This is an optimization exercise on Yosys and OpenROAD, whose aim is a short achievable clock period and few clock cycles, not a production implementation. Where RTL was checked, it was by simulation tests only, not by an equivalence proof against the original. Not every run is shown, and edits may drop behaviour that the tests do not exercise. Function not checked in run 2: the RTL went through the layout flow alone. Power and IR drop assume default switching activity.

`config.mk`:
```
export PLATFORM = sky130hd
export DESIGN_NAME = y86_pipe
export DESIGN_NICKNAME = y86_pipe
export VERILOG_FILES = /design/flow/design.v
export SDC_FILE = /design/flow/constraint.sdc
export NUM_CORES = 4
export LEC_CHECK = 0
export CAP_MARGIN = 20
export CORE_MARGIN = 2
export CORE_UTILIZATION = 40
export SLEW_MARGIN = 20
```
`constraint.sdc`:
```
create_clock -name core_clock -period 26.0 [get_ports {clk}]
set_input_delay 5.2000 -clock core_clock [delete_from_list [all_inputs] [get_ports {clk}]]
set_output_delay 5.2000 -clock core_clock [all_outputs]
set_load 0.01 [all_outputs]
```
`design.v`:
```
module ADDx1(A, B, C, S, carry);
    input A,B,C;
    output S, carry;
    wire w1, w2, w3;
    xor(w1, A, B);
    xor(S, w1, C);
    and(w2, A, B);
    and(w3, w1, C);
    or(carry, w3, w2);
endmodule
module ADDx64(A, B, sum, OF);
input signed [63:0] A;
input signed [63:0] B;
output signed [63:0] sum;
output OF;
wire [64:0] carry;
assign carry[0]=1'b0;
genvar j;
generate for(j = 0; j < 64; j = j + 1)
begin
    ADDx1 A11(A[j], B[j], carry[j], sum[j], carry[j+1]);
end
endgenerate
wire OF1, OF2, na, nb, ns;
not(ns, sum[63]);
not(nb, B[63]);
not(na, A[63]);
and(OF1, na, nb, sum[63]);
and(OF2, A[63], B[63], ns);
or(OF, OF1, OF2);
endmodule
module SUBx1(A, B, borrow_in, borrow_out, diff);
input A, B, borrow_in;
output diff, borrow_out;
xor X1(w1, A, B);
xor X2(diff, w1, borrow_in);
xnor XN1(w2, A, B);
and A1(w3, borrow_in, w2);
not NT1(w4, A);
and A2(w5, w4, B);
or O1(borrow_out, w3, w5);
endmodule
module SUBx64(num1, num2, diff, overflow);
input signed [63:0] num1, num2;
output signed [63:0] diff;
output overflow;
wire b[64:0];
assign b[0]=1'b0;
genvar x;
generate for(x=0;x<64;x=x+1)
begin
    SUBx1 M1(num1[x], num2[x], b[x], b[x+1], diff[x]);
end
endgenerate
xor X1(overflow, b[64], b[63]);
endmodule
module ANDx64(A, B, out);
input signed [63:0] A;
input signed [63:0] B;
output signed [63:0] out;
genvar j;
generate for(j = 0; j < 64; j = j + 1)
begin
    and(out[j], A[j], B[j]);
end
endgenerate
endmodule
module XORx64(num1, num2, result);
input signed[63:0] num1, num2;
output signed[63:0] result;
genvar x;
for(x=0;x<64;x=x+1)
begin
    xor (result[x], num1[x], num2[x]);
end
endmodule
module ALU(A, B, control, result, overflow);
input signed [63:0] A,B;
input signed [1:0] control;
output signed [63:0] result;
reg signed [63:0] result;
output signed overflow;
reg overflow;
wire signed [63:0] out_sum;
wire signed [63:0] out_diff;
wire signed [63:0] out_and;
wire signed [63:0] out_xor;
wire OF_add, OF_diff;
ADDx64 G1(A, B, out_sum, OF_sum);
SUBx64 G2(A, B, out_diff, OF_diff);
ANDx64 G3(A, B, out_and);
XORx64 G4(A, B, out_xor);
always @(*)
begin
case(control)
2'b00:
begin
result = out_sum;
overflow = OF_sum;
end
2'b01:
begin
result = out_diff;
overflow = OF_diff;
end
2'b10:
begin
result = out_and;
overflow = 0;
end
2'b11:
begin
result = out_xor;
overflow = 0;
end
endcase
end
endmodule
module pipe_control (
    F_stall,
    D_icode, d_srcA, d_srcB,
    D_stall, D_bubble,
    E_icode, E_dstM, e_cnd,
    E_bubble,
    M_icode, m_stat,
    M_bubble,
    W_stat,
    W_stall,
    set_cc
);
input [3:0] D_icode, d_srcA, d_srcB;
input [3:0] E_icode, E_dstM;
input e_cnd;
input [3:0] M_icode;
input [0:3] m_stat;
input [0:3] W_stat;
output reg set_cc, F_stall, D_stall, D_bubble, E_bubble, M_bubble, W_stall;
reg ret_hazard, mispredict, load_use, exception;
always @(*)
begin
    ret_hazard = (D_icode==4'b1001 | E_icode==4'b1001 | M_icode==4'b1001);
    mispredict = (E_icode==4'b0111 & !e_cnd);
    load_use = (E_icode == 4'b0101 | E_icode == 4'b1011) & (E_dstM==d_srcA | E_dstM==d_srcB);
    exception = (m_stat!=4'b1000) | (W_stat!=4'b1000);
    F_stall = load_use | ret_hazard;
    D_stall = load_use;
    D_bubble = mispredict | (ret_hazard & !load_use);
    E_bubble = mispredict | load_use;
    M_bubble = exception;
    W_stall = (W_stat!=4'b1000);
    set_cc = (E_icode == 4'b0110) & !exception;
end
endmodule
module fetch (
    clk, rst,
    F_stall,
    M_icode, W_icode, M_valA, W_valM, M_cnd,  
    imem_addr, imem_data,
    D_stall,
    D_bubble,
    D_icode, D_ifun,
    D_rA, D_rB,
    D_valC, D_valP,
    D_stat
);
input clk, rst;
input F_stall, D_stall, D_bubble, M_cnd;             
input [3:0] M_icode, W_icode;                        
input [63:0] M_valA, W_valM;                         
output [11:0] imem_addr;                             
input [79:0] imem_data;                              
output reg [3:0] D_icode, D_ifun, D_rA, D_rB;        
output reg signed [63:0] D_valC, D_valP;             
output reg [0:3] D_stat;                             
reg [63:0] F_predictedPC;                            
reg [63:0] f_predictedPC;                            
reg [3:0] icode, ifun, rA, rB;                       
reg [63:0] valC, valP;
reg [0:3] stat;                                      
wire [0:79] instruction;
reg [63:0] PC;
reg imem_error;
reg instr_invalid;
always @(*)
begin
    if(W_icode==4'b1001)
        PC = W_valM;             
    else if(M_icode==4'b0111 & !M_cnd)
        PC = M_valA;             
    else
        PC = F_predictedPC;      
    imem_error = (PC > 64'd4095);
end
assign imem_addr = PC[11:0];
assign instruction = imem_data;
always @(*)
begin
    icode = instruction[0:3];
    ifun = instruction[4:7];
    if (imem_error)
    begin
        icode = 4'h1;            
        ifun = 4'h0;
    end
end
always @(*)
begin
    rA = 4'hF;
    rB = 4'hF;
    valC = 64'd0;
    valP = PC;
    f_predictedPC = PC;
    instr_invalid = 1'b0;
    if(icode==4'h0)                  
    begin
        valP = PC;
        f_predictedPC = valP;
    end
    else if (icode==4'h1)            
    begin
        valP = PC+1;
        f_predictedPC = valP;
    end
    else if (icode==4'h3)            
    begin
        rA = instruction[8:11];
        rB = instruction[12:15];
        valC = instruction[16:79];
        valP = PC+10;
        f_predictedPC = valP;
    end
    else if (icode==4'h4)            
    begin
        rA = instruction[8:11];
        rB = instruction[12:15];
        valC = instruction[16:79];
        valP = PC+10;
        f_predictedPC = valP;
    end
    else if (icode==4'h5)            
    begin
        rA = instruction[8:11];
        rB = instruction[12:15];
        valC = instruction[16:79];
        valP = PC+10;
        f_predictedPC = valP;
    end
    else if (icode==4'h2)            
    begin
        rA = instruction[8:11];
        rB = instruction[12:15];
        valP = PC+2;
        f_predictedPC = valP;
    end
    else if (icode==4'h6)            
    begin
        rA = instruction[8:11];
        rB = instruction[12:15];
        valP = PC+2;
        f_predictedPC = valP;
    end
    else if (icode==4'hA)            
    begin
        rA = instruction[8:11];
        rB = instruction[12:15];
        valP = PC+2;
        f_predictedPC = valP;
    end
    else if (icode==4'hB)            
    begin
        rA = instruction[8:11];
        rB = instruction[12:15];
        valP = PC+2;
        f_predictedPC = valP;
    end
    else if (icode==4'h7)            
    begin
        valC = instruction[8:71];
        valP = PC+9;
        f_predictedPC = valC;  
    end
    else if (icode==4'h8)            
    begin
        valC = instruction[8:71];
        valP = PC+9;
        f_predictedPC = valC;
    end
    else if (icode==4'h9)            
    begin
        valP = PC+1;
    end
    else
    begin                            
        instr_invalid=1'b1;
    end
end
always @(*)
begin
    if (imem_error)
    stat = 4'h2;
    else if (instr_invalid)
    stat = 4'h1;
    else if (icode==4'h0)
    stat = 4'h4;
    else
    stat = 4'h8;
end
always @(posedge clk)
begin
    if (rst)
        F_predictedPC <= 64'd0;
    else if (F_stall==1'b0)
        F_predictedPC <= f_predictedPC;
end
always @(posedge clk )
begin
    if (rst | (D_stall==1'b0 & D_bubble==1'b1))
    begin
        D_icode <= 4'h1;
        D_ifun <= 4'h0;
        D_rA <= 4'hF;
        D_rB <= 4'hF;
        D_valC <= 64'b0;
        D_valP <= 64'b0;
        D_stat <= 4'h8;
    end
    else if (D_stall==1'b0)
    begin
        D_icode <= icode;
        D_ifun <= ifun;
        D_rA <= rA;
        D_rB <= rB;
        D_valC <= valC;
        D_valP <= valP;
        D_stat <= stat;
    end
end
endmodule
module decode (
    clk, rst,
    D_icode,D_ifun,D_rA, D_rB, D_valC, D_valP,
    D_stat,
    d_srcA, d_srcB,
    E_icode, E_ifun, E_valC, E_valA, E_valB,
    E_srcA, E_srcB, E_dstE, E_dstM,
    E_stat,
    E_bubble,
    e_dstE, e_valE,
    M_dstE, M_valE,
    M_dstM, m_valM,
    W_dstE, W_valE,
    W_dstM, W_valM,
    W_stall
);
input clk, rst;
input [3:0] D_icode, D_ifun, D_rA, D_rB;
input signed [63:0] D_valC, D_valP;                                 
input [0:3] D_stat;                                              
output reg[3:0] d_srcA, d_srcB;                                  
output reg [3:0] E_icode, E_ifun;                                
output reg signed [63:0] E_valA, E_valB, E_valC;
output reg [3:0] E_srcA, E_srcB, E_dstE, E_dstM;
output reg [0:3] E_stat;
input E_bubble;                                                  
input W_stall;                                                   
input [3:0] e_dstE, M_dstE, M_dstM, W_dstE, W_dstM;              
input signed [63:0] e_valE, M_valE, m_valM, W_valE, W_valM;      
reg [3:0] d_dstE, d_dstM;
reg [63:0] d_valA, d_valB;                                       
reg [63:0] d_rvalA, d_rvalB;                                     
reg [63:0] register[0:14];                                       
always @(*)
begin
    if (D_icode==4'h8 | D_icode==4'h7)           
    begin
        d_valA = D_valP;
    end
    else if (d_srcA == e_dstE & e_dstE!=4'hF)    
    begin
        d_valA = e_valE;
    end
    else if (d_srcA == M_dstM & M_dstM!=4'hF)    
    begin
        d_valA = m_valM;
    end
    else if (d_srcA == M_dstE & M_dstE!=4'hF)    
    begin
        d_valA = M_valE;
    end
    else if (d_srcA == W_dstM & W_dstM!=4'hF)    
    begin
        d_valA = W_valM;
    end
    else if (d_srcA == W_dstE & W_dstE!=4'hF)    
    begin
        d_valA = W_valE;
    end
    else                                          
    begin
        d_valA = d_rvalA;
    end
    if (d_srcB == e_dstE & e_dstE!=4'hF)           
    begin
        d_valB = e_valE;
    end
    else if (d_srcB == M_dstM & M_dstM!=4'hF)           
    begin
        d_valB = m_valM;
    end
    else if (d_srcB == M_dstE & M_dstE!=4'hF)           
    begin
        d_valB = M_valE;
    end
    else if (d_srcB == W_dstM & W_dstM!=4'hF)           
    begin
        d_valB = W_valM;
    end
    else if (d_srcB == W_dstE & W_dstE!=4'hF)           
    begin
        d_valB = W_valE;
    end
    else                                 
    begin
        d_valB = d_rvalB;
    end
end
always @(*)
begin
    d_srcA = 4'hF;
    d_srcB = 4'hF;
    d_dstE = 4'hF;
    d_dstM = 4'hF;
    if (D_icode==4'h2)       
    begin
        d_srcA = D_rA;
        d_dstE = D_rB;
    end
    else if (D_icode==4'h3)  
    begin
        d_dstE = D_rB;
    end
    else if (D_icode==4'h4)  
    begin
        d_srcA = D_rA;
        d_srcB = D_rB;
    end
    else if (D_icode==4'h5)  
    begin
        d_srcB = D_rB;
        d_dstM = D_rA;
    end
    else if (D_icode==4'h6)  
    begin
        d_srcA = D_rA;
        d_srcB = D_rB;
        d_dstE = D_rB;
    end
    else if (D_icode==4'h8)  
    begin
        d_srcB = 4;
        d_dstE = 4;
    end
    else if (D_icode==4'h9)  
    begin
        d_srcA = 4;
        d_srcB = 4;
        d_dstE = 4;
    end
    else if (D_icode==4'hA)  
    begin
        d_srcA = D_rA;
        d_srcB = 4;
        d_dstE = 4;
    end
    else if (D_icode==4'hB)  
    begin
        d_srcA = 4;
        d_srcB = 4;
        d_dstE = 4;
        d_dstM = D_rA;
    end
end
always @(*)
begin
    d_rvalA = (d_srcA == 4'hF) ? 64'd0 : register[d_srcA];
    d_rvalB = (d_srcB == 4'hF) ? 64'd0 : register[d_srcB];
end
always @(posedge clk )
begin
    if (rst | E_bubble==1'b1)  
    begin
        E_icode <= 4'h1;
        E_ifun <= 4'h0;
        E_valC <= 64'h0;
        E_valA <= 64'h0;
        E_valB <= 64'h0;
        E_dstE <= 4'hF;
        E_dstM <= 4'hF;
        E_srcA <= 4'hF;
        E_srcB <= 4'hF;
        E_stat <= 4'h8;
    end
    else                 
    begin
        E_icode <= D_icode;
        E_ifun <= D_ifun;
        E_srcA <= d_srcA;
        E_srcB <= d_srcB;
        E_dstE <= d_dstE;
        E_dstM <= d_dstM;
        E_valA <= d_valA;
        E_valB <= d_valB;
        E_valC <= D_valC;
        E_stat <= D_stat;
    end
end
always @(posedge clk )
begin
    if (!W_stall)
    begin
        if (W_dstE != 4'hF && !(W_dstM == W_dstE))
            register[W_dstE] <= W_valE;
        if (W_dstM != 4'hF)
            register[W_dstM] <= W_valM;
    end
end
endmodule
module execute(clk, rst, E_stat, E_icode, E_ifun, E_valC, E_valA, E_valB, E_dstE, E_dstM, set_cc, M_bubble,
                M_stat, M_icode, M_cnd, M_valE, M_valA, e_valE, M_dstE, M_dstM, e_dstE, e_cnd);
input clk, rst;
input [0:3] E_stat;
input [3:0] E_icode, E_ifun, E_dstE, E_dstM;
input signed [63:0] E_valC, E_valA, E_valB;
input set_cc;
input M_bubble;
output reg [0:3] M_stat;
output reg [3:0] M_icode;
output reg signed [63:0] M_valE, M_valA, e_valE;
output reg [3:0] M_dstE, M_dstM, e_dstE;
output reg M_cnd;
output reg e_cnd;
reg [2:0] CC;    
wire ZF, SF, OF;   
wire e_OF;         
wire t_OF1, t_OF3, t_OF4;
wire [63:0] valE_BC, valE_OP, valE_IN, valE_DE;
ALU E1(E_valB, E_valC, 2'b00, valE_BC, t_OF1);
ALU E3(E_valB, E_valA, E_ifun[1:0], valE_OP, e_OF);
ALU E4(E_valB, 64'd1, 2'b00, valE_IN, t_OF3);
ALU E5(E_valB, 64'd1, 2'b01, valE_DE, t_OF4);
always @(*)
begin
    case(E_icode)
    4'b0010: e_valE = E_valA;        
    4'b0011: e_valE = 0 + E_valC;    
    4'b0100: e_valE = valE_BC;       
    4'b0101: e_valE = valE_BC;       
    4'b0110: e_valE = valE_OP;       
    4'b1000: e_valE = valE_DE;      
    4'b1001: e_valE = valE_IN;      
    4'b1010: e_valE = valE_DE;      
    4'b1011: e_valE = valE_IN;      
    default: e_valE = 64'd0;
    endcase
end
always @(posedge clk)
begin
    if (rst)
        CC <= 3'b000;
    else if (set_cc)
    begin
        CC[0] <= (valE_OP == 0) ? 1'b1:1'b0;    
        CC[1] <= valE_OP[63];                   
        CC[2] <= e_OF;                          
    end
end
assign ZF = CC[0];
assign SF = CC[1];
assign OF = CC[2];
always @(*)
begin
    e_cnd = 1'b0;
    if(E_icode == 2 || E_icode == 7)   
    begin
        case(E_ifun)
        4'b0000: e_cnd = 1;            
        4'b0001: e_cnd = (OF^SF)|ZF;   
        4'b0010: e_cnd = (OF^SF);      
        4'b0011: e_cnd = ZF;           
        4'b0100: e_cnd = ~ZF;          
        4'b0101: e_cnd = ~(SF^OF);     
        4'b0110: e_cnd = ~(SF^OF)&~ZF; 
        default: e_cnd = 1'b0;
        endcase
    end
end
always @(*)
begin
    if(E_icode == 2)
    begin
        e_dstE = (e_cnd == 1) ? E_dstE : 4'b1111;     
    end
    else
    begin
        e_dstE = E_dstE;
    end
end
always @(posedge clk)
begin
    if (rst | M_bubble)
    begin
        M_stat <= 4'h8;
        M_icode <= 4'h1;
        M_cnd <= 1'b0;
        M_valE <= 64'd0;
        M_valA <= 64'd0;
        M_dstE <= 4'hF;
        M_dstM <= 4'hF;
    end
    else
    begin
        M_stat <= E_stat;
        M_icode <= E_icode;
        M_cnd <= e_cnd;
        M_valE <= e_valE;
        M_valA <= E_valA;
        M_dstE <= e_dstE;
        M_dstM <= E_dstM;
    end
end
endmodule
module memory ( clk, rst, M_stat, M_icode, M_cnd, M_valE, M_valA, M_dstE, M_dstM, W_stall,
                dmem_addr, dmem_wdata, dmem_we, dmem_rdata,
                W_stat, W_icode, W_valE, W_valM, W_dstE, W_dstM, m_valM, m_stat);
input clk, rst;
input [0:3] M_stat;
input [3:0] M_icode;
input M_cnd;
input signed [63:0] M_valE;
input signed [63:0] M_valA;
input [3:0] M_dstE;
input [3:0] M_dstM;
input W_stall;
output [13:0] dmem_addr;             
output [63:0] dmem_wdata;            
output dmem_we;                      
input [63:0] dmem_rdata;             
output reg [0:3] W_stat;
output reg [3:0] W_icode;
output reg signed [63:0] W_valE, W_valM;
output reg [3:0] W_dstE, W_dstM;
output reg signed [63:0] m_valM;
output reg [3:0] m_stat;
reg [63:0] mem_addr;
reg mem_read, mem_write;
reg mainmem_err;
always @(*)
begin
    mem_addr = M_valE;
    mem_read = 1'b0;
    mem_write = 1'b0;
    case(M_icode)
    4'b0100: mem_write = 1'b1;                       
    4'b0101: mem_read = 1'b1;                        
    4'b1000: mem_write = 1'b1;                       
    4'b1001: begin mem_read = 1'b1; mem_addr = M_valA; end   
    4'b1010: mem_write = 1'b1;                       
    4'b1011: begin mem_read = 1'b1; mem_addr = M_valA; end   
    default: ;
    endcase
    mainmem_err = (mem_read | mem_write) & (mem_addr > 16383);
    m_valM = mem_read ? dmem_rdata : 64'd0;
end
assign dmem_addr = mem_addr[13:0];
assign dmem_wdata = M_valA;
assign dmem_we = mem_write & !mainmem_err;
always @(*)
begin
    if(mainmem_err == 1)
        m_stat = 4'b0010;
    else
        m_stat = M_stat;
end
always @(posedge clk)
begin
    if (rst)
    begin
        W_dstE <= 4'hF;
        W_valE <= 64'd0;
        W_valM <= 64'd0;
        W_dstM <= 4'hF;
        W_stat <= 4'h8;
        W_icode <= 4'h1;
    end
    else if (!W_stall)
    begin
        W_dstE <= M_dstE;
        W_valE <= M_valE;
        W_valM <= m_valM;
        W_dstM <= M_dstM;
        W_stat <= m_stat;
        W_icode <= M_icode;
    end
end
endmodule
module y86_pipe (
    input clk,
    input rst,                   
    output [11:0] imem_addr,     
    input  [79:0] imem_data,     
    output [13:0] dmem_addr,     
    output [63:0] dmem_wdata,    
    output dmem_we,              
    input  [63:0] dmem_rdata,    
    output [1:0] stat            
);
wire [3:0] D_icode, D_ifun, D_rA, D_rB;
wire signed [63:0] D_valC, D_valP;
wire [0:3] D_stat;
wire [3:0] d_srcA, d_srcB;
wire [3:0] E_icode, E_ifun;
wire signed [63:0] E_valA, E_valB, E_valC;
wire [3:0] E_srcA, E_srcB, E_dstE, E_dstM;
wire [0:3] E_stat;
wire [3:0] e_dstE;
wire signed [63:0] e_valE;
wire e_cnd;
wire [3:0] M_icode, M_dstE, M_dstM;
wire signed [63:0] M_valA, M_valE;
wire [0:3] M_stat;
wire M_cnd;
wire signed [63:0] m_valM;
wire [0:3] m_stat;
wire [0:3] W_stat;
wire [3:0] W_icode, W_dstE, W_dstM;
wire signed [63:0] W_valE, W_valM;
wire F_stall, D_stall, D_bubble, E_bubble, M_bubble, W_stall, set_cc;
fetch fetch(
    .clk(clk), .rst(rst),
    .F_stall(F_stall),
    .M_icode(M_icode),.W_icode(W_icode),.M_valA(M_valA),.W_valM(W_valM),.M_cnd(M_cnd),
    .imem_addr(imem_addr), .imem_data(imem_data),
    .D_stall(D_stall),.D_bubble(D_bubble),
    .D_icode(D_icode),.D_ifun(D_ifun),.D_rA(D_rA),.D_rB(D_rB),
    .D_valC(D_valC),.D_valP(D_valP),.D_stat(D_stat)
    );
decode decode(
    .clk(clk), .rst(rst),
    .D_icode(D_icode),.D_ifun(D_ifun),.D_rA(D_rA),.D_rB(D_rB),.D_valC(D_valC),.D_valP(D_valP),
    .D_stat(D_stat),
    .d_srcA(d_srcA),.d_srcB(d_srcB),
    .E_icode(E_icode),.E_ifun(E_ifun),.E_valC(E_valC),.E_valA(E_valA),.E_valB(E_valB),
    .E_srcA(E_srcA),.E_srcB(E_srcB),.E_dstE(E_dstE),.E_dstM(E_dstM),
    .E_stat(E_stat),
    .E_bubble(E_bubble),
    .e_dstE(e_dstE),.e_valE(e_valE),
    .M_dstE(M_dstE),.M_valE(M_valE),
    .M_dstM(M_dstM),.m_valM(m_valM),
    .W_dstE(W_dstE),.W_valE(W_valE),
    .W_dstM(W_dstM),.W_valM(W_valM),
    .W_stall(W_stall)
    );
execute execute(
    .clk(clk), .rst(rst),
    .E_stat(E_stat),.E_icode(E_icode),.E_ifun(E_ifun),.E_valC(E_valC),.E_valA(E_valA),.E_valB(E_valB),
    .E_dstE(E_dstE),.E_dstM(E_dstM),
    .set_cc(set_cc),.M_bubble(M_bubble),
    .M_stat(M_stat),.M_icode(M_icode),.M_cnd(M_cnd),.M_valE(M_valE),.M_valA(M_valA),
    .e_valE(e_valE),.M_dstE(M_dstE),.M_dstM(M_dstM),.e_dstE(e_dstE),.e_cnd(e_cnd)
    );
memory memory(
    .clk(clk), .rst(rst),
    .M_stat(M_stat),.M_icode(M_icode),.M_cnd(M_cnd),.M_valE(M_valE),.M_valA(M_valA),
    .M_dstE(M_dstE),.M_dstM(M_dstM),.W_stall(W_stall),
    .dmem_addr(dmem_addr),.dmem_wdata(dmem_wdata),.dmem_we(dmem_we),.dmem_rdata(dmem_rdata),
    .W_stat(W_stat),.W_icode(W_icode),.W_valE(W_valE),.W_valM(W_valM),.W_dstE(W_dstE),.W_dstM(W_dstM),
    .m_valM(m_valM),.m_stat(m_stat)
    );
pipe_control pipe_control(
    .F_stall(F_stall),
    .D_icode(D_icode),.d_srcA(d_srcA),.d_srcB(d_srcB),
    .D_stall(D_stall),.D_bubble(D_bubble),
    .E_icode(E_icode),.E_dstM(E_dstM),.e_cnd(e_cnd),
    .E_bubble(E_bubble),
    .M_icode(M_icode),.m_stat(m_stat),
    .M_bubble(M_bubble),
    .W_stat(W_stat),
    .W_stall(W_stall),
    .set_cc(set_cc)
    );
assign stat = (W_stat == 4'h4) ? 2'd1 :
              (W_stat == 4'h2) ? 2'd2 :
              (W_stat == 4'h1) ? 2'd3 : 2'd0;
endmodule
```
`run.sh`:
```
#!/bin/bash
# synth_recipe.tcl (not shown) runs the flow's synth.tcl, then flattens the netlist and writes it again
# the make line also repeats each setting of config.mk as NAME=value (left out here)
make -C /OpenROAD-flow-scripts/flow DESIGN_CONFIG=/design/flow/config.mk WORK_HOME=/design/flow/orfs CLKGATE_MAP_FILE= SYNTH_SCRIPT=/design/flow/synth_recipe.tcl finish
```
Fig. 1: run 1, M1 wires
The bar under the picture is 200 um long. Supply wires on this layer in grey.
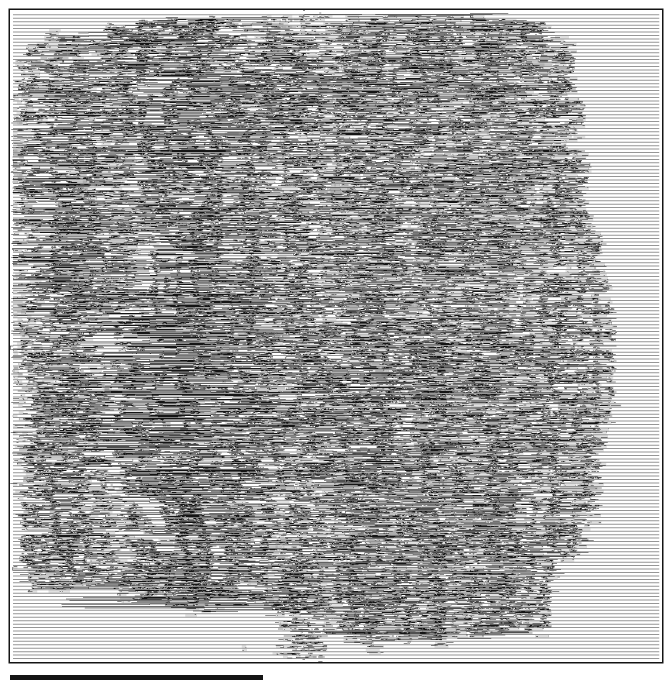
main direction = horizontal
share of all routed wire = 38%
nets with wire on the layer = 10925
longest straight run = 140 um
routed vias: 101000
GR Layer Usage met1: 50.1%

Fig. 2: run 1, met2 routing
The bar under the picture is 200 um long.
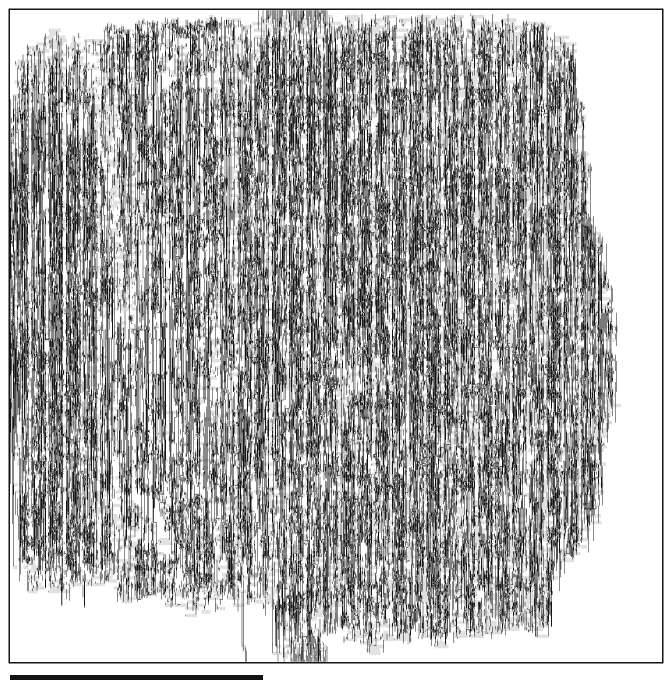
nets with wire on the layer = 9364
share of all routed wire = 41%

Fig. 3: run 1, M3 wires
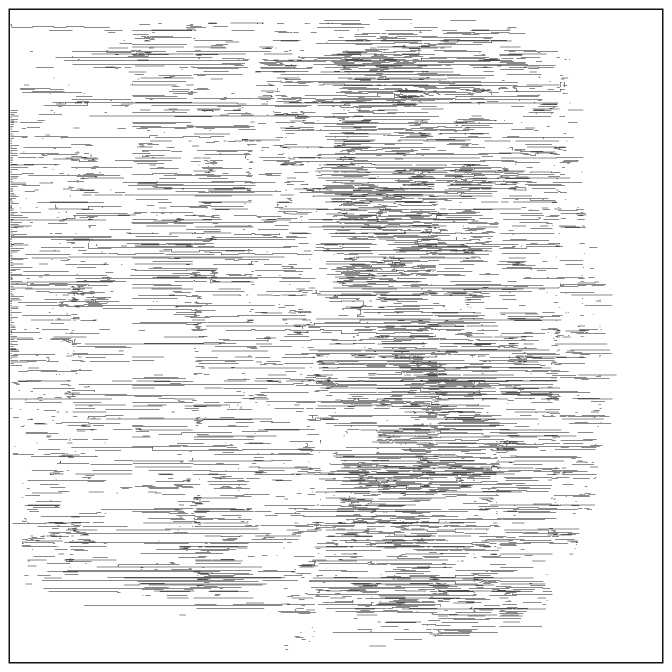
share of all routed wire = 14%
nets with wire on the layer = 1639
wire length on this layer = 71.6 mm
met3 GRT Util: 11.4%
detailed-route wire length: 528 mm

==> run 1: repair_timing <==
item | in CTS | in global routing
endpoints found under the setup margin | 12 | 6
setup buffers | 0 | 0
resized for setup | 3 | 2
pin swaps | 25 | 42
==> run 1: state kept, by name (all words and copies together), names as in the netlist, 64 cells and up <==
register,count
execute.M_valA,64
fetch.D_valC,64
decode.E_valA,64
execute.M_valE,64
decode.register,960
memory.W_valM,64
fetch.D_valP,64
fetch.F_predictedPC,64
decode.E_valB,64
decode.E_valC,64
memory.W_valE,64
==> run 1: per-layer routing <==
metal / GRT usage [%] / vias up / part of all wire, %
met1: 50.1 / 49200 / 38
li1: - / 42200 / -
met4: 22.8 / 12 / 7.1
met5: 0 / - / 0.021
met2: 55.2 / 7931 / 41
met3: 11.4 / 1680 / 14
==> run 1: layout by cell type, fill, tap and decap left out, types with 237 or more instances in the layout <==
cell type	instances
clkdlybuf4s50_1	237
mux2i_1	260
mux2_2	977
dfxtp_1	711
buf_4	249
nor2_1	961
o21ai_0	464
a21oi_1	722
a221oi_1	396
edfxtp_1	960
nand2_1	1567
nand3_1	978
==> run 1: worst paths after layout <==
path	to	slack (ps)	depth (start not counted)
setup / recovery	decode.E_valA[63]	620	73
hold / removal	execute.M_stat[0]	410	1
setup reg to reg	decode.E_valA[63]	620	73
hold reg to reg	execute.M_stat[0]	410	1
==> run 1: final cells by class <==
cell class / instances / area, um2
Timing Repair Buffer: 501 / 4540
Clock buffer: 255 / 5270
Tap cell: 3402 / 4260
Inverter: 208 / 781
Multi-Input combinational cell: 8671 / 57100
Antenna cell: 25 / 62.6
Fill cell: 25000 / 143000
Sequential cell: 1676 / 43200
Clock inverter: 95 / 1320
==> run 1: report_power, final <==
group          switching (mW)  internal, mW
Combinational            3.34          1.57
Clock                    1.23          1.68
Sequential              0.336          3.11
==> run 1: through the flow <==
step / setup WS [ps] / area (um2)
4_1_cts: 25.1 / 116000
3_5_place_dp: -1120 / 110000
3_3_place_gp: -1110 / 110000
2_1_floorplan: 19.2 / 105000
5_1_grt: 23.5 / 116000
6_report: 619 / 116000
==> run 1: cell families after synthesis <==
family / share of synthesized area [%]
flops: 41.3
simple gates: 18.5
fa+ha+maj: 2.77
mux: 13.0
compound gates: 17.8
buf+inv: 5.00
xor+xnor: 1.60
==> results.py, run 1 <==
metrics = {
    "drt": {
        "firstDrtPassIters": 10,
        "drt_drc_violations_left": 0,
        "drt_first_iter_violations": 16100,
        "avgRoutedWirePerCell_um": 35.6,
        "ant_nets": 0,
    },
    "cts": {
        "cts.path.max_buffers": 3,
        "worst_skew_pair.late_latency_ps": 910,
        "clk_pin_slew_ps": 60,
        "total_cts_buffers": 191,
        "cts_sinks": 1676,
        "htree_levels": 4,
        "hold_fix_buffers_cts": 0,
    },
    "yosys": {
        "synthDominantAreaCellType": "edfxtp_1",
        "synth_enable_flop_cells": 960,
        "synth_area_mm2": 0.105,
        "synth_most_common_cell": "nand2_1",
        "yosys-top-cells-area": "edfxtp_1 28%, dfxtp_1 14%, mux2_2 11%",
        "seq_area_frac_synth_pct": 41.3,
        "netlist-cell-type-count": 106,
        "post_synthesis_cell_count": 11700,
    },
    "die": {
        "die_y_um": 515,
        "floorplan.io_pins": 239,
        "die-area_mm2": 0.265,
        "coreArea_mm2": 0.260,
        "floorplan.initialDensity_pct": 40.2,
        "die_x_um": 515,
    },
    "sta": {
        "achievable-frequency_ghz": 0.0394,
        "unrepaired_setup_endpoints_after_global_routing": "false",
        "slew_viol_final": 0,
        "period_share_pct": 97.6,
        "final-hold-violation-count": 0,
        "timing_worst_slew_pin_value_ps": 1260,
        "timing.hold.ws_ps": 411,
        "final_report_setup_violation_count": 0,
        "maxSlewHeadroom_pct": 15.0,
        "period_minus_slack_ps": 25380,
        "final.setup_skew_ps": 51.1,
    },
    "min_path": {
        "min-delay-path-class": "register to register",
        "timing.hold.worst.start": "decode.E_stat[0]",
    },
    "job": {
        "drv.max_cap_violation_count": 0,
    },
    "worst_setup_path": {
        "endpoint_required_time_on_the_critical_path_ps": 26720,
        "critical_path.startpoint": "decode.E_valC[0]",
        "worst_path_dominant_cell_family": "adder cells",
        "worst_path_arrival_time_ps": 26100,
        "cp-start-kind": "register",
        "reg2reg_from": "decode.E_valC[0]",
        "critical-path-max-stage-delay_ps": 460,
        "cp_max_fo": 3,
        "cp.buffers_inverters": 3,
        "worst-setup-path-type": "register to register",
        "critical_path.endpoint_type": "register",
    },
    "layout": {
        "final-instance-count-excl-fill": 14800,
        "final_core_utilization_pct": 44.8,
        "nets": 11600,
        "area_added_between_synthesis_and_finish_pct": 11.4,
        "layout-drive-gt1-share_pct": 15.6,
    },
    "global_route": {
        "maximum_number_of_pins_on_one_net_before_global_route_repair": 167,
        "globalRouteOverflowTotal": 0,
        "grt_pass1_vias": 93800,
        "antenna_found_initial": 49,
    },
    "pwr": {
        "leakage_nw": 42.5,
        "finalPower_mw": 11.3,
        "max-vdd-ir-drop_v": 0.000222,
    },
    "run_status": {
        "status": "finished clean",
    },
    "placement": {
        "placedCellCount": 14500,
        "detailedPlacementHpwl_mm": 340,
    },
}
Testbench counts for the RTL of run 1, summed over its fixed seeds: cycles 24,664.
Fig. 4: run 1, CTS result over the die
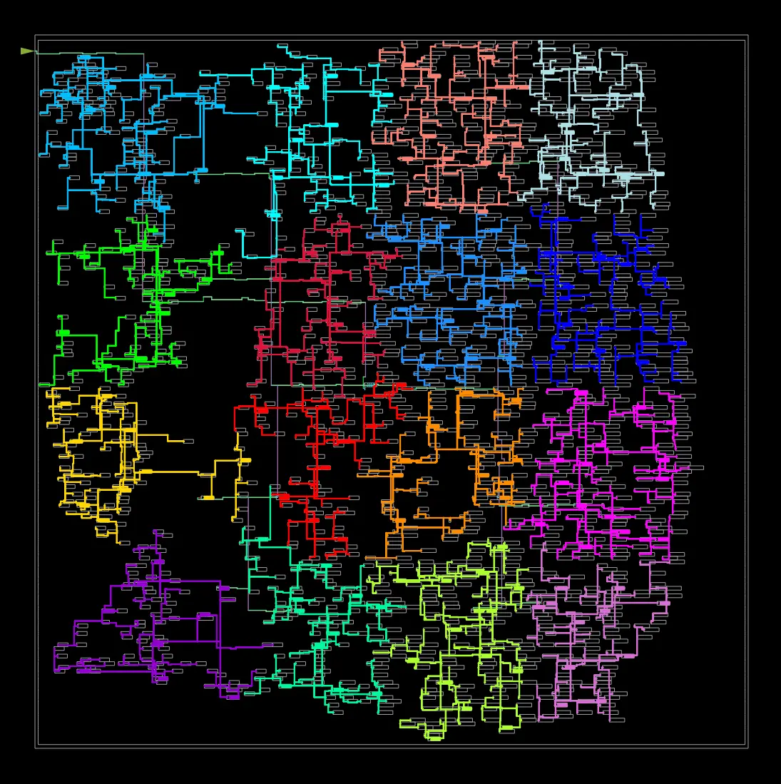

==> run 2: a larger rewrite; changed files in full <==
==> design.v <==
module y86_pipe (
    input clk,
    input rst,                   
    output [11:0] imem_addr,     
    input  [79:0] imem_data,     
    output [13:0] dmem_addr,     
    output [63:0] dmem_wdata,    
    output dmem_we,              
    input  [63:0] dmem_rdata,    
    output [1:0] stat            
);
localparam [3:0] I_HALT = 4'h0, I_NOP = 4'h1, I_CMOV = 4'h2, I_IRMOV = 4'h3,
                 I_RMMOV = 4'h4, I_MRMOV = 4'h5, I_OP = 4'h6, I_JXX = 4'h7,
                 I_CALL = 4'h8, I_RET = 4'h9, I_PUSH = 4'hA, I_POP = 4'hB;
localparam [3:0] RNONE = 4'hF, RSP = 4'h4;
function cond;
    input [3:0] fn;
    input [2:0] cc;              
    reg zf, sf, of;
    begin
        zf = cc[0]; sf = cc[1]; of = cc[2];
        case (fn)
        4'd0: cond = 1'b1;
        4'd1: cond = (sf ^ of) | zf;
        4'd2: cond = sf ^ of;
        4'd3: cond = zf;
        4'd4: cond = ~zf;
        4'd5: cond = ~(sf ^ of);
        4'd6: cond = ~(sf ^ of) & ~zf;
        default: cond = 1'b0;
        endcase
    end
endfunction
reg [11:0] F_pc;
reg        F_bad;                
reg        D_valid;
reg [79:0] D_raw;
reg [11:0] D_pc;
reg        D_bad;
reg [12:0] D_pred;               
reg        E_valid;
reg [3:0]  E_icode, E_ifun, E_dstE, E_dstM;
reg [63:0] E_valA, E_valB, E_valC;
reg        E_exc;
reg [1:0]  E_stat;
reg [12:0] E_pred;
reg        M_valid;
reg [13:0] M_addr;
reg [63:0] M_wdata;
reg        M_we;
reg [63:0] M_valE;
reg [3:0]  M_dstE, M_dstM;
reg        M_isOP, M_isRet;
reg [2:0]  M_flags;
reg        M_exc;
reg [1:0]  M_stat;
reg [12:0] M_pred;
reg        W_valid;
reg [63:0] W_valE, W_valM;
reg [3:0]  W_dstE, W_dstM;
reg        W_isOP, W_isRet;
reg [2:0]  W_flags;
reg [12:0] W_pred;
reg [2:0]  CC;                   
reg [1:0]  S_stat;               
reg        stop;                 
reg [63:0] regs [0:14];
reg [12:0] ras [0:7];
reg [2:0]  ras_sp;               
wire W_mismatch = W_valid & W_isRet & (W_valM != {51'd0, W_pred});
wire [11:0] w_pc  = W_valM[11:0];
wire        w_bad = |W_valM[63:12];
wire [3:0] D_icode = D_raw[79:76];
wire [3:0] D_ifun  = D_raw[75:72];
wire [3:0] D_rA    = D_raw[71:68];
wire [3:0] D_rB    = D_raw[67:64];
wire D_isJC  = (D_icode == I_JXX) | (D_icode == I_CALL);
wire [63:0] D_valC = D_isJC ? D_raw[71:8] : D_raw[63:0];
reg [3:0] d_len;
always @(*) begin
    case (D_icode)
    I_CMOV, I_OP, I_PUSH, I_POP: d_len = 4'd2;
    I_IRMOV, I_RMMOV, I_MRMOV:   d_len = 4'd10;
    I_JXX, I_CALL:               d_len = 4'd9;
    default:                     d_len = 4'd1;
    endcase
end
wire [12:0] D_valP = {1'b0, D_pc} + {9'd0, d_len};
wire d_invalid = (D_icode > I_POP);
wire d_exc = D_bad | d_invalid | (D_icode == I_HALT);
wire [1:0] d_stat = D_bad ? 2'd2 : d_invalid ? 2'd3 : (D_icode == I_HALT) ? 2'd1 : 2'd0;
wire dv   = D_valid & ~stop;             
wire dok  = dv & ~d_exc;                 
reg [3:0] d_srcA, d_srcB, d_dstE, d_dstM;
always @(*) begin
    d_srcA = RNONE; d_srcB = RNONE; d_dstE = RNONE; d_dstM = RNONE;
    if (dok) begin
        case (D_icode)
        I_CMOV:  begin d_srcA = D_rA; d_dstE = D_rB; end
        I_IRMOV: begin d_dstE = D_rB; end
        I_RMMOV: begin d_srcA = D_rA; d_srcB = D_rB; end
        I_MRMOV: begin d_srcB = D_rB; d_dstM = D_rA; end
        I_OP:    begin d_srcA = D_rA; d_srcB = D_rB; d_dstE = D_rB; end
        I_CALL:  begin d_srcB = RSP; d_dstE = RSP; end
        I_RET:   begin d_srcA = RSP; d_srcB = RSP; d_dstE = RSP; end
        I_PUSH:  begin d_srcA = D_rA; d_srcB = RSP; d_dstE = RSP; end
        I_POP:   begin d_srcA = RSP; d_srcB = RSP; d_dstE = RSP; d_dstM = D_rA; end
        default: ;
        endcase
    end
end
wire [63:0] e_valE;
wire [3:0]  e_dstE;
wire [2:0]  e_flags;
wire        E_isOP   = E_valid & (E_icode == I_OP);
wire        E_isLoad = E_valid & ((E_icode == I_MRMOV) | (E_icode == I_POP));
wire        E_isRet  = E_valid & (E_icode == I_RET);
wire        M_isLoadDst = (M_dstM != RNONE);
function [63:0] fwd;
    input [3:0] src;
    input [3:0] e_dst;  input [63:0] e_val;
    input [3:0] m_dm;   input [63:0] m_vm;
    input [3:0] m_de;   input [63:0] m_ve;
    input [3:0] w_dm;   input [63:0] w_vm;
    input [3:0] w_de;   input [63:0] w_ve;
    input [63:0] rf;
    begin
        if (src == RNONE)       fwd = 64'd0;
        else if (src == e_dst)  fwd = e_val;
        else if (src == m_dm)   fwd = m_vm;
        else if (src == m_de)   fwd = m_ve;
        else if (src == w_dm)   fwd = w_vm;
        else if (src == w_de)   fwd = w_ve;
        else                    fwd = rf;
    end
endfunction
wire [63:0] rfA = regs[d_srcA[3:0] == RNONE ? 4'd0 : d_srcA];
wire [63:0] rfB = regs[d_srcB[3:0] == RNONE ? 4'd0 : d_srcB];
wire [63:0] d_fwdA = fwd(d_srcA, e_dstE, e_valE, M_dstM, dmem_rdata, M_dstE, M_valE,
                         W_dstM, W_valM, W_dstE, W_valE, rfA);
wire [63:0] d_valB = fwd(d_srcB, e_dstE, e_valE, M_dstM, dmem_rdata, M_dstE, M_valE,
                         W_dstM, W_valM, W_dstE, W_valE, rfB);
wire [63:0] d_valA = (D_icode == I_CALL) ? {51'd0, D_valP} : d_fwdA;
wire [2:0] cc_E = M_isOP ? M_flags : W_isOP ? W_flags : CC;      
wire [2:0] cc_D = E_isOP ? e_flags : cc_E;                       
wire d_jmp      = dok & (D_icode == I_JXX);
wire d_mispred  = d_jmp & ~cond(D_ifun, cc_D);        
wire d_isStore  = (D_icode == I_RMMOV) | (D_icode == I_PUSH) | (D_icode == I_CALL);
wire lu_hazard  = E_isLoad & (E_dstM != RNONE) & ((E_dstM == d_srcA) | (E_dstM == d_srcB));
wire ret_store  = E_isRet & dok & d_isStore;
wire D_stall    = dv & (lu_hazard | ret_store);
wire d_advance  = dv & ~D_stall & ~W_mismatch & ~rst;
assign imem_addr = F_pc;
wire [3:0] f_icode = imem_data[79:76];
wire [12:0] f_p1  = {1'b0, F_pc} + 13'd1;
wire [12:0] f_p2  = {1'b0, F_pc} + 13'd2;
wire [12:0] f_p10 = {1'b0, F_pc} + 13'd10;
wire d_call = dok & (D_icode == I_CALL);
wire d_ret  = dok & (D_icode == I_RET);
wire [12:0] ras_top = d_call ? D_valP :
                      d_ret  ? ras[ras_sp - 3'd2] : ras[ras_sp - 3'd1];
wire D_tgt_bad = |D_raw[71:20];
wire f_bad = F_bad | (dok & D_isJC & D_tgt_bad);
reg [12:0] f_next;       
always @(*) begin
    case (f_icode)
    I_CMOV, I_OP, I_PUSH, I_POP: f_next = f_p2;
    I_IRMOV, I_RMMOV, I_MRMOV:   f_next = f_p10;
    I_JXX, I_CALL:               f_next = {1'b0, imem_data[19:8]};
    I_RET:                       f_next = ras_top;
    default:                     f_next = f_p1;
    endcase
end
always @(posedge clk) begin
    if (rst) begin
        F_pc <= 12'd0;
        F_bad <= 1'b0;
    end else if (W_mismatch) begin
        F_pc <= w_pc;
        F_bad <= w_bad;
    end else if (d_mispred) begin
        F_pc <= D_valP[11:0];
        F_bad <= D_valP[12];
    end else if (!D_stall) begin
        F_pc <= f_next[11:0];
        F_bad <= f_next[12] | f_bad;
    end
end
always @(posedge clk) begin
    if (rst | W_mismatch | d_mispred)
        D_valid <= 1'b0;
    else if (!D_stall)
        D_valid <= 1'b1;
    if (!D_stall) begin
        D_raw  <= imem_data;
        D_pc   <= F_pc;
        D_bad  <= f_bad;
        D_pred <= ras_top;
    end
end
always @(posedge clk) begin
    if (rst)
        ras_sp <= 3'd0;
    else if (d_advance & d_call) begin
        ras[ras_sp] <= D_valP;
        ras_sp <= ras_sp + 3'd1;
    end else if (d_advance & d_ret)
        ras_sp <= ras_sp - 3'd1;
end
always @(posedge clk) begin
    if (rst | W_mismatch)
        stop <= 1'b0;
    else if (d_advance & d_exc)
        stop <= 1'b1;
end
always @(posedge clk) begin
    if (rst | W_mismatch | ~d_advance)
        E_valid <= 1'b0;
    else
        E_valid <= 1'b1;
    E_icode <= d_exc ? I_NOP : D_icode;
    E_ifun  <= D_ifun;
    E_dstE  <= d_advance ? d_dstE : RNONE;
    E_dstM  <= d_advance ? d_dstM : RNONE;
    E_valA  <= d_valA;
    E_valB  <= d_valB;
    E_valC  <= D_valC;
    E_exc   <= d_exc;
    E_stat  <= d_stat;
    E_pred  <= D_pred;
end
wire [63:0] e_sum_bc = E_valB + E_valC;
wire [63:0] e_add    = E_valB + E_valA;
wire [63:0] e_sub    = E_valB - E_valA;
wire [63:0] e_inc    = E_valB + 64'd1;
wire [63:0] e_dec    = E_valB - 64'd1;
reg [63:0] e_op;
reg        e_of;
always @(*) begin
    case (E_ifun[1:0])
    2'd0: begin e_op = e_add; e_of = (E_valA[63] == E_valB[63]) & (e_add[63] != E_valB[63]); end
    2'd1: begin e_op = e_sub; e_of = (E_valA[63] != E_valB[63]) & (e_sub[63] != E_valB[63]); end
    2'd2: begin e_op = E_valB & E_valA; e_of = 1'b0; end
    default: begin e_op = E_valB ^ E_valA; e_of = 1'b0; end
    endcase
end
assign e_flags = {e_of, e_op[63], e_op == 64'd0};
reg [63:0] e_val;
always @(*) begin
    case (E_icode)
    I_CMOV:          e_val = E_valA;
    I_IRMOV:         e_val = E_valC;
    I_RMMOV, I_MRMOV: e_val = e_sum_bc;
    I_OP:            e_val = e_op;
    I_CALL, I_PUSH:  e_val = e_dec;
    I_RET, I_POP:    e_val = e_inc;
    default:         e_val = 64'd0;
    endcase
end
assign e_valE = e_val;
wire e_cnd = cond(E_ifun, cc_E);
assign e_dstE = (E_icode == I_CMOV && !e_cnd) ? RNONE : E_dstE;
wire e_isMem   = (E_icode == I_RMMOV) | (E_icode == I_MRMOV) | (E_icode == I_CALL) |
                 (E_icode == I_RET) | (E_icode == I_PUSH) | (E_icode == I_POP);
wire e_isStore = (E_icode == I_RMMOV) | (E_icode == I_CALL) | (E_icode == I_PUSH);
wire e_useA    = (E_icode == I_RET) | (E_icode == I_POP);
wire [63:0] e_addr = e_useA ? E_valA : (E_icode == I_RMMOV || E_icode == I_MRMOV) ? e_sum_bc : e_dec;
wire e_fault = e_isMem & (|e_addr[63:14]);
wire block_store = (M_valid & M_exc) | (S_stat != 2'd0);
always @(posedge clk) begin
    if (rst | W_mismatch | ~E_valid) begin
        M_valid <= 1'b0;
        M_we    <= 1'b0;
        M_dstE  <= RNONE;
        M_dstM  <= RNONE;
        M_isOP  <= 1'b0;
        M_isRet <= 1'b0;
        M_exc   <= 1'b0;
    end else begin
        M_valid <= 1'b1;
        M_we    <= e_isStore & ~e_fault & ~E_exc & ~block_store;
        M_dstE  <= e_dstE;
        M_dstM  <= E_dstM;
        M_isOP  <= (E_icode == I_OP);
        M_isRet <= (E_icode == I_RET) & ~e_fault;
        M_exc   <= E_exc | e_fault;
    end
    M_addr  <= e_addr[13:0];
    M_wdata <= E_valA;
    M_valE  <= e_valE;
    M_flags <= e_flags;
    M_stat  <= E_exc ? E_stat : 2'd2;
    M_pred  <= E_pred;
end
assign dmem_addr  = M_addr;
assign dmem_wdata = M_wdata;
assign dmem_we    = M_we;
always @(posedge clk) begin
    if (rst | W_mismatch | ~M_valid) begin
        W_valid <= 1'b0;
        W_dstE  <= RNONE;
        W_dstM  <= RNONE;
        W_isOP  <= 1'b0;
        W_isRet <= 1'b0;
    end else begin
        W_valid <= 1'b1;
        W_dstE  <= M_dstE;
        W_dstM  <= M_dstM;
        W_isOP  <= M_isOP;
        W_isRet <= M_isRet;
    end
    W_valE  <= M_valE;
    W_valM  <= dmem_rdata;
    W_flags <= M_flags;
    W_pred  <= M_pred;
end
always @(posedge clk) begin
    if (rst)
        S_stat <= 2'd0;
    else if (S_stat == 2'd0 && M_valid && M_exc && !W_mismatch)
        S_stat <= M_stat;
end
assign stat = S_stat;
always @(posedge clk) begin
    if (rst)
        CC <= 3'b000;
    else if (W_isOP)
        CC <= W_flags;
end
always @(posedge clk) begin
    if (W_dstE != RNONE && W_dstE != W_dstM)
        regs[W_dstE] <= W_valE;
    if (W_dstM != RNONE)
        regs[W_dstM] <= W_valM;
end
endmodule
Fig. 5: run 2, CTS result over the die
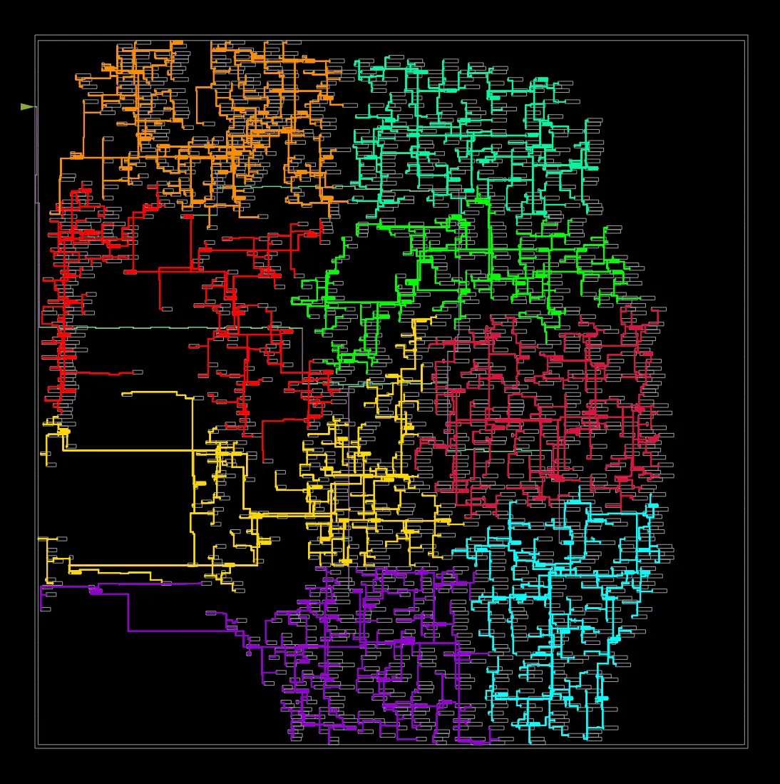
total CTS buffers: 195
Max H-tree Level: 4

Fig. 6: run 2, M3 wires
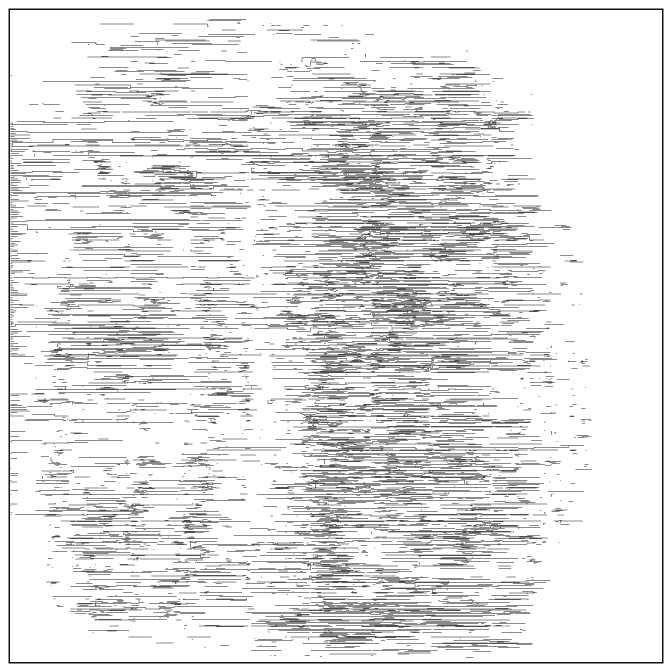
wire length on this layer = 76.9 mm
main direction = horizontal
nets with wire on the layer = 1988
longest straight run = 173 um

==> run 2 against run 1 <==
Effect of this change:
- still clean on timing, DRC and antenna
- clock skew grew 23 ps
- non-clock buffer count grew 11
- count of clock-buffer cells in the layout grew 19
- total power shrank 21%
- final cell count grew 0.90%
- largest cell class unchanged
==> results.py, run 2 <==
metrics = {
    "die": {
        "coreArea_mm2": 0.268,
        "die_x_um": 524,
        "die_y_um": 524,
        "floorplan.initialDensity_pct": 40.3,
    },
    "placement": {
        "detailedPlacementHpwl_mm": 350,
        "placedCellCount": 14600,
        "dpl_cell_area_mm2": 0.113,
    },
    "layout": {
        "layout.cell_area.non_filler_mm2": 0.120,
        "largest_register_ffs": 960,
        "biggestRegsByFlops": "regs: 960 flops, ras: 104 flops, D_raw: 80 flops",
        "final-instance-count-excl-fill": 15000,
        "nets": 11600,
        "layout-drive-gt1-share_pct": 16.1,
        "area_added_between_synthesis_and_finish_pct": 11.0,
    },
    "worst_setup_path": {
        "cp.buffers_inverters": 4,
        "worstRegToRegCells": 17,
        "worst-setup-path-type": "register to register",
        "critical-path-max-stage-delay_ps": 830,
        "cp_max_fo": 94,
        "worst_path_dominant_cell_family": "buffers and inverters",
        "r2r_end": "E_valA[40]",
        "critical_path.endpoint_type": "register",
        "endpoint_required_time_on_the_critical_path_ps": 26720,
        "reg2reg_from": "D_raw[76]",
    },
    "sta": {
        "final-hold-violation-count": 0,
        "timing_worst_slew_pin_value_ps": 1340,
        "slew_viol_final": 0,
        "unrepaired_setup_endpoints_after_global_routing": "false",
        "achievable-frequency_ghz": 0.121,
        "finalWorstSetupSlack_ps": 17760,
    },
    "min_path": {
        "min_delay_path_depth": 0,
        "timing.hold.worst.start": "E_pred[4]",
        "min-delay-path-class": "register to register",
    },
    "global_route": {
        "maximum_number_of_pins_on_one_net_before_global_route_repair": 141,
        "grt_pass1_vias": 96700,
        "globalRouteOverflowTotal": 0,
    },
    "drt": {
        "firstDrtPassIters": 12,
        "avgRoutedWirePerCell_um": 35.8,
        "met2_wirelength_mm": 219,
        "drt_first_iter_violations": 19300,
        "dr_wl_met3_mm": 76.9,
        "drt_drc_violations_left": 0,
    },
    "cts": {
        "cts.path.max_buffers": 4,
        "number_of_gates_resized_after_cts": 0,
        "worst_skew_pair.late_latency_ps": 930,
        "postCtsSetupBuffers": 0,
    },
    "yosys": {
        "synth_enable_flop_cells": 1170,
        "synthDominantAreaCellType": "edfxtp_1",
        "post_synthesis_cell_count": 11600,
        "yosys-top-cells-area": "edfxtp_1 33%, dfxtp_1 11%, mux2_2 11%",
    },
    "run_status": {
        "status": "finished clean",
    },
    "job": {
        "drv.max_cap_violation_count": 0,
    },
}
Fig. 7: run 2, metal 4
Supply wires on this layer in grey.
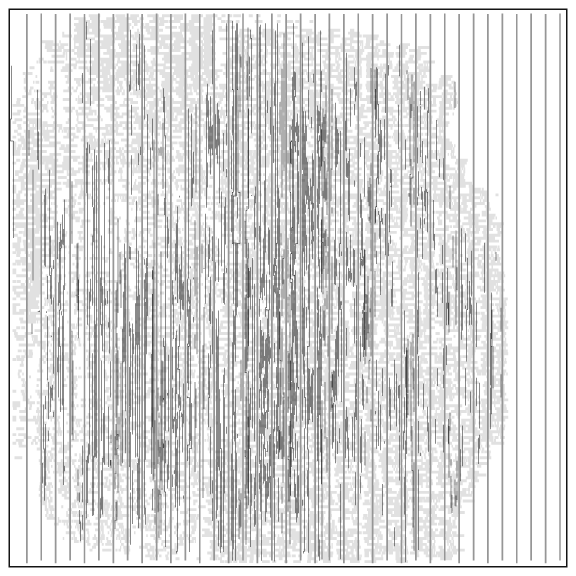
longest straight run = 320 um
nets with wire on the layer = 474
share of all routed wire = 7.7%
main direction = vertical
wire length on this layer = 41.4 mm
routed vias: 104000
detailed-route wire length: 535 mm

Fig. 8: run 2, M1 wires
The bar under the picture is 200 um long. Supply wires on this layer in grey.
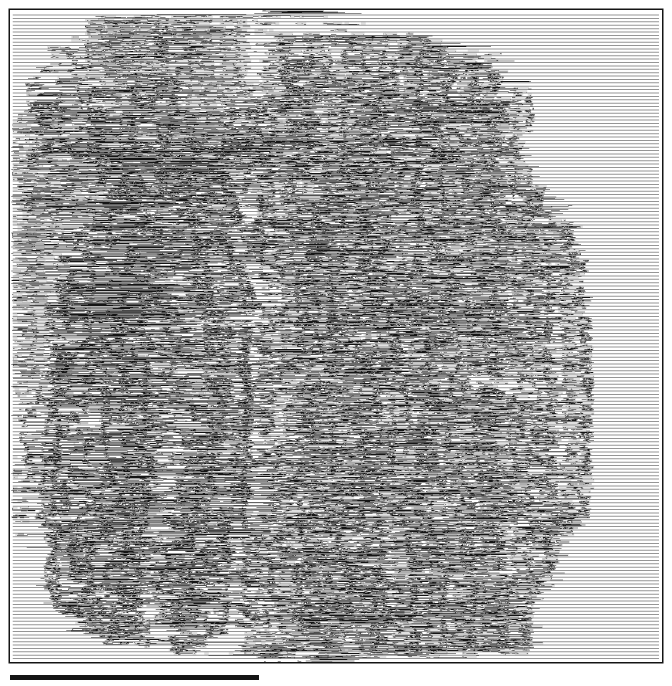
wire length on this layer = 198 mm
nets with wire on the layer = 10929

run 2: stage by stage:
stage	util (%)	hold slack, ps
2_1_floorplan	-	310
3_3_place_gp	42.3	312
3_5_place_dp	42.3	312
4_1_cts	44.7	322
5_1_grt	44.7	327
6_report	44.7	325
run 2: where the power goes:
| part | internal, mW | switching (mW) |
|---|---|---|
| registers | 3.13 | 0.278 |
| logic | 0.889 | 1.80 |
| clock network | 1.59 | 1.24 |
| total | 5.61 | 3.32 |
run 2: how the worst max path moves through the flow:
stage | startpoint | to
3_3_place_gp | imem_data[78] | F_pc[4]
2_1_floorplan | imem_data[78] | F_pc[8]
3_5_place_dp | imem_data[78] | F_pc[10]
6_report | D_raw[76] | E_valA[40]
4_1_cts | E_valA[4] | F_pc[4]
5_1_grt | E_valA[4] | F_pc[7]
run 2: layout make-up:
class / instances / area, um2
inverters: 201 / 757
diodes: 35 / 87.6
fillers: 25400 / 148000
multi-input cells: 8563 / 57000
flip-flops and latches: 1749 / 46700
repair buffers: 512 / 4590
clock inverters: 80 / 747
well taps: 3552 / 4440
clock buffers: 274 / 5540
run 2: cell families after synthesis:
logic type | share of synthesized area (%)
AO/OA/AOI/OAI | 18.1
flip-flops | 43.3
adder cells (fa/ha/maj) | 2.45
XOR/XNOR | 2.28
buffers and inverters | 4.65
AND/OR/NAND/NOR | 16.7
multiplexers | 12.5
run 2: routing by layer:
| metal | vias up | global-route usage [%] |
|---|---|---|
| met5 | - | 0 |
| met4 | 38 | 23.7 |
| met3 | 1990 | 11.6 |
| met2 | 9075 | 53.8 |
| met1 | 50700 | 48.7 |
| li1 | 42700 | - |
Fig. 9: run 2, met2 routing
The bar under the picture is 200 um long.
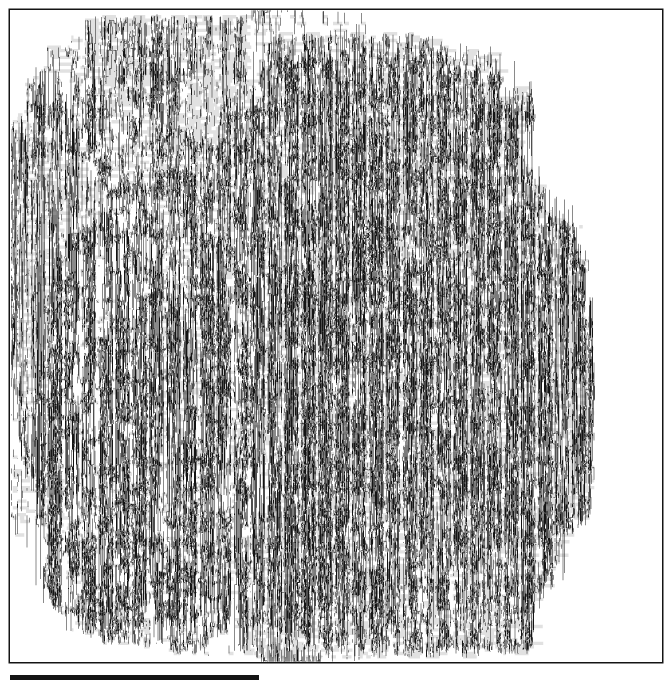

--- run 3 (changed files replaced; the others as in run 2) ---
removed: run.sh
==> design.v <==
module y86_pipe (
    input clk,
    input rst,                   
    output [11:0] imem_addr,     
    input  [79:0] imem_data,     
    output [13:0] dmem_addr,     
    output [63:0] dmem_wdata,    
    output dmem_we,              
    input  [63:0] dmem_rdata,    
    output [1:0] stat            
);
localparam [3:0] I_HALT = 4'h0, I_NOP = 4'h1, I_CMOV = 4'h2, I_IRMOV = 4'h3,
                 I_RMMOV = 4'h4, I_MRMOV = 4'h5, I_OP = 4'h6, I_JXX = 4'h7,
                 I_CALL = 4'h8, I_RET = 4'h9, I_PUSH = 4'hA, I_POP = 4'hB;
localparam [3:0] RNONE = 4'hF, RSP = 4'h4;
function cond;
    input [3:0] fn;
    input [1:0] cc;              
    reg zf, lt;
    begin
        zf = cc[0]; lt = cc[1];
        case (fn)
        4'd0: cond = 1'b1;
        4'd1: cond = lt | zf;
        4'd2: cond = lt;
        4'd3: cond = zf;
        4'd4: cond = ~zf;
        4'd5: cond = ~lt;
        4'd6: cond = ~lt & ~zf;
        default: cond = 1'b0;
        endcase
    end
endfunction
reg [11:0] F_pc;
reg        F_bad;                
reg        D_valid;
reg [79:0] D_raw;
reg [11:0] D_pc;
reg        D_bad;
reg [12:0] D_pred;               
reg        D_predT;              
reg        E_valid;
reg [3:0]  E_icode, E_ifun, E_dstE, E_dstM;
reg [63:0] E_X, E_Y;             
reg        E_ci;                 
reg [63:0] E_A;                  
reg        E_exc;
reg [1:0]  E_stat;
reg [12:0] E_pred;
reg        M_valid;
reg [13:0] M_addr;
reg [63:0] M_wdata;
reg        M_we;
reg [63:0] M_valE;
reg [3:0]  M_dstE, M_dstM;
reg        M_isOP, M_isRet;
reg [1:0]  M_flags;
reg        M_exc;
reg [1:0]  M_stat;
reg [12:0] M_pred;
reg        W_valid;
reg [63:0] W_valE, W_valM;
reg [3:0]  W_dstE, W_dstM;
reg        W_isOP;
reg        W_mis;                
reg        W_bad;                
reg [1:0]  W_flags;
reg [1:0]  CC;                   
reg [1:0]  S_stat;               
reg        stop;                 
reg [63:0] regs [0:14];
reg [12:0] ras [0:7];
reg [2:0]  ras_sp;               
wire W_mismatch = W_mis;
wire [3:0] D_icode = D_raw[79:76];
wire [3:0] D_ifun  = D_raw[75:72];
wire [3:0] D_rA    = D_raw[71:68];
wire [3:0] D_rB    = D_raw[67:64];
wire D_isJC  = (D_icode == I_JXX) | (D_icode == I_CALL);
wire [63:0] D_valC = D_isJC ? D_raw[71:8] : D_raw[63:0];
reg [3:0] d_len;
always @(*) begin
    case (D_icode)
    I_CMOV, I_OP, I_PUSH, I_POP: d_len = 4'd2;
    I_IRMOV, I_RMMOV, I_MRMOV:   d_len = 4'd10;
    I_JXX, I_CALL:               d_len = 4'd9;
    default:                     d_len = 4'd1;
    endcase
end
wire [12:0] D_valP = {1'b0, D_pc} + {9'd0, d_len};
wire d_invalid = (D_icode > I_POP);
wire d_exc = D_bad | d_invalid | (D_icode == I_HALT);
wire [1:0] d_stat = D_bad ? 2'd2 : d_invalid ? 2'd3 : (D_icode == I_HALT) ? 2'd1 : 2'd0;
wire dv   = D_valid & ~stop;             
wire dok  = dv & ~d_exc;                 
reg [3:0] d_srcA, d_srcB, d_dstE, d_dstM;
always @(*) begin
    d_srcA = RNONE; d_srcB = RNONE; d_dstE = RNONE; d_dstM = RNONE;
    if (dok) begin
        case (D_icode)
        I_CMOV:  begin d_srcA = D_rA; d_dstE = D_rB; end
        I_IRMOV: begin d_dstE = D_rB; end
        I_RMMOV: begin d_srcA = D_rA; d_srcB = D_rB; end
        I_MRMOV: begin d_srcB = D_rB; d_dstM = D_rA; end
        I_OP:    begin d_srcA = D_rA; d_srcB = D_rB; d_dstE = D_rB; end
        I_CALL:  begin d_srcB = RSP; d_dstE = RSP; end
        I_RET:   begin d_srcA = RSP; d_srcB = RSP; d_dstE = RSP; end
        I_PUSH:  begin d_srcA = D_rA; d_srcB = RSP; d_dstE = RSP; end
        I_POP:   begin d_srcA = RSP; d_srcB = RSP; d_dstE = RSP; d_dstM = D_rA; end
        default: ;
        endcase
    end
end
wire [63:0] e_valE;
wire [3:0]  e_dstE;
wire [1:0]  e_flags;
wire        E_isOP   = E_valid & (E_icode == I_OP);
wire        E_isLoad = E_valid & ((E_icode == I_MRMOV) | (E_icode == I_POP));
function [63:0] fwd;
    input [3:0] src;
    input [3:0] e_dst;  input [63:0] e_val;
    input [3:0] m_de;   input [63:0] m_ve;
    input [3:0] w_dm;   input [63:0] w_vm;
    input [3:0] w_de;   input [63:0] w_ve;
    input [63:0] rf;
    begin
        if (src == RNONE)       fwd = 64'd0;
        else if (src == e_dst)  fwd = e_val;
        else if (src == m_de)   fwd = m_ve;
        else if (src == w_dm)   fwd = w_vm;
        else if (src == w_de)   fwd = w_ve;
        else                    fwd = rf;
    end
endfunction
wire [63:0] rfA = regs[d_srcA == RNONE ? 4'd0 : d_srcA];
wire [63:0] rfB = regs[d_srcB == RNONE ? 4'd0 : d_srcB];
wire d_mA = (d_srcA != RNONE) & (d_srcA != e_dstE) & (d_srcA == M_dstM);
wire d_mB = (d_srcB != RNONE) & (d_srcB != e_dstE) & (d_srcB == M_dstM);
wire [63:0] d_oA = fwd(d_srcA, e_dstE, e_valE, M_dstE, M_valE, W_dstM, W_valM, W_dstE, W_valE, rfA);
wire [63:0] d_oB = fwd(d_srcB, e_dstE, e_valE, M_dstE, M_valE, W_dstM, W_valM, W_dstE, W_valE, rfB);
wire d_sub  = (D_icode == I_OP) & (D_ifun[1:0] == 2'd1);
wire d_xB   = (D_icode == I_OP) | (D_icode == I_RMMOV) | (D_icode == I_MRMOV) |
              (D_icode == I_CALL) | (D_icode == I_RET) | (D_icode == I_PUSH) | (D_icode == I_POP);
wire d_yA   = (D_icode == I_OP) | (D_icode == I_CMOV);
wire d_yC   = (D_icode == I_RMMOV) | (D_icode == I_MRMOV) | (D_icode == I_IRMOV);
wire d_yM1  = (D_icode == I_CALL) | (D_icode == I_PUSH);
wire d_ci   = d_sub | (D_icode == I_RET) | (D_icode == I_POP);
wire d_aP   = (D_icode == I_CALL);
wire [63:0] x_o = d_xB ? d_oB : 64'd0;
wire [63:0] y_o = d_yA ? (d_oA ^ {64{d_sub}}) : d_yC ? D_valC : {64{d_yM1}};
wire [63:0] a_o = d_aP ? {51'd0, D_valP} : d_oA;
wire [63:0] x_n, y_n, a_n;
late_sel u_selx (.sel(d_xB & d_mB), .inv(1'b0),  .late(dmem_rdata), .other(x_o), .out(x_n));
late_sel u_sely (.sel(d_yA & d_mA), .inv(d_sub), .late(dmem_rdata), .other(y_o), .out(y_n));
late_sel u_sela (.sel(~d_aP & d_mA), .inv(1'b0), .late(dmem_rdata), .other(a_o), .out(a_n));
wire [1:0] cc_E = M_isOP ? M_flags : W_isOP ? W_flags : CC;      
wire [1:0] cc_D = E_isOP ? e_flags : cc_E;                       
wire d_jmp      = dok & (D_icode == I_JXX);
wire d_taken    = cond(D_ifun, cc_D);
wire d_mispred  = d_jmp & (d_taken != D_predT);
wire D_tgt_bad  = |D_raw[71:20];
wire [12:0] d_redir = d_taken ? {D_tgt_bad, D_valC[11:0]} : D_valP;
wire lu_hazard  = E_isLoad & (E_dstM != RNONE) & ((E_dstM == d_srcA) | (E_dstM == d_srcB));
wire d_replay   = dv & lu_hazard;
wire d_advance  = dv & ~d_replay & ~W_mismatch & ~rst;
assign imem_addr = F_pc;
wire d_call = dok & (D_icode == I_CALL);
wire d_ret  = dok & (D_icode == I_RET);
wire [12:0] ras_top = d_call ? D_valP :
                      d_ret  ? ras[ras_sp - 3'd2] : ras[ras_sp - 3'd1];
wire D_wentT = (D_icode == I_CALL) | D_predT;
wire f_bad = F_bad | (dok & D_isJC & D_wentT & D_tgt_bad);
wire f_cc_known = ~(dok & (D_icode == I_OP));
wire [15:0] f_tk;
genvar gk;
generate
    for (gk = 0; gk < 16; gk = gk + 1) begin : tk
        assign f_tk[gk] = ~f_cc_known | cond(gk, cc_D);
    end
endgenerate
wire        f_ovr = rst | W_mismatch | d_mispred | d_replay;
wire [12:0] f_ovr_val = rst        ? 13'd0 :
                        W_mismatch ? {W_bad, W_valM[11:0]} :
                        d_mispred  ? d_redir : {D_bad, D_pc};
wire [12:0] f_p1  = {1'b0, F_pc} + 13'd1;
wire [12:0] f_p2  = {1'b0, F_pc} + 13'd2;
wire [12:0] f_p9  = {1'b0, F_pc} + 13'd9;
wire [12:0] f_p10 = {1'b0, F_pc} + 13'd10;
wire [12:0] f_next;      
wire        f_taken;
fetch_next u_fnext (
    .icode(imem_data[79:76]), .ifun(imem_data[75:72]), .tgt(imem_data[19:8]),
    .p1(f_p1), .p2(f_p2), .p9(f_p9), .p10(f_p10),
    .bad(f_bad), .ras_top(ras_top), .tk(f_tk),
    .ovr(f_ovr), .ovr_val(f_ovr_val),
    .next(f_next), .taken(f_taken)
);
always @(posedge clk) begin
    F_pc  <= f_next[11:0];
    F_bad <= f_next[12];
end
always @(posedge clk) begin
    D_valid <= ~(rst | W_mismatch | d_mispred | d_replay);
    D_raw   <= imem_data;
    D_pc    <= F_pc;
    D_bad   <= f_bad;
    D_pred  <= ras_top;
    D_predT <= f_taken;
end
always @(posedge clk) begin
    if (rst)
        ras_sp <= 3'd0;
    else if (d_advance & d_call) begin
        ras[ras_sp] <= D_valP;
        ras_sp <= ras_sp + 3'd1;
    end else if (d_advance & d_ret)
        ras_sp <= ras_sp - 3'd1;
end
always @(posedge clk) begin
    if (rst | W_mismatch)
        stop <= 1'b0;
    else if (d_advance & d_exc)
        stop <= 1'b1;
end
always @(posedge clk) begin
    if (rst | W_mismatch | ~d_advance)
        E_valid <= 1'b0;
    else
        E_valid <= 1'b1;
    E_icode <= d_exc ? I_NOP : D_icode;
    E_ifun  <= D_ifun;
    E_dstE  <= d_advance ? d_dstE : RNONE;
    E_dstM  <= d_advance ? d_dstM : RNONE;
    E_X     <= x_n;
    E_Y     <= y_n;
    E_ci    <= d_ci;
    E_A     <= a_n;
    E_exc   <= d_exc;
    E_stat  <= d_stat;
    E_pred  <= D_pred;
end
wire [63:0] e_sum;
wire        e_co;
ks_add64 u_add (.a(E_X), .b(E_Y), .ci(E_ci), .s(e_sum), .co(e_co));
wire [63:0] e_and = E_X & E_Y;
wire [63:0] e_xor = E_X ^ E_Y;
wire        e_logic = (E_icode == I_OP) & E_ifun[1];
assign e_valE = e_logic ? (E_ifun[0] ? e_xor : e_and) : e_sum;
wire [63:0] e_or = E_X | E_Y;
wire z_sum = ~|(e_xor ^ {e_or[62:0], E_ci});
wire e_zf = e_logic ? (E_ifun[0] ? ~|e_xor : ~|e_and) : z_sum;
wire e_lt = e_logic ? (E_ifun[0] ? e_xor[63] : e_and[63]) : (E_X[63] ^ E_Y[63] ^ e_co);
assign e_flags = {e_lt, e_zf};
wire e_cnd = cond(E_ifun, cc_E);
assign e_dstE = (E_icode == I_CMOV && !e_cnd) ? RNONE : E_dstE;
wire e_isMem   = (E_icode == I_RMMOV) | (E_icode == I_MRMOV) | (E_icode == I_CALL) |
                 (E_icode == I_RET) | (E_icode == I_PUSH) | (E_icode == I_POP);
wire e_isStore = (E_icode == I_RMMOV) | (E_icode == I_CALL) | (E_icode == I_PUSH);
wire e_useX    = (E_icode == I_RET) | (E_icode == I_POP);   
wire [63:0] e_addr = e_useX ? E_X : e_sum;
wire e_fault = e_isMem & (|e_addr[63:14]);
wire block_store = (M_valid & M_exc) | (S_stat != 2'd0);
wire m_we_pre = ~(rst | W_mismatch | ~E_valid) & e_isStore & ~e_fault & ~E_exc & ~block_store;
wire m_ret    = M_isRet & ~rst & ~W_mismatch;
wire m_we_n, w_mis_n, m_hibad;
ret_check u_rchk (.rdata(dmem_rdata), .pred(M_pred), .is_ret(m_ret), .we_pre(m_we_pre),
                  .we(m_we_n), .mis(w_mis_n), .hibad(m_hibad));
always @(posedge clk) begin
    if (rst | W_mismatch | ~E_valid) begin
        M_valid <= 1'b0;
        M_dstE  <= RNONE;
        M_dstM  <= RNONE;
        M_isOP  <= 1'b0;
        M_isRet <= 1'b0;
        M_exc   <= 1'b0;
    end else begin
        M_valid <= 1'b1;
        M_dstE  <= e_dstE;
        M_dstM  <= E_dstM;
        M_isOP  <= (E_icode == I_OP);
        M_isRet <= (E_icode == I_RET) & ~e_fault;
        M_exc   <= E_exc | e_fault;
    end
    M_we    <= m_we_n;
    M_addr  <= e_addr[13:0];
    M_wdata <= E_A;
    M_valE  <= e_valE;
    M_flags <= e_flags;
    M_stat  <= E_exc ? E_stat : 2'd2;
    M_pred  <= E_pred;
end
assign dmem_addr  = M_addr;
assign dmem_wdata = M_wdata;
assign dmem_we    = M_we;
always @(posedge clk) begin
    if (rst | W_mismatch | ~M_valid) begin
        W_valid <= 1'b0;
        W_dstE  <= RNONE;
        W_dstM  <= RNONE;
        W_isOP  <= 1'b0;
    end else begin
        W_valid <= 1'b1;
        W_dstE  <= M_dstE;
        W_dstM  <= M_dstM;
        W_isOP  <= M_isOP;
    end
    W_mis   <= w_mis_n;
    W_valE  <= M_valE;
    W_valM  <= dmem_rdata;
    W_bad   <= m_hibad;
    W_flags <= M_flags;
end
always @(posedge clk) begin
    if (rst)
        S_stat <= 2'd0;
    else if (S_stat == 2'd0 && !W_mismatch) begin
        if (M_valid && M_exc)
            S_stat <= M_stat;
        else if (E_valid && (E_exc || e_fault) && !M_isRet)
            S_stat <= E_exc ? E_stat : 2'd2;
    end
end
assign stat = S_stat;
always @(posedge clk) begin
    if (rst)
        CC <= 2'b00;
    else if (W_isOP)
        CC <= W_flags;
end
always @(posedge clk) begin
    if (W_dstE != RNONE && W_dstE != W_dstM)
        regs[W_dstE] <= W_valE;
    if (W_dstM != RNONE)
        regs[W_dstM] <= W_valM;
end
endmodule
module fetch_next (
    input  [3:0]  icode,
    input  [3:0]  ifun,
    input  [11:0] tgt,
    input  [12:0] p1, p2, p9, p10,   
    input         bad,
    input  [12:0] ras_top,
    input  [15:0] tk,
    input         ovr,
    input  [12:0] ovr_val,
    output [12:0] next,
    output        taken
);
    assign taken = tk[ifun];
    wire to_tgt = (icode == 4'h8) | ((icode == 4'h7) & taken);
    reg [12:0] seq;
    always @(*) begin
        case (icode)
        4'h2, 4'h6, 4'hA, 4'hB: seq = p2;
        4'h3, 4'h4, 4'h5:       seq = p10;
        4'h7:                   seq = p9;
        4'h9:                   seq = ras_top;
        default:                seq = p1;
        endcase
    end
    assign next = ovr ? ovr_val :
                  to_tgt ? {bad, tgt} : {seq[12] | bad, seq[11:0]};
endmodule
module late_sel (
    input         sel,
    input         inv,
    input  [63:0] late,
    input  [63:0] other,
    output [63:0] out
);
    assign out = sel ? (late ^ {64{inv}}) : other;
endmodule
module ret_check (
    input  [63:0] rdata,
    input  [12:0] pred,
    input         is_ret,
    input         we_pre,
    output        we,
    output        mis,
    output        hibad
);
    wire differ = rdata != {51'd0, pred};
    assign mis   = is_ret & differ;
    assign we    = we_pre & ~(is_ret & differ);
    assign hibad = |rdata[63:12];
endmodule
module ks_add64 (input [63:0] a, input [63:0] b, input ci, output [63:0] s, output co);
    wire [63:0] p0 = a ^ b;
    wire [64:0] g [0:7];
    wire [64:0] p [0:7];
    assign g[0] = {a & b, ci};
    assign p[0] = {p0, 1'b0};
    genvar l, i;
    generate
        for (l = 0; l < 7; l = l + 1) begin : lvl
            for (i = 0; i < 65; i = i + 1) begin : bt
                if (i >= (1 << l)) begin : pg
                    assign g[l+1][i] = g[l][i] | (p[l][i] & g[l][i - (1 << l)]);
                    assign p[l+1][i] = p[l][i] & p[l][i - (1 << l)];
                end else begin : ps
                    assign g[l+1][i] = g[l][i];
                    assign p[l+1][i] = p[l][i];
                end
            end
        end
    endgenerate
    wire [64:0] c = g[7];        
    assign s  = p0 ^ c[63:0];
    assign co = c[64];
endmodule
==> flow/run.sh <==
#!/bin/bash
set -uo pipefail
cd "$(dirname "$0")/.."
MARGIN=$(cat flow/margin.txt)
bash standard.sh \
    SETUP_SLACK_MARGIN="$MARGIN" \
    MATCH_CELL_FOOTPRINT=0 \
    "BUFFER_PORTS_ARGS=-buffer_cell sky130_fd_sc_hd__buf_6" \
    finish > flow_standard.log 2>&1
status=$?
exit $status
==> flow/margin.txt <==
19.5
==> standard.sh <==
#!/bin/bash
# synth_recipe.tcl (not shown) runs the flow's synth.tcl, then flattens the netlist and writes it again
# the make line also repeats each setting of config.mk as NAME=value (left out here)
make -C /OpenROAD-flow-scripts/flow DESIGN_CONFIG=/design/flow/config.mk WORK_HOME=/design/flow/orfs CLKGATE_MAP_FILE= SYNTH_SCRIPT=/design/flow/synth_recipe.tcl "${@:-finish}"
==> config.mk <==
export PLATFORM = sky130hd
export DESIGN_NAME = y86_pipe
export DESIGN_NICKNAME = y86_pipe
export VERILOG_FILES = /design/flow/design.v
export SDC_FILE = /design/flow/constraint.sdc
export NUM_CORES = 4
export LEC_CHECK = 0
export CAP_MARGIN = 20
export CORE_MARGIN = 2
export CORE_UTILIZATION = 50
export SLEW_MARGIN = 20
export SYNTH_HIERARCHICAL = 1
Fig. 10: run 3, met2 routing
The bar under the picture is 100 um long.
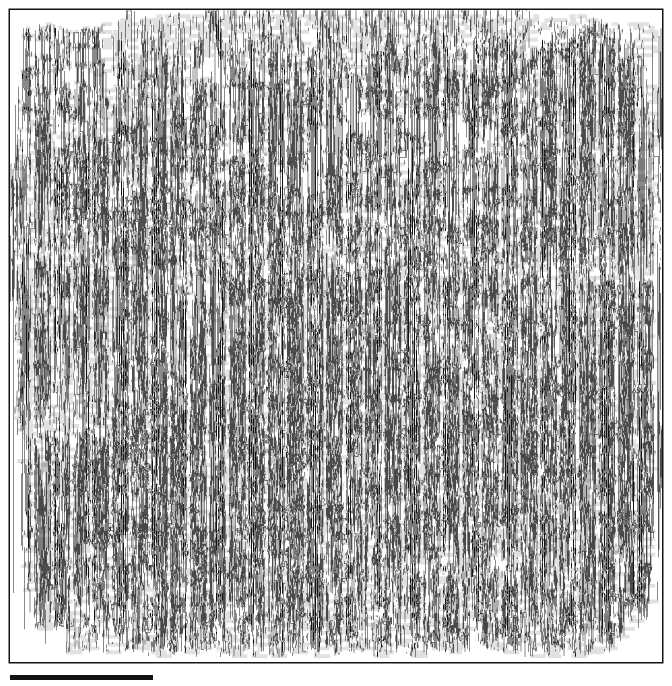
longest straight run = 286 um
wire length on this layer = 206 mm
main direction = vertical
share of all routed wire = 42%
routed vias: 91000
met2 capacity usage during global routing: 67.4%
detailed-route wire length: 489 mm

Fig. 11: run 3, M1 wires
The bar under the picture is 100 um long. Supply wires on this layer in grey.
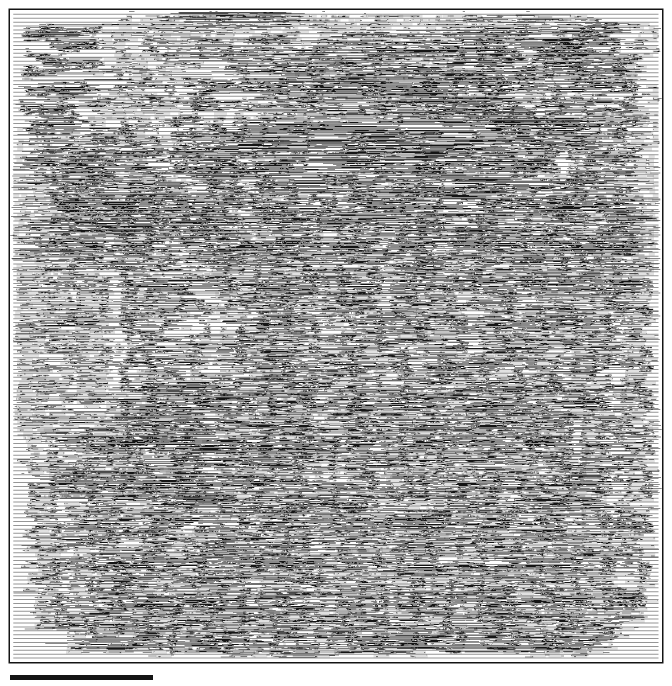
share of all routed wire = 35%
wire length on this layer = 171 mm
nets with wire on the layer = 9594
GR Layer Usage met1: 56.1%

==> run 3 against run 2 <==
Effect of this change:
- critical path type unchanged
- synthesized cell count down 13%
- total power down 11%
- flip-flop and latch count is 14 lower
- combinational power fell by 35%
- sequential share of layout area rose by 1.2 points
- register-to-register slack gained 1500 ps
- fmax increased by 22%
- final area shrank 5.4%
==> results.py, run 3 <==
metrics = {
    "run_status": {
        "status": "finished clean",
    },
    "pwr": {
        "power.share.switching_pct": 32.8,
        "p_clk_share_pct": 35.4,
        "cell_internal_pwr_mw": 5.33,
        "seq_power_share_pct": 42.4,
        "pwr-share-comb_pct": 22.2,
        "leakage_nw": 42.0,
        "netSwitchingPower_mw": 2.60,
        "max-vdd-ir-drop_v": 0.0000776,
    },
    "sta": {
        "timing_worst_slew_pin_value_ps": 1310,
        "final_report_setup_violation_count": 0,
        "slew_viol_final": 0,
        "final-hold-violation-count": 0,
        "maxSlewHeadroom_pct": 12.7,
        "achievable-frequency_ghz": 0.148,
        "period_minus_slack_ps": 6770,
        "unrepaired_setup_endpoints_after_global_routing": "true",
        "final.setup_skew_ps": 55.3,
        "period_share_pct": 26.0,
    },
    "worst_setup_path": {
        "worst-path-stages": 14,
        "cp_max_fo": 35,
        "reg2reg_from": "D_raw[77]",
        "r2r_end": "E_Y[48]",
        "critical_path.endpoint_type": "register",
        "timing.critical_path.to": "E_Y[48]",
        "critical_path.startpoint": "D_raw[77]",
        "critical-path-max-stage-delay_ps": 1060,
        "cp.buffers_inverters": 2,
        "cp-start-kind": "register",
        "worst_path_dominant_cell_family": "simple AND/OR/NAND/NOR gates",
        "worst-setup-path-type": "register to register",
        "worstRegToRegCells": 14,
    },
    "yosys": {
        "synthDominantAreaCellType": "edfxtp_1",
        "synth_most_common_cell": "nand2_1",
        "netlist-cell-type-count": 117,
        "post_synthesis_cell_count": 10100,
        "yosys-top-cells-area": "edfxtp_1 31%, dfxtp_1 13%, mux2_2 11%",
        "synth_enable_flop_cells": 1064,
        "seq_area_frac_synth_pct": 44.7,
        "synth_area_mm2": 0.101,
    },
    "die": {
        "floorplan.initialDensity_pct": 50.3,
        "die_y_um": 455,
        "die-area_mm2": 0.207,
        "die_x_um": 455,
        "floorplan.io_pins": 239,
    },
    "layout": {
        "biggestRegsByFlops": "regs: 960 flops, ras: 104 flops, D_raw: 80 flops",
        "final-instance-count-excl-fill": 12700,
        "layout_common_cells": "1256 x nand2_1, 1064 x edfxtp_1, 1003 x mux2_2",
        "nets": 10200,
        "top_register": "regs",
        "layout-drive-gt1-share_pct": 22.1,
        "fillers": 17500,
        "area_added_between_synthesis_and_finish_pct": 11.7,
    },
    "cts": {
        "htree_levels": 4,
        "total_cts_buffers": 197,
        "cts_sinks": 1735,
        "worst_skew_pair.late_latency_ps": 910,
    },
    "min_path": {
        "timing.hold.worst.start": "E_A[0]",
        "hold_end": "M_wdata[0]",
        "min_delay_path_depth": 0,
    },
    "global_route": {
        "antenna_found_initial": 23,
        "maximum_number_of_pins_on_one_net_before_global_route_repair": 129,
        "grt_pass1_vias": 86400,
        "globalRouteOverflowTotal": 0,
    },
    "placement": {
        "placedCellCount": 12300,
        "detailedPlacementHpwl_mm": 308,
    },
    "drt": {
        "drt_first_iter_violations": 14800,
        "avgRoutedWirePerCell_um": 38.5,
        "drt_drc_violations_left": 0,
        "ant_nets": 0,
    },
    "job": {
        "drv.max_cap_violation_count": 0,
    },
}
Testbench counts for the RTL of run 3, summed over its fixed seeds: cycles 20,777.
Fig. 12: run 3, M3 wires
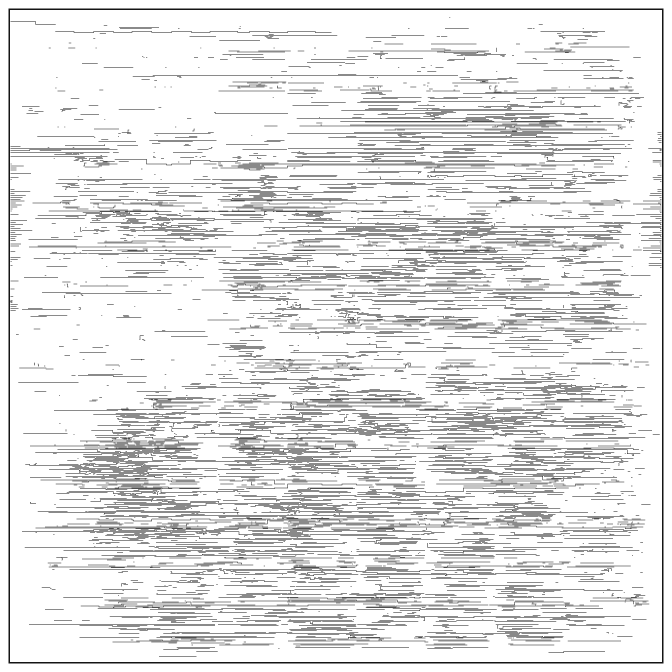
share of all routed wire = 13%
main direction = horizontal
longest straight run = 213 um
nets with wire on the layer = 1488
wire length on this layer = 63.0 mm

Fig. 13: run 3, CTS result over the die
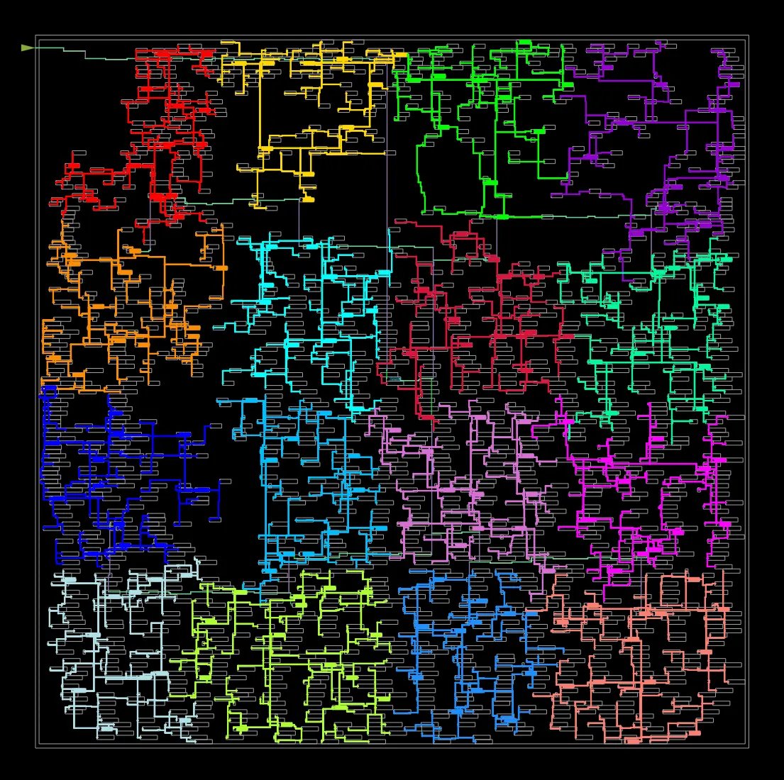
number of sequential cells in the layout: 1735
CTS Root Cell: clkbuf_16

## run 3: cell count changes after synthesis, moves of 117 or more
cell	previous run	this run
a21oi_1	780	590
a311oi_1	218	89
buf_2	6	148
clkbuf_1	993	668
mux2i_1	71	309
nand2_1	1893	1269
nand3_1	659	375
o211ai_1	276	38
o21ai_0	476	256
o221ai_1	226	86
xnor2_1	175	292
## run 3: power groups by stage
stage	Combinational, mW	Clock (mW)	Sequential (mW)
after floorplan	1.04	0	3.25
after global placement	1.61	0	3.41
after detailed placement	1.63	0	3.41
after CTS	1.66	2.80	3.35
after global routing	1.80	2.91	3.38
final	1.76	2.81	3.37
## run 3: final cells by class
| class | count | area (um2) | share of cell area, % |
|---|---|---|---|
| Multi-Input combinational cell | 7168 | 52300 | 46.1 |
| Sequential cell | 1735 | 45500 | 40.2 |
| Clock buffer | 260 | 5320 | 4.69 |
| Timing Repair Buffer | 503 | 4960 | 4.38 |
| Tap cell | 2672 | 3340 | 2.95 |
| Clock inverter | 104 | 1010 | 0.887 |
| Inverter | 241 | 905 | 0.798 |
| Antenna cell | 18 | 45.0 | 0.0397 |
## run 3: what timing repair did
action | CTS | global route
setup buffers | 19 | 6
endpoints found under the hold margin | 0 | 0
resized for setup | 115 | 26
pin swaps | 3 | 8
hold buffers | 0 | 0
gates cloned | 2 | 1
setup endpoints to repair | 232 | 281
## run 3: per-stage QoR
step	area [um2]	total power, mW	hold slack, ps	utilization, %	setup slack [ps]
2_1_floorplan	102000	4.30	310	-	19300
3_3_place_gp	106000	5.02	310	52.7	18160
3_5_place_dp	106000	5.05	312	52.7	18100
4_1_cts	113000	7.82	320	56.0	19350
5_1_grt	113000	8.08	320	56.2	19350
6_report	113000	7.93	321	56.2	19230
## run 3: cell families (layout without fill, tap and decap cells)
logic type,Yosys count,after routing,synth area share [%]
DFF,1735,1735,44.7
buffers and inverters,1186,1108,4.84
adders and majority gates,205,205,2.54
and+or+nand+nor,2872,2875,12.8
other,2,21,0.00740
AOI/OAI and AO/OA,2273,2273,15.4
xor gates and xnor gates,410,410,3.54
muxes,1402,1402,16.2
## run 3: routing by layer
metal	track usage, %	wire length, um
met5	0	167
met4	38.5	50000
met3	13.0	63000
met2	67.4	206000
met1	56.1	171000
## run 3: worst register-to-register path, delay by kind of cell (launching register included)
family,cells,cell delay [ps]
compound gates,6,2120
buf+inv,2,720
simple gates,6,3560
flops,1,300
Fig. 14: run 3, metal 4
Supply wires on this layer in grey.
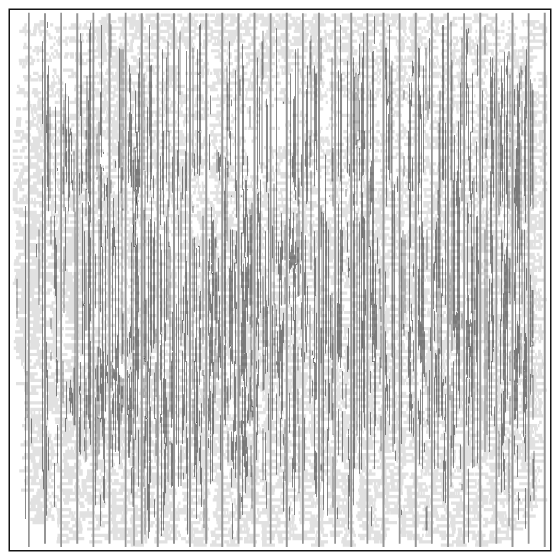

## Run 4: files that changed since run 3, shown whole
==> design.v <==
module y86_pipe (
    input clk,
    input rst,                   
    output [11:0] imem_addr,     
    input  [79:0] imem_data,     
    output [13:0] dmem_addr,     
    output [63:0] dmem_wdata,    
    output dmem_we,              
    input  [63:0] dmem_rdata,    
    output [1:0] stat            
);
localparam [3:0] I_HALT = 4'h0, I_NOP = 4'h1, I_CMOV = 4'h2, I_IRMOV = 4'h3,
                 I_RMMOV = 4'h4, I_MRMOV = 4'h5, I_OP = 4'h6, I_JXX = 4'h7,
                 I_CALL = 4'h8, I_RET = 4'h9, I_PUSH = 4'hA, I_POP = 4'hB;
localparam [3:0] RNONE = 4'hF, RSP = 4'h4;
function cond;
    input [3:0] fn;
    input [1:0] cc;              
    reg zf, lt;
    begin
        zf = cc[0]; lt = cc[1];
        case (fn)
        4'd0: cond = 1'b1;
        4'd1: cond = lt | zf;
        4'd2: cond = lt;
        4'd3: cond = zf;
        4'd4: cond = ~zf;
        4'd5: cond = ~lt;
        4'd6: cond = ~lt & ~zf;
        default: cond = 1'b0;
        endcase
    end
endfunction
reg [11:0] F_pc;
reg        F_bad;                
reg        D_valid;
reg [79:0] D_raw;
reg [11:0] D_pc;
reg        D_bad;
reg [12:0] D_pred;               
reg        D_predT;              
reg [3:0]  D_srcA, D_srcB, D_dstE, D_dstM;
reg [14:0] D_ohA, D_ohB;         
reg        D_xB, D_yA, D_yC, D_yM1, D_ci, D_sub, D_isJC, D_isJxx, D_isCall, D_isRet,
           D_isOP, D_isHalt, D_invalid, D_Adata;
reg [12:0] D_valP;
reg        E_valid;
reg [3:0]  E_icode, E_ifun, E_dstE, E_dstM;
reg [63:0] E_X, E_Y;             
reg        E_ci;                 
reg [63:0] E_A;                  
reg        E_Afwd;               
reg        E_exc;
reg [1:0]  E_stat;
reg [12:0] E_pred;
reg        M_valid;
reg [13:0] M_addr;
reg [63:0] M_wdata;
reg        M_we;
reg [63:0] M_valE;
reg [3:0]  M_dstE, M_dstM;
reg        M_isOP, M_isRet;
reg [1:0]  M_flags;
reg        M_exc;
reg [1:0]  M_stat;
reg [12:0] M_pred;
reg        W_valid;
reg [63:0] W_valE, W_valM;
reg [3:0]  W_dstE, W_dstM;
reg        W_isOP;
reg        W_mis;                
reg        W_bad;                
reg [1:0]  W_flags;
reg [1:0]  CC;                   
reg [1:0]  S_stat;               
reg        stop;                 
reg [63:0] regs [0:14];
reg [12:0] ras [0:7];
reg [2:0]  ras_sp;               
wire W_mismatch = W_mis;
wire [3:0] D_icode = D_raw[79:76];
wire [3:0] D_ifun  = D_raw[75:72];
wire [3:0] D_rA    = D_raw[71:68];
wire [3:0] D_rB    = D_raw[67:64];
wire [63:0] D_valC = D_isJC ? D_raw[71:8] : D_raw[63:0];
wire d_exc = D_bad | D_invalid | D_isHalt;
wire [1:0] d_stat = D_bad ? 2'd2 : D_invalid ? 2'd3 : D_isHalt ? 2'd1 : 2'd0;
wire dv   = D_valid & ~stop;             
wire dok  = dv & ~d_exc;                 
wire [3:0] d_srcA = D_srcA, d_srcB = D_srcB;
wire [63:0] e_valE;
wire [3:0]  e_dstE;
wire [1:0]  e_flags;
wire        E_isOP   = E_valid & (E_icode == I_OP);
wire        E_isLoad = E_valid & ((E_icode == I_MRMOV) | (E_icode == I_POP));
function [63:0] fwd;
    input [3:0] src;
    input [3:0] m_de;   input [63:0] m_ve;
    input [3:0] w_dm;   input [63:0] w_vm;
    input [3:0] w_de;   input [63:0] w_ve;
    input [63:0] rf;
    begin
        if (src == RNONE)       fwd = 64'd0;
        else if (src == m_de)   fwd = m_ve;
        else if (src == w_dm)   fwd = w_vm;
        else if (src == w_de)   fwd = w_ve;
        else                    fwd = rf;
    end
endfunction
reg [63:0] rfA, rfB;
integer ri;
always @(*) begin
    rfA = 64'd0;
    rfB = 64'd0;
    for (ri = 0; ri < 15; ri = ri + 1) begin
        rfA = rfA | (regs[ri] & {64{D_ohA[ri]}});
        rfB = rfB | (regs[ri] & {64{D_ohB[ri]}});
    end
end
wire d_eA = (d_srcA != RNONE) & (d_srcA == e_dstE);
wire d_eB = (d_srcB != RNONE) & (d_srcB == e_dstE);
wire d_mA = (d_srcA != RNONE) & ~d_eA & (d_srcA == M_dstM);
wire d_mB = (d_srcB != RNONE) & ~d_eB & (d_srcB == M_dstM);
wire [63:0] d_oA = fwd(d_srcA, M_dstE, M_valE, W_dstM, W_valM, W_dstE, W_valE, rfA);
wire [63:0] d_oB = fwd(d_srcB, M_dstE, M_valE, W_dstM, W_valM, W_dstE, W_valE, rfB);
wire d_sub = D_sub, d_xB = D_xB, d_yA = D_yA, d_yC = D_yC, d_yM1 = D_yM1, d_ci = D_ci;
wire d_aP  = D_isCall;
wire [63:0] x_o = d_xB ? d_oB : 64'd0;
wire [63:0] y_o = d_yA ? (d_oA ^ {64{d_sub}}) : d_yC ? D_valC : {64{d_yM1}};
wire [63:0] a_o = d_aP ? {51'd0, D_valP} : d_oA;
wire [63:0] x_n, y_n, a_n;
fwd_sel u_selx (.sel_e(d_xB & d_eB), .sel_m(d_xB & d_mB), .inv(1'b0),
                .e_val(e_valE), .m_val(dmem_rdata), .other(x_o), .out(x_n));
fwd_sel u_sely (.sel_e(d_yA & d_eA), .sel_m(d_yA & d_mA), .inv(d_sub),
                .e_val(e_valE), .m_val(dmem_rdata), .other(y_o), .out(y_n));
fwd_sel u_sela (.sel_e(~d_aP & d_eA), .sel_m(~d_aP & d_mA), .inv(1'b0),
                .e_val(e_valE), .m_val(dmem_rdata), .other(a_o), .out(a_n));
wire [1:0] cc_E = M_isOP ? M_flags : W_isOP ? W_flags : CC;      
wire [1:0] cc_D;                                                 
wire d_jmp      = dok & D_isJxx;
wire d_taken, d_mispred;
br_check u_brchk (.e_flags(e_flags), .e_op(E_isOP), .cc_e(cc_E), .fn(D_ifun), .jmp(d_jmp),
                  .pred(D_predT), .cc(cc_D), .taken(d_taken), .mispred(d_mispred));
wire D_tgt_bad  = |D_raw[71:20];
wire [12:0] d_redir = d_taken ? {D_tgt_bad, D_valC[11:0]} : D_valP;
wire d_Adata    = D_Adata;
wire d_lA       = E_isLoad & (E_dstM != RNONE) & (E_dstM == d_srcA);
wire lu_hazard  = (d_lA & ~d_Adata) | (E_isLoad & (E_dstM != RNONE) & (E_dstM == d_srcB));
wire d_replay   = dok & lu_hazard;
wire d_advance  = dv & ~d_replay & ~W_mismatch & ~rst;
assign imem_addr = F_pc;
wire d_call = dok & D_isCall;
wire d_ret  = dok & D_isRet;
wire [12:0] ras_top = d_call ? D_valP :
                      d_ret  ? ras[ras_sp - 3'd2] : ras[ras_sp - 3'd1];
wire D_wentT = D_isCall | D_predT;
wire f_bad = F_bad | (dok & D_isJC & D_wentT & D_tgt_bad);
wire f_cc_known = ~(dok & D_isOP);
wire [15:0] f_tk;
genvar gk;
generate
    for (gk = 0; gk < 16; gk = gk + 1) begin : tk
        assign f_tk[gk] = ~f_cc_known | cond(gk, cc_D);
    end
endgenerate
wire        f_ovr = rst | W_mismatch | d_mispred | d_replay;
wire [12:0] f_ovr_val = rst        ? 13'd0 :
                        W_mismatch ? {W_bad, W_valM[11:0]} :
                        d_mispred  ? d_redir : {D_bad, D_pc};
wire [12:0] f_p1  = {1'b0, F_pc} + 13'd1;
wire [12:0] f_p2  = {1'b0, F_pc} + 13'd2;
wire [12:0] f_p9  = {1'b0, F_pc} + 13'd9;
wire [12:0] f_p10 = {1'b0, F_pc} + 13'd10;
wire [12:0] f_next;      
wire        f_taken;
fetch_next u_fnext (
    .icode(imem_data[79:76]), .ifun(imem_data[75:72]), .tgt(imem_data[19:8]),
    .p1(f_p1), .p2(f_p2), .p9(f_p9), .p10(f_p10),
    .bad(f_bad), .ras_top(ras_top), .tk(f_tk),
    .ovr(f_ovr), .ovr_val(f_ovr_val),
    .next(f_next), .taken(f_taken)
);
always @(posedge clk) begin
    F_pc  <= f_next[11:0];
    F_bad <= f_next[12];
end
wire [3:0] f_ic = imem_data[79:76];
wire [3:0] f_fn = imem_data[75:72];
wire [3:0] f_rA = imem_data[71:68];
wire [3:0] f_rB = imem_data[67:64];
reg [3:0] f_srcA, f_srcB, f_dstE, f_dstM;
reg [12:0] f_valP;
always @(*) begin
    f_srcA = RNONE; f_srcB = RNONE; f_dstE = RNONE; f_dstM = RNONE;
    case (f_ic)
    I_CMOV:  begin f_srcA = f_rA; f_dstE = f_rB; end
    I_IRMOV: begin f_dstE = f_rB; end
    I_RMMOV: begin f_srcA = f_rA; f_srcB = f_rB; end
    I_MRMOV: begin f_srcB = f_rB; f_dstM = f_rA; end
    I_OP:    begin f_srcA = f_rA; f_srcB = f_rB; f_dstE = f_rB; end
    I_CALL:  begin f_srcB = RSP; f_dstE = RSP; end
    I_RET:   begin f_srcA = RSP; f_srcB = RSP; f_dstE = RSP; end
    I_PUSH:  begin f_srcA = f_rA; f_srcB = RSP; f_dstE = RSP; end
    I_POP:   begin f_srcA = RSP; f_srcB = RSP; f_dstE = RSP; f_dstM = f_rA; end
    default: ;
    endcase
    case (f_ic)
    I_CMOV, I_OP, I_PUSH, I_POP: f_valP = f_p2;
    I_IRMOV, I_RMMOV, I_MRMOV:   f_valP = f_p10;
    I_JXX, I_CALL:               f_valP = f_p9;
    default:                     f_valP = f_p1;
    endcase
end
wire [14:0] f_ohA, f_ohB;
genvar go;
generate
    for (go = 0; go < 15; go = go + 1) begin : oh
        assign f_ohA[go] = (f_srcA == go);
        assign f_ohB[go] = (f_srcB == go);
    end
endgenerate
always @(posedge clk) begin
    D_valid <= ~(rst | W_mismatch | d_mispred | d_replay);
    D_raw   <= imem_data;
    D_srcA  <= f_srcA;
    D_srcB  <= f_srcB;
    D_dstE  <= f_dstE;
    D_dstM  <= f_dstM;
    D_ohA   <= f_ohA;
    D_ohB   <= f_ohB;
    D_valP  <= f_valP;
    D_sub   <= (f_ic == I_OP) & (f_fn[1:0] == 2'd1);
    D_xB    <= (f_ic == I_OP) | (f_ic == I_RMMOV) | (f_ic == I_MRMOV) |
               (f_ic == I_CALL) | (f_ic == I_RET) | (f_ic == I_PUSH) | (f_ic == I_POP);
    D_yA    <= (f_ic == I_OP) | (f_ic == I_CMOV);
    D_yC    <= (f_ic == I_RMMOV) | (f_ic == I_MRMOV) | (f_ic == I_IRMOV);
    D_yM1   <= (f_ic == I_CALL) | (f_ic == I_PUSH);
    D_ci    <= ((f_ic == I_OP) & (f_fn[1:0] == 2'd1)) | (f_ic == I_RET) | (f_ic == I_POP);
    D_isJC  <= (f_ic == I_JXX) | (f_ic == I_CALL);
    D_isJxx <= (f_ic == I_JXX);
    D_isCall <= (f_ic == I_CALL);
    D_isRet <= (f_ic == I_RET);
    D_isOP  <= (f_ic == I_OP);
    D_isHalt <= (f_ic == I_HALT);
    D_invalid <= (f_ic > I_POP);
    D_Adata <= (f_ic == I_RMMOV) | (f_ic == I_PUSH);
    D_pc    <= F_pc;
    D_bad   <= f_bad;
    D_pred  <= ras_top;
    D_predT <= f_taken;
end
always @(posedge clk) begin
    if (rst)
        ras_sp <= 3'd0;
    else if (d_advance & d_call) begin
        ras[ras_sp] <= D_valP;
        ras_sp <= ras_sp + 3'd1;
    end else if (d_advance & d_ret)
        ras_sp <= ras_sp - 3'd1;
end
always @(posedge clk) begin
    if (rst | W_mismatch)
        stop <= 1'b0;
    else if (d_advance & d_exc)
        stop <= 1'b1;
end
always @(posedge clk) begin
    if (rst | W_mismatch | ~d_advance)
        E_valid <= 1'b0;
    else
        E_valid <= 1'b1;
    E_icode <= d_exc ? I_NOP : D_icode;
    E_ifun  <= D_ifun;
    E_dstE  <= (d_advance & ~d_exc) ? D_dstE : RNONE;
    E_dstM  <= (d_advance & ~d_exc) ? D_dstM : RNONE;
    E_X     <= x_n;
    E_Y     <= y_n;
    E_ci    <= d_ci;
    E_A     <= a_n;
    E_Afwd  <= d_lA & d_Adata;
    E_exc   <= d_exc;
    E_stat  <= d_stat;
    E_pred  <= D_pred;
end
wire [63:0] e_sum;
wire        e_co;
ks_add64 u_add (.a(E_X), .b(E_Y), .ci(E_ci), .s(e_sum), .co(e_co));
wire [63:0] e_and = E_X & E_Y;
wire [63:0] e_xor = E_X ^ E_Y;
wire        e_logic = (E_icode == I_OP) & E_ifun[1];
assign e_valE = e_logic ? (E_ifun[0] ? e_xor : e_and) : e_sum;
wire [63:0] e_or = E_X | E_Y;
wire z_sum = ~|(e_xor ^ {e_or[62:0], E_ci});
wire e_zf = e_logic ? (E_ifun[0] ? ~|e_xor : ~|e_and) : z_sum;
wire e_lt = e_logic ? (E_ifun[0] ? e_xor[63] : e_and[63]) : (E_X[63] ^ E_Y[63] ^ e_co);
assign e_flags = {e_lt, e_zf};
wire e_cnd = cond(E_ifun, cc_E);
assign e_dstE = (E_icode == I_CMOV && !e_cnd) ? RNONE : E_dstE;
wire e_isMem   = (E_icode == I_RMMOV) | (E_icode == I_MRMOV) | (E_icode == I_CALL) |
                 (E_icode == I_RET) | (E_icode == I_PUSH) | (E_icode == I_POP);
wire e_isStore = (E_icode == I_RMMOV) | (E_icode == I_CALL) | (E_icode == I_PUSH);
wire e_useX    = (E_icode == I_RET) | (E_icode == I_POP);   
wire [63:0] e_addr = e_useX ? E_X : e_sum;
wire e_fault = e_isMem & (|e_addr[63:14]);
wire block_store = (M_valid & M_exc) | (S_stat != 2'd0);
wire [63:0] e_wdata;
late_sel u_selw (.sel(E_Afwd), .inv(1'b0), .late(dmem_rdata), .other(E_A), .out(e_wdata));
wire m_we_pre = ~(rst | W_mismatch | ~E_valid) & e_isStore & ~e_fault & ~E_exc & ~block_store;
wire m_ret    = M_isRet & ~rst & ~W_mismatch;
wire m_we_n, w_mis_n, m_hibad;
ret_check u_rchk (.rdata(dmem_rdata), .pred(M_pred), .is_ret(m_ret), .we_pre(m_we_pre),
                  .we(m_we_n), .mis(w_mis_n), .hibad(m_hibad));
always @(posedge clk) begin
    if (rst | W_mismatch | ~E_valid) begin
        M_valid <= 1'b0;
        M_dstE  <= RNONE;
        M_dstM  <= RNONE;
        M_isOP  <= 1'b0;
        M_isRet <= 1'b0;
        M_exc   <= 1'b0;
    end else begin
        M_valid <= 1'b1;
        M_dstE  <= e_dstE;
        M_dstM  <= E_dstM;
        M_isOP  <= (E_icode == I_OP);
        M_isRet <= (E_icode == I_RET) & ~e_fault;
        M_exc   <= E_exc | e_fault;
    end
    M_we    <= m_we_n;
    M_addr  <= e_addr[13:0];
    M_wdata <= e_wdata;
    M_valE  <= e_valE;
    M_flags <= e_flags;
    M_stat  <= E_exc ? E_stat : 2'd2;
    M_pred  <= E_pred;
end
assign dmem_addr  = M_addr;
assign dmem_wdata = M_wdata;
assign dmem_we    = M_we;
always @(posedge clk) begin
    if (rst | W_mismatch | ~M_valid) begin
        W_valid <= 1'b0;
        W_dstE  <= RNONE;
        W_dstM  <= RNONE;
        W_isOP  <= 1'b0;
    end else begin
        W_valid <= 1'b1;
        W_dstE  <= M_dstE;
        W_dstM  <= M_dstM;
        W_isOP  <= M_isOP;
    end
    W_mis   <= w_mis_n;
    W_valE  <= M_valE;
    W_valM  <= dmem_rdata;
    W_bad   <= m_hibad;
    W_flags <= M_flags;
end
always @(posedge clk) begin
    if (rst)
        S_stat <= 2'd0;
    else if (S_stat == 2'd0 && !W_mismatch) begin
        if (M_valid && M_exc)
            S_stat <= M_stat;
        else if (E_valid && (E_exc || e_fault) && !M_isRet)
            S_stat <= E_exc ? E_stat : 2'd2;
    end
end
assign stat = S_stat;
always @(posedge clk) begin
    if (rst)
        CC <= 2'b00;
    else if (W_isOP)
        CC <= W_flags;
end
always @(posedge clk) begin
    if (W_dstE != RNONE && W_dstE != W_dstM)
        regs[W_dstE] <= W_valE;
    if (W_dstM != RNONE)
        regs[W_dstM] <= W_valM;
end
endmodule
module fetch_next (
    input  [3:0]  icode,
    input  [3:0]  ifun,
    input  [11:0] tgt,
    input  [12:0] p1, p2, p9, p10,   
    input         bad,
    input  [12:0] ras_top,
    input  [15:0] tk,
    input         ovr,
    input  [12:0] ovr_val,
    output [12:0] next,
    output        taken
);
    assign taken = tk[ifun];
    wire to_tgt = (icode == 4'h8) | ((icode == 4'h7) & taken);
    reg [12:0] seq;
    always @(*) begin
        case (icode)
        4'h2, 4'h6, 4'hA, 4'hB: seq = p2;
        4'h3, 4'h4, 4'h5:       seq = p10;
        4'h7:                   seq = p9;
        4'h9:                   seq = ras_top;
        default:                seq = p1;
        endcase
    end
    assign next = ovr ? ovr_val :
                  to_tgt ? {bad, tgt} : {seq[12] | bad, seq[11:0]};
endmodule
module br_check (
    input  [1:0] e_flags,
    input        e_op,
    input  [1:0] cc_e,
    input  [3:0] fn,
    input        jmp,
    input        pred,
    output [1:0] cc,
    output       taken,
    output       mispred
);
    assign cc = e_op ? e_flags : cc_e;
    wire zf = cc[0], lt = cc[1];
    reg t;
    always @(*) begin
        case (fn)
        4'd0: t = 1'b1;
        4'd1: t = lt | zf;
        4'd2: t = lt;
        4'd3: t = zf;
        4'd4: t = ~zf;
        4'd5: t = ~lt;
        4'd6: t = ~lt & ~zf;
        default: t = 1'b0;
        endcase
    end
    assign taken = t;
    assign mispred = jmp & (t != pred);
endmodule
module fwd_sel (
    input         sel_e,
    input         sel_m,
    input         inv,
    input  [63:0] e_val,
    input  [63:0] m_val,
    input  [63:0] other,
    output [63:0] out
);
    assign out = sel_e ? (e_val ^ {64{inv}}) : sel_m ? (m_val ^ {64{inv}}) : other;
endmodule
module late_sel (
    input         sel,
    input         inv,
    input  [63:0] late,
    input  [63:0] other,
    output [63:0] out
);
    assign out = sel ? (late ^ {64{inv}}) : other;
endmodule
module ret_check (
    input  [63:0] rdata,
    input  [12:0] pred,
    input         is_ret,
    input         we_pre,
    output        we,
    output        mis,
    output        hibad
);
    wire differ = rdata != {51'd0, pred};
    assign mis   = is_ret & differ;
    assign we    = we_pre & ~(is_ret & differ);
    assign hibad = |rdata[63:12];
endmodule
module ks_add64 (input [63:0] a, input [63:0] b, input ci, output [63:0] s, output co);
    wire [63:0] p0 = a ^ b;
    wire [64:0] g [0:7];
    wire [64:0] p [0:7];
    assign g[0] = {a & b, ci};
    assign p[0] = {p0, 1'b0};
    genvar l, i;
    generate
        for (l = 0; l < 7; l = l + 1) begin : lvl
            for (i = 0; i < 65; i = i + 1) begin : bt
                if (i >= (1 << l)) begin : pg
                    assign g[l+1][i] = g[l][i] | (p[l][i] & g[l][i - (1 << l)]);
                    assign p[l+1][i] = p[l][i] & p[l][i - (1 << l)];
                end else begin : ps
                    assign g[l+1][i] = g[l][i];
                    assign p[l+1][i] = p[l][i];
                end
            end
        end
    endgenerate
    wire [64:0] c = g[7];        
    assign s  = p0 ^ c[63:0];
    assign co = c[64];
endmodule
Fig. 15: run 4, metal 4
Supply wires on this layer in grey.
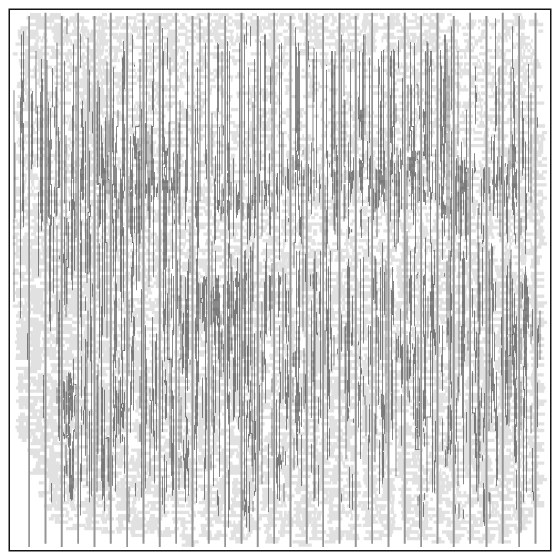
longest straight run = 208 um
main direction = vertical
wire length on this layer = 48.0 mm
nets with wire on the layer = 610
share of all routed wire = 10%

Fig. 16: run 4, M1 wires
The bar under the picture is 100 um long. Supply wires on this layer in grey.
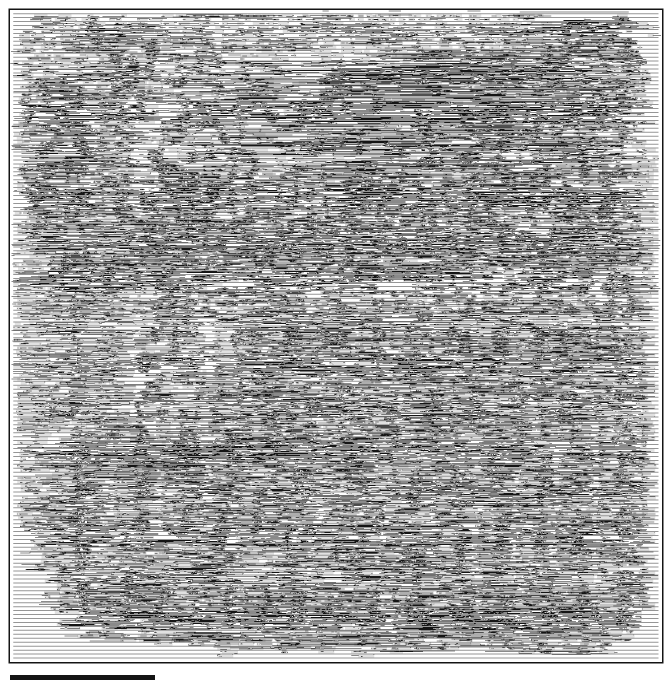
wire length on this layer = 166 mm
share of all routed wire = 35%
main direction = horizontal
longest straight run = 159 um

Fig. 17: run 4, CTS result over the die
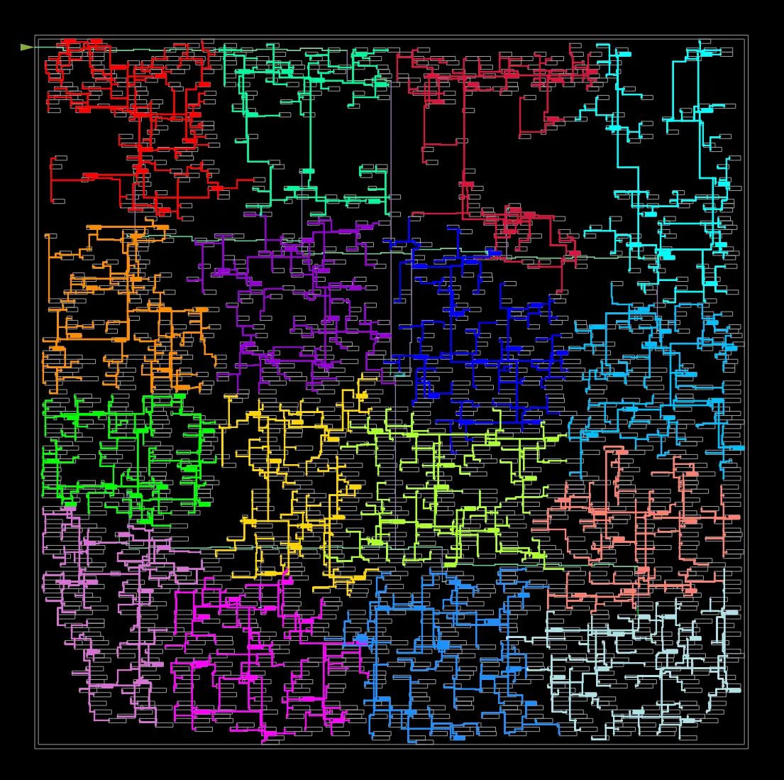
total CTS buffers: 200
number of sequential cells in the layout: 1806
Sink Count: 1806

Fig. 18: run 4, M3 wires
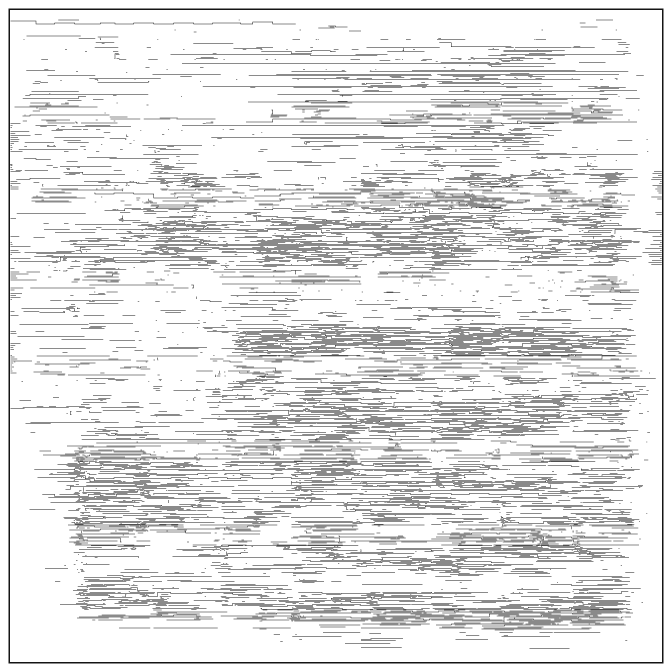
main direction = horizontal
share of all routed wire = 13%

==> run 4 against run 3 <==
Effect of this change:
- still clean on timing, DRC and antenna
- sequential power is 23% higher
- clock skew up 4.3 ps
- worst setup slack better by 110 ps
- combinational power is 53% higher
- count of clock-buffer cells in the layout decreased by 5
- critical endpoint is now imem_addr[6]
- largest cell class unchanged
- highest routed layer unchanged
==> results.py, run 4 <==
metrics = {
    "drt": {
        "avgRoutedWirePerCell_um": 41.6,
        "ant_nets": 0,
        "detailroute.via_count": 86200,
        "drt_first_iter_violations": 16300,
        "firstDrtPassIters": 13,
        "drt-total-wl_mm": 474,
        "drt_drc_violations_left": 0,
        "via_per_inst": 7.56,
    },
    "worst_setup_path": {
        "cp_max_fo": 2,
        "worst-setup-path-type": "register to output port",
        "setup.reg_to_reg.worst_slack_ps": 19620,
        "worst_path_arrival_time_ps": 1460,
        "cp-start-kind": "register",
        "worstRegToRegCells": 18,
        "endpoint_required_time_on_the_critical_path_ps": 20800,
        "timing.critical_path.to": "imem_addr[6]",
        "r2r_end": "M_we",
        "critical_path.startpoint": "F_pc[6]",
        "critical_path.endpoint_type": "output port",
        "reg2reg_from": "E_X[0]",
    },
    "sta": {
        "slew_viol_final": 0,
        "final.setup_skew_ps": 59.6,
        "maxSlewHeadroom_pct": 14.2,
        "achievable-frequency_ghz": 0.150,
        "final_report_setup_violation_count": 0,
        "period_share_pct": 25.6,
        "setup_tns_final_ps": 0,
        "period_minus_slack_ps": 6660,
        "unrepaired_setup_endpoints_after_global_routing": "true",
        "final-hold-violation-count": 0,
        "timing_worst_slew_pin_value_ps": 1290,
        "timing.hold.ws_ps": 325,
    },
    "die": {
        "floorplan.io_pins": 239,
        "die-area_mm2": 0.201,
        "num_rows": 163,
        "floorplan.initialDensity_pct": 50.2,
        "die_y_um": 449,
        "die_x_um": 449,
        "coreArea_mm2": 0.197,
    },
    "placement": {
        "numPortBuffers": 238,
        "gp_congestion": 1.05,
        "detailedPlacementHpwl_mm": 296,
    },
    "global_route": {
        "grt_pass1_vias": 81900,
        "antenna_found_initial": 24,
        "grt_first_pass_wirelength_mm": 647,
        "grtUsageTotal_pct": 45.2,
        "globalRouteOverflowTotal": 0,
        "maximum_number_of_pins_on_one_net_before_global_route_repair": 129,
    },
    "layout": {
        "layout-drive-gt1-share_pct": 23.8,
        "biggestRegsByFlops": "regs: 960 flops, ras: 104 flops, D_raw: 80 flops",
        "area_added_between_synthesis_and_finish_pct": 11.1,
        "most_common_library_cell_in_the_layout_ignoring_fill_and_taps": "edfxtp_1",
        "layout_common_cells": "1064 x edfxtp_1, 976 x mux2_2, 660 x a22oi_1",
        "largest_register_ffs": 960,
        "top_register": "regs",
        "nets": 8923,
    },
    "cts": {
        "cts.path.max_buffers": 3,
        "cts_root_cell": "clkbuf_16",
        "clk_pin_slew_ps": 60,
        "htree_levels": 4,
        "hold_fix_buffers_cts": 0,
        "worst_skew_pair.late_latency_ps": 900,
        "tritoncts": "built",
    },
    "job": {
        "drv.max_cap_violation_count": 0,
    },
    "yosys": {
        "yosys_most_used_dff": "edfxtp_1",
        "yosys-top-cells-area": "edfxtp_1 32%, dfxtp_1 15%, mux2_2 11%",
        "netlist-cell-type-count": 101,
        "synth_area_mm2": 0.0988,
        "synthDominantAreaCellType": "edfxtp_1",
        "post_synthesis_cell_count": 8837,
        "synth_enable_flop_cells": 1064,
        "synth-seq-cells": 1806,
        "synth_top_area_share_pct": 32.3,
        "seq_area_frac_synth_pct": 47.4,
        "synth_most_common_cell": "edfxtp_1",
        "synthesis.yosys.warnings": 10,
        "synth_commonest_cells": "1064 x edfxtp_1, 977 x mux2_2, 742 x dfxtp_1",
        "async_flop_share_pct": 0,
        "avgSynthCellArea_um2": 11.2,
    },
    "min_path": {
        "min-delay-path-class": "register to register",
        "hold_end": "E_pred[10]",
        "min_delay_path_depth": 0,
        "timing.hold.worst.start": "D_pred[10]",
    },
    "pwr": {
        "power_density_over_the_cells_mw_per_mm2": 89.1,
        "max-vdd-ir-drop_v": 0.0000748,
        "leakage_nw": 38.8,
    },
    "run_status": {
        "status": "finished clean",
    },
}
Testbench counts for the RTL of run 4, summed over its fixed seeds: cycles 20,707.
[run 4: per-module statistics from Yosys, one instance, submodules excluded]
| module | area [um2] | flip-flops and latches |
|---|---|---|
| br_check | 140 | 0 |
| late_sel | 1290 | 0 |
| ret_check | 295 | 0 |
| ks_add64 | 3730 | 0 |
| fwd_sel | 1990 | 0 |
| y86_pipe | 86200 | 1806 |
| fetch_next | 1240 | 0 |
[run 4: per-stage QoR]
stage | cell area [um2] | utilization, % | cells | worst slack [ps] | power (mW)
floorplan | 99000 | - | 8843 | 19390 | 5.54
global placement | 103000 | 52.2 | 11000 | 18230 | 6.68
detailed placement | 103000 | 52.2 | 11000 | 18150 | 6.73
CTS | 110000 | 55.7 | 11400 | 19310 | 9.64
global route | 110000 | 55.8 | 11400 | 19320 | 10.0
finish | 110000 | 55.8 | 11400 | 19340 | 9.78
[run 4: per-layer routing]
| metal | global-route usage (%) | wire length (um) |
|---|---|---|
| met3 | 13.5 | 63800 |
| met1 | 56.0 | 166000 |
| met4 | 36.4 | 48000 |
| met2 | 65.3 | 196000 |
| met5 | 0 | 166 |
[run 4: repair_timing]
| item | in CTS | in global routing |
|---|---|---|
| setup buffers | 17 | 0 |
| pin swaps | 1 | 2 |
| setup endpoints to repair | 205 | 88 |
| gates cloned | 0 | 1 |
| resized for setup | 100 | 24 |
[run 4: final cells by class]
class                      count  area [um2]
multi-input combinational   5956       47900
inverter                     188         707
antenna                       15        37.5
sequential                  1806       47100
clock inverter               114        1220
tap                         2640        3300
clock buffer                 255        5430
fill                       16600       87000
timing repair buffer         425        4140
[run 4: logic make-up after synthesis]
group / after synthesis / synth area share (%)
other cells: 2 / 0.00760
fa+ha+maj: 200 / 2.54
flops: 1806 / 47.4
buf+inv: 1082 / 4.87
mux: 1210 / 14.2
xor+xnor: 288 / 2.57
compound gates: 2678 / 20.3
simple gates: 1571 / 8.18
[run 4: power by group]
group / leakage, nW / total (mW) / switching [mW] / internal, mW
sequential: 15.9 / 4.14 / 0.592 / 3.54
combinational: 19.7 / 2.70 / 1.51 / 1.19
clock: 3.24 / 2.94 / 1.27 / 1.67
[run 4: critical path, cell delays in order, from the launching register on]
cell and delay, ps:
dfxtp_2 330, buf_12 140, buf_6 120
Fig. 19: run 4, met2 routing
The bar under the picture is 100 um long.
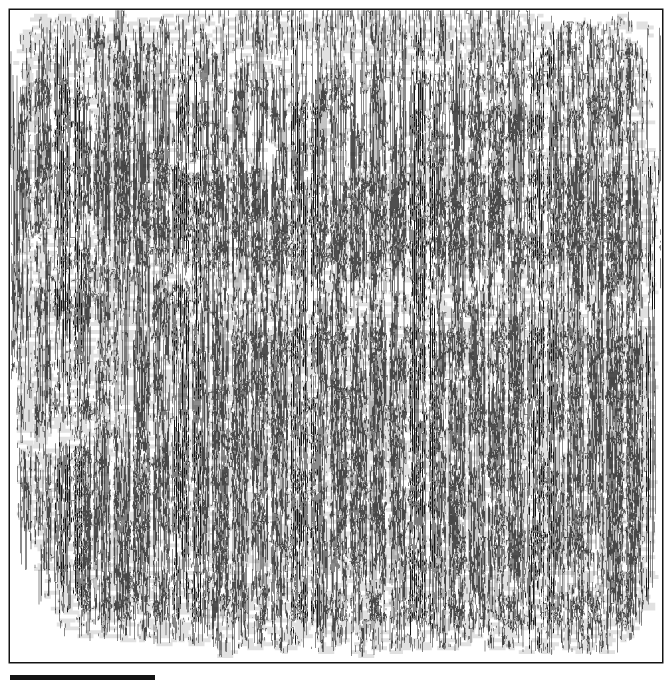

==> inputs of run 5 (changes only) <==
--- a/design.v
+++ b/design.v
@@ -149,5 +149,5 @@
 wire d_replay   = dok & lu_hazard;
 wire d_advance  = dv & ~d_replay & ~W_mismatch & ~rst;
-assign imem_addr = F_pc;
+assign imem_addr = F_pco;
 wire d_call = dok & D_isCall;
 wire d_ret  = dok & D_isRet;
@@ -181,4 +181,9 @@
     .next(f_next), .taken(f_taken)
 );
+reg [11:0] F_pco;
+always @(posedge clk) begin
+    if (rst) F_pco <= 12'd0;
+    else     F_pco <= f_next[11:0];
+end
 always @(posedge clk) begin
     F_pc  <= f_next[11:0];
Fig. 20: run 5, met2 routing
The bar under the picture is 100 um long.
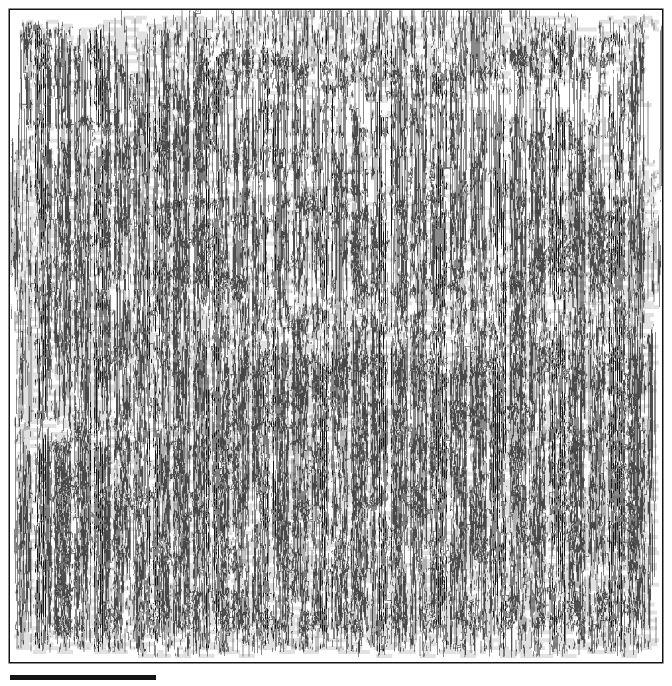
main direction = vertical
longest straight run = 185 um
detailed-route wire length: 476 mm
routed vias: 86400
met2 capacity usage during global routing: 66.7%

Fig. 21: run 5, M1 wires
The bar under the picture is 100 um long. Supply wires on this layer in grey.
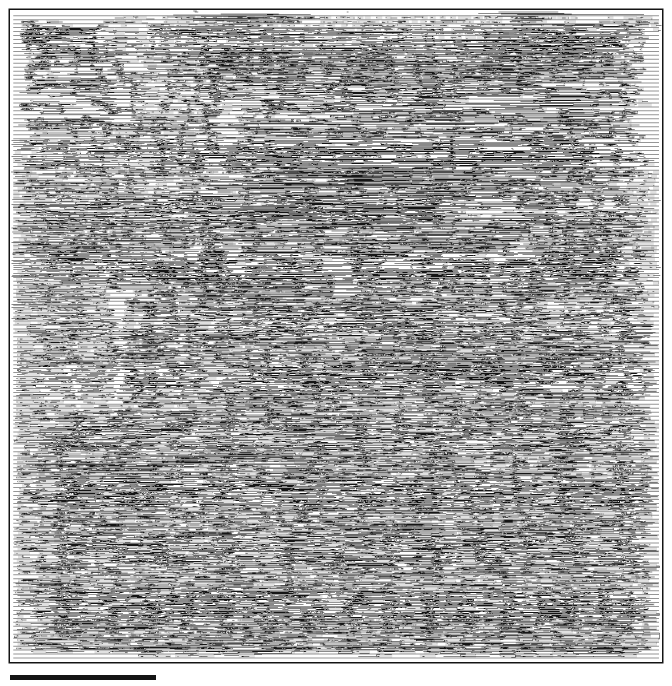
longest straight run = 117 um
nets with wire on the layer = 8457

Fig. 22: run 5, M3 wires
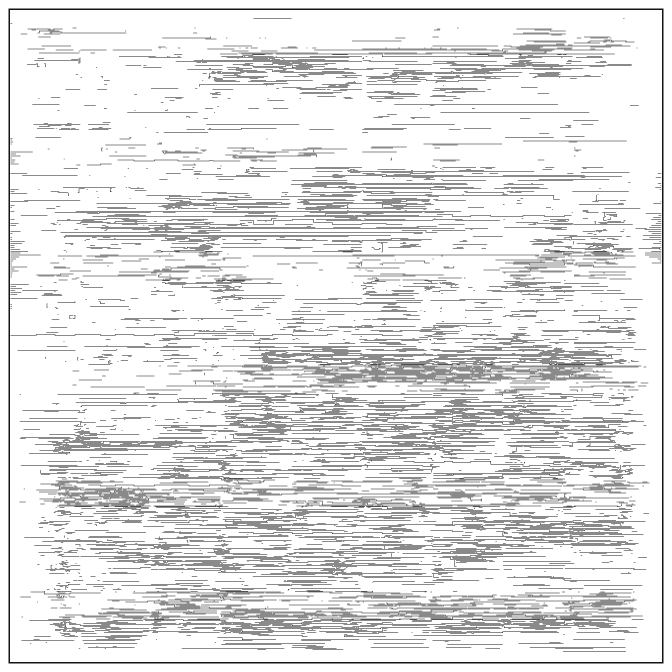
share of all routed wire = 14%
wire length on this layer = 64.6 mm
met3 GRT Util: 12.9%

Fig. 23: run 5, metal 4
Supply wires on this layer in grey.
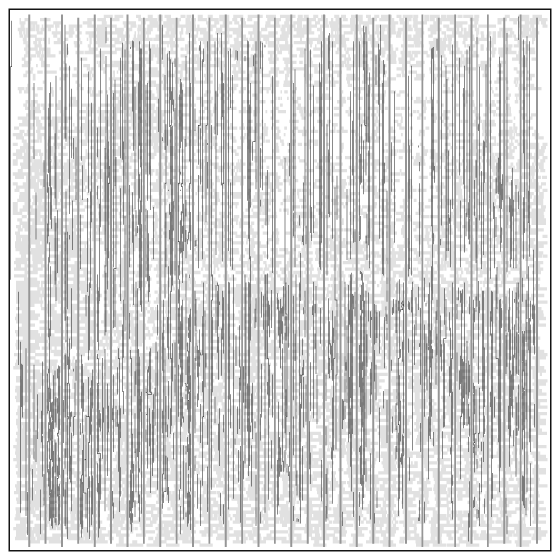
wire length on this layer = 45.2 mm
longest straight run = 201 um

==> run 5 against run 4 <==
Effect of this change:
- still clean
- flip-flop and latch count up 12
- synthesized cell count about the same
- final area down 0.12%
- die area down 0.59%
- final cell count up 0.25%
- synthesized area down 0.59%
- utilization up 0.39 points
- fmax up 1.4%
- sequential power about the same
- via count up 0.25%
- hold slack worse by 10 ps
- clock skew down 18 ps
- critical path type unchanged
==> results.py, run 5 <==
metrics = {
    "run_status": {
        "status": "finished clean",
    },
    "worst_setup_path": {
        "critical-path-max-stage-delay_ps": 380,
        "critical_path.slowest_cell": "dfxtp_4",
        "cp_max_fo": 1,
        "worstPathCellList": "buf_6",
        "worst_path_dominant_cell_family": "flip-flops",
        "worst-setup-path-type": "register to output port",
        "worst_path_arrival_time_ps": 1370,
        "critical_path.endpoint_type": "output port",
        "cp.buffers_inverters": 1,
    },
    "yosys": {
        "post_synthesis_cell_count": 8841,
        "yosys_most_used_dff": "edfxtp_1",
        "netlist-cell-type-count": 98,
        "synthesis.yosys.warnings": 10,
        "yosys-top-cells-area": "edfxtp_1 33%, dfxtp_1 15%, mux2_2 11%",
        "synth_area_mm2": 0.0982,
        "synthDominantAreaCellType": "edfxtp_1",
        "async_flop_share_pct": 0,
        "synth_most_common_cell": "edfxtp_1",
        "synth_enable_flop_cells": 1064,
        "seq_area_frac_synth_pct": 47.9,
        "synth-seq-cells": 1818,
        "avgSynthCellArea_um2": 11.1,
    },
    "layout": {
        "layout_common_cells": "1064 x edfxtp_1, 975 x mux2_2, 658 x a22oi_1",
        "layout-drive-gt1-share_pct": 23.7,
        "area_added_between_synthesis_and_finish_pct": 11.7,
        "most_common_library_cell_in_the_layout_ignoring_fill_and_taps": "edfxtp_1",
        "largest_register_ffs": 960,
        "final-instance-count-excl-fill": 11400,
        "top_register": "regs",
    },
    "global_route": {
        "globalRouteOverflowTotal": 0,
        "grt_pass1_vias": 81900,
        "antenna_found_initial": 19,
        "grt_first_pass_wirelength_mm": 647,
        "grtUsageMet1_pct": 58.1,
        "grtUsageTotal_pct": 46.0,
    },
    "die": {
        "num_rows": 162,
        "floorplan.initialDensity_pct": 50.3,
        "floorplan.io_pins": 239,
        "die_x_um": 447,
    },
    "sta": {
        "maxSlewHeadroom_pct": 9.24,
        "unrepaired_setup_endpoints_after_global_routing": "true",
        "setup_tns_final_ps": 0,
        "period_share_pct": 25.3,
        "achievable-frequency_ghz": 0.152,
        "final_report_setup_violation_count": 0,
        "slew_viol_final": 0,
        "finalWorstSetupSlack_ps": 19430,
        "timing_worst_slew_pin_value_ps": 1350,
    },
    "cts": {
        "worst_skew_pair.late_latency_ps": 890,
        "clk_pin_slew_ps": 70,
        "cts.path.max_buffers": 3,
        "total_cts_buffers": 198,
        "cts_root_cell": "clkbuf_16",
    },
    "pwr": {
        "leakage_nw": 39.5,
        "max-vdd-ir-drop_v": 0.0000885,
        "finalPower_mw": 9.70,
    },
    "placement": {
        "gp_congestion": 1.07,
        "placedCellCount": 11000,
        "place_worst_setup_slack_ps": 18120,
    },
    "drt": {
        "via_per_inst": 7.56,
        "drt_drc_violations_left": 0,
        "firstDrtPassIters": 14,
        "avgRoutedWirePerCell_um": 41.7,
    },
    "min_path": {
        "min-delay-path-class": "register to register",
    },
}
Testbench counts for the RTL of run 5, summed over its fixed seeds: cycles 20,707.
==> run 5: cell types whose count changed after synthesis, sizes merged, moves of 57 or more <==
cell    delta
nand4     -65
xnor2     +66
nor2     -135
o21ai     +59
o31a      -64
clkbuf    +61
a211o     -64
nand2    +197
a211oi    +66
or2       -57
nor4      +63
nor3      -61
buf       -62
==> run 5: metrics by stage <==
step                      hold WS, ps  area (um2)
final                             315      110000
after CTS                         318      110000
after global routing              330      110000
after floorplan                   310       98400
after global placement            311      103000
after detailed placement          312      103000
==> run 5: where the power goes <==
group          internal, mW  switching [mW]
Clock                  1.61            1.27
Sequential             3.55           0.563
Combinational          1.17            1.53
Total                  6.33            3.37
==> run 5: final timing paths <==
kind	startpoint	endpoint	slack [ps]	cells past startpoint
hold / removal	E_pred[3]	M_pred[3]	320	0
setup reg to reg	E_X[0]	M_we	19600	17
setup / recovery	M_wdata[12]	dmem_wdata[12]	19430	1
hold reg to reg	E_pred[3]	M_pred[3]	320	0
==> run 5: routing by layer <==
metal	up-vias	wire length [um]
met2	7898	199000
li1	34300	-
met1	42200	167000
met5	-	67
met4	10	45200
met3	2036	64600
==> run 5: modules after synthesis, one instance, submodules excluded <==
module	flip-flops and latches	copies in the design
fwd_sel	0	3
ks_add64	0	1
late_sel	0	1
ret_check	0	1
y86_pipe	1818	1
fetch_next	0	1
br_check	0	1
==> run 5: timing repair <==
item,CTS,global route
resized for setup,99,19
cloned,1,0
setup buffers,3,6
setup endpoints to repair,122,116
pin swaps,5,11
hold buffers,0,0
hold endpoints to repair,0,0
==> run 5: cell type report <==
cell class	instances	area, um2
multi-input combinational	5959	47500
clock buffer	264	5530
tap	2624	3280
clock inverter	106	981
inverter	181	683
sequential	1818	47300
antenna	6	15.0
fill	16500	85500
timing repair buffer	470	4440
==> run 5: cell families after synthesis <==
logic type | after synthesis | synth area share, %
other cells | 2 | 0.00764
fa+ha+maj | 200 | 2.55
xor+xnor | 353 | 3.15
simple gates | 1514 | 7.50
mux | 1210 | 14.3
compound gates | 2673 | 20.1
flops | 1818 | 47.9
buf+inv | 1071 | 4.54

[separate check: timing with driven ports]
How much do the figures lean on ideal ports? The routed layouts below were timed once more, with nothing changed but the port constraints. Step 1 sets driving cells, clkbuf_16 on the clock port and buf_2 on the other inputs (assumed; they add their load-dependent delay and slew). Step 2 also shifts input and output timing later by t, the mid clock arrival at the registers, as if the neighbouring blocks saw the same clock. Slacks: ideal ports / drivers / drivers and shift; pairs: ideal ports / drivers.
run	shift t [ns]	setup WS [ns]
run 1	0.986	0.619 / 0.619 / 0.619
run 2	0.994	17.759 / 17.759 / 17.759
run 3	0.985	19.229 / 19.229 / 18.573
run 4	0.964	19.337 / 19.240 / 18.664
run 5	0.967	19.431 / 19.336 / 18.611
After both steps every run listed still meets setup and hold.
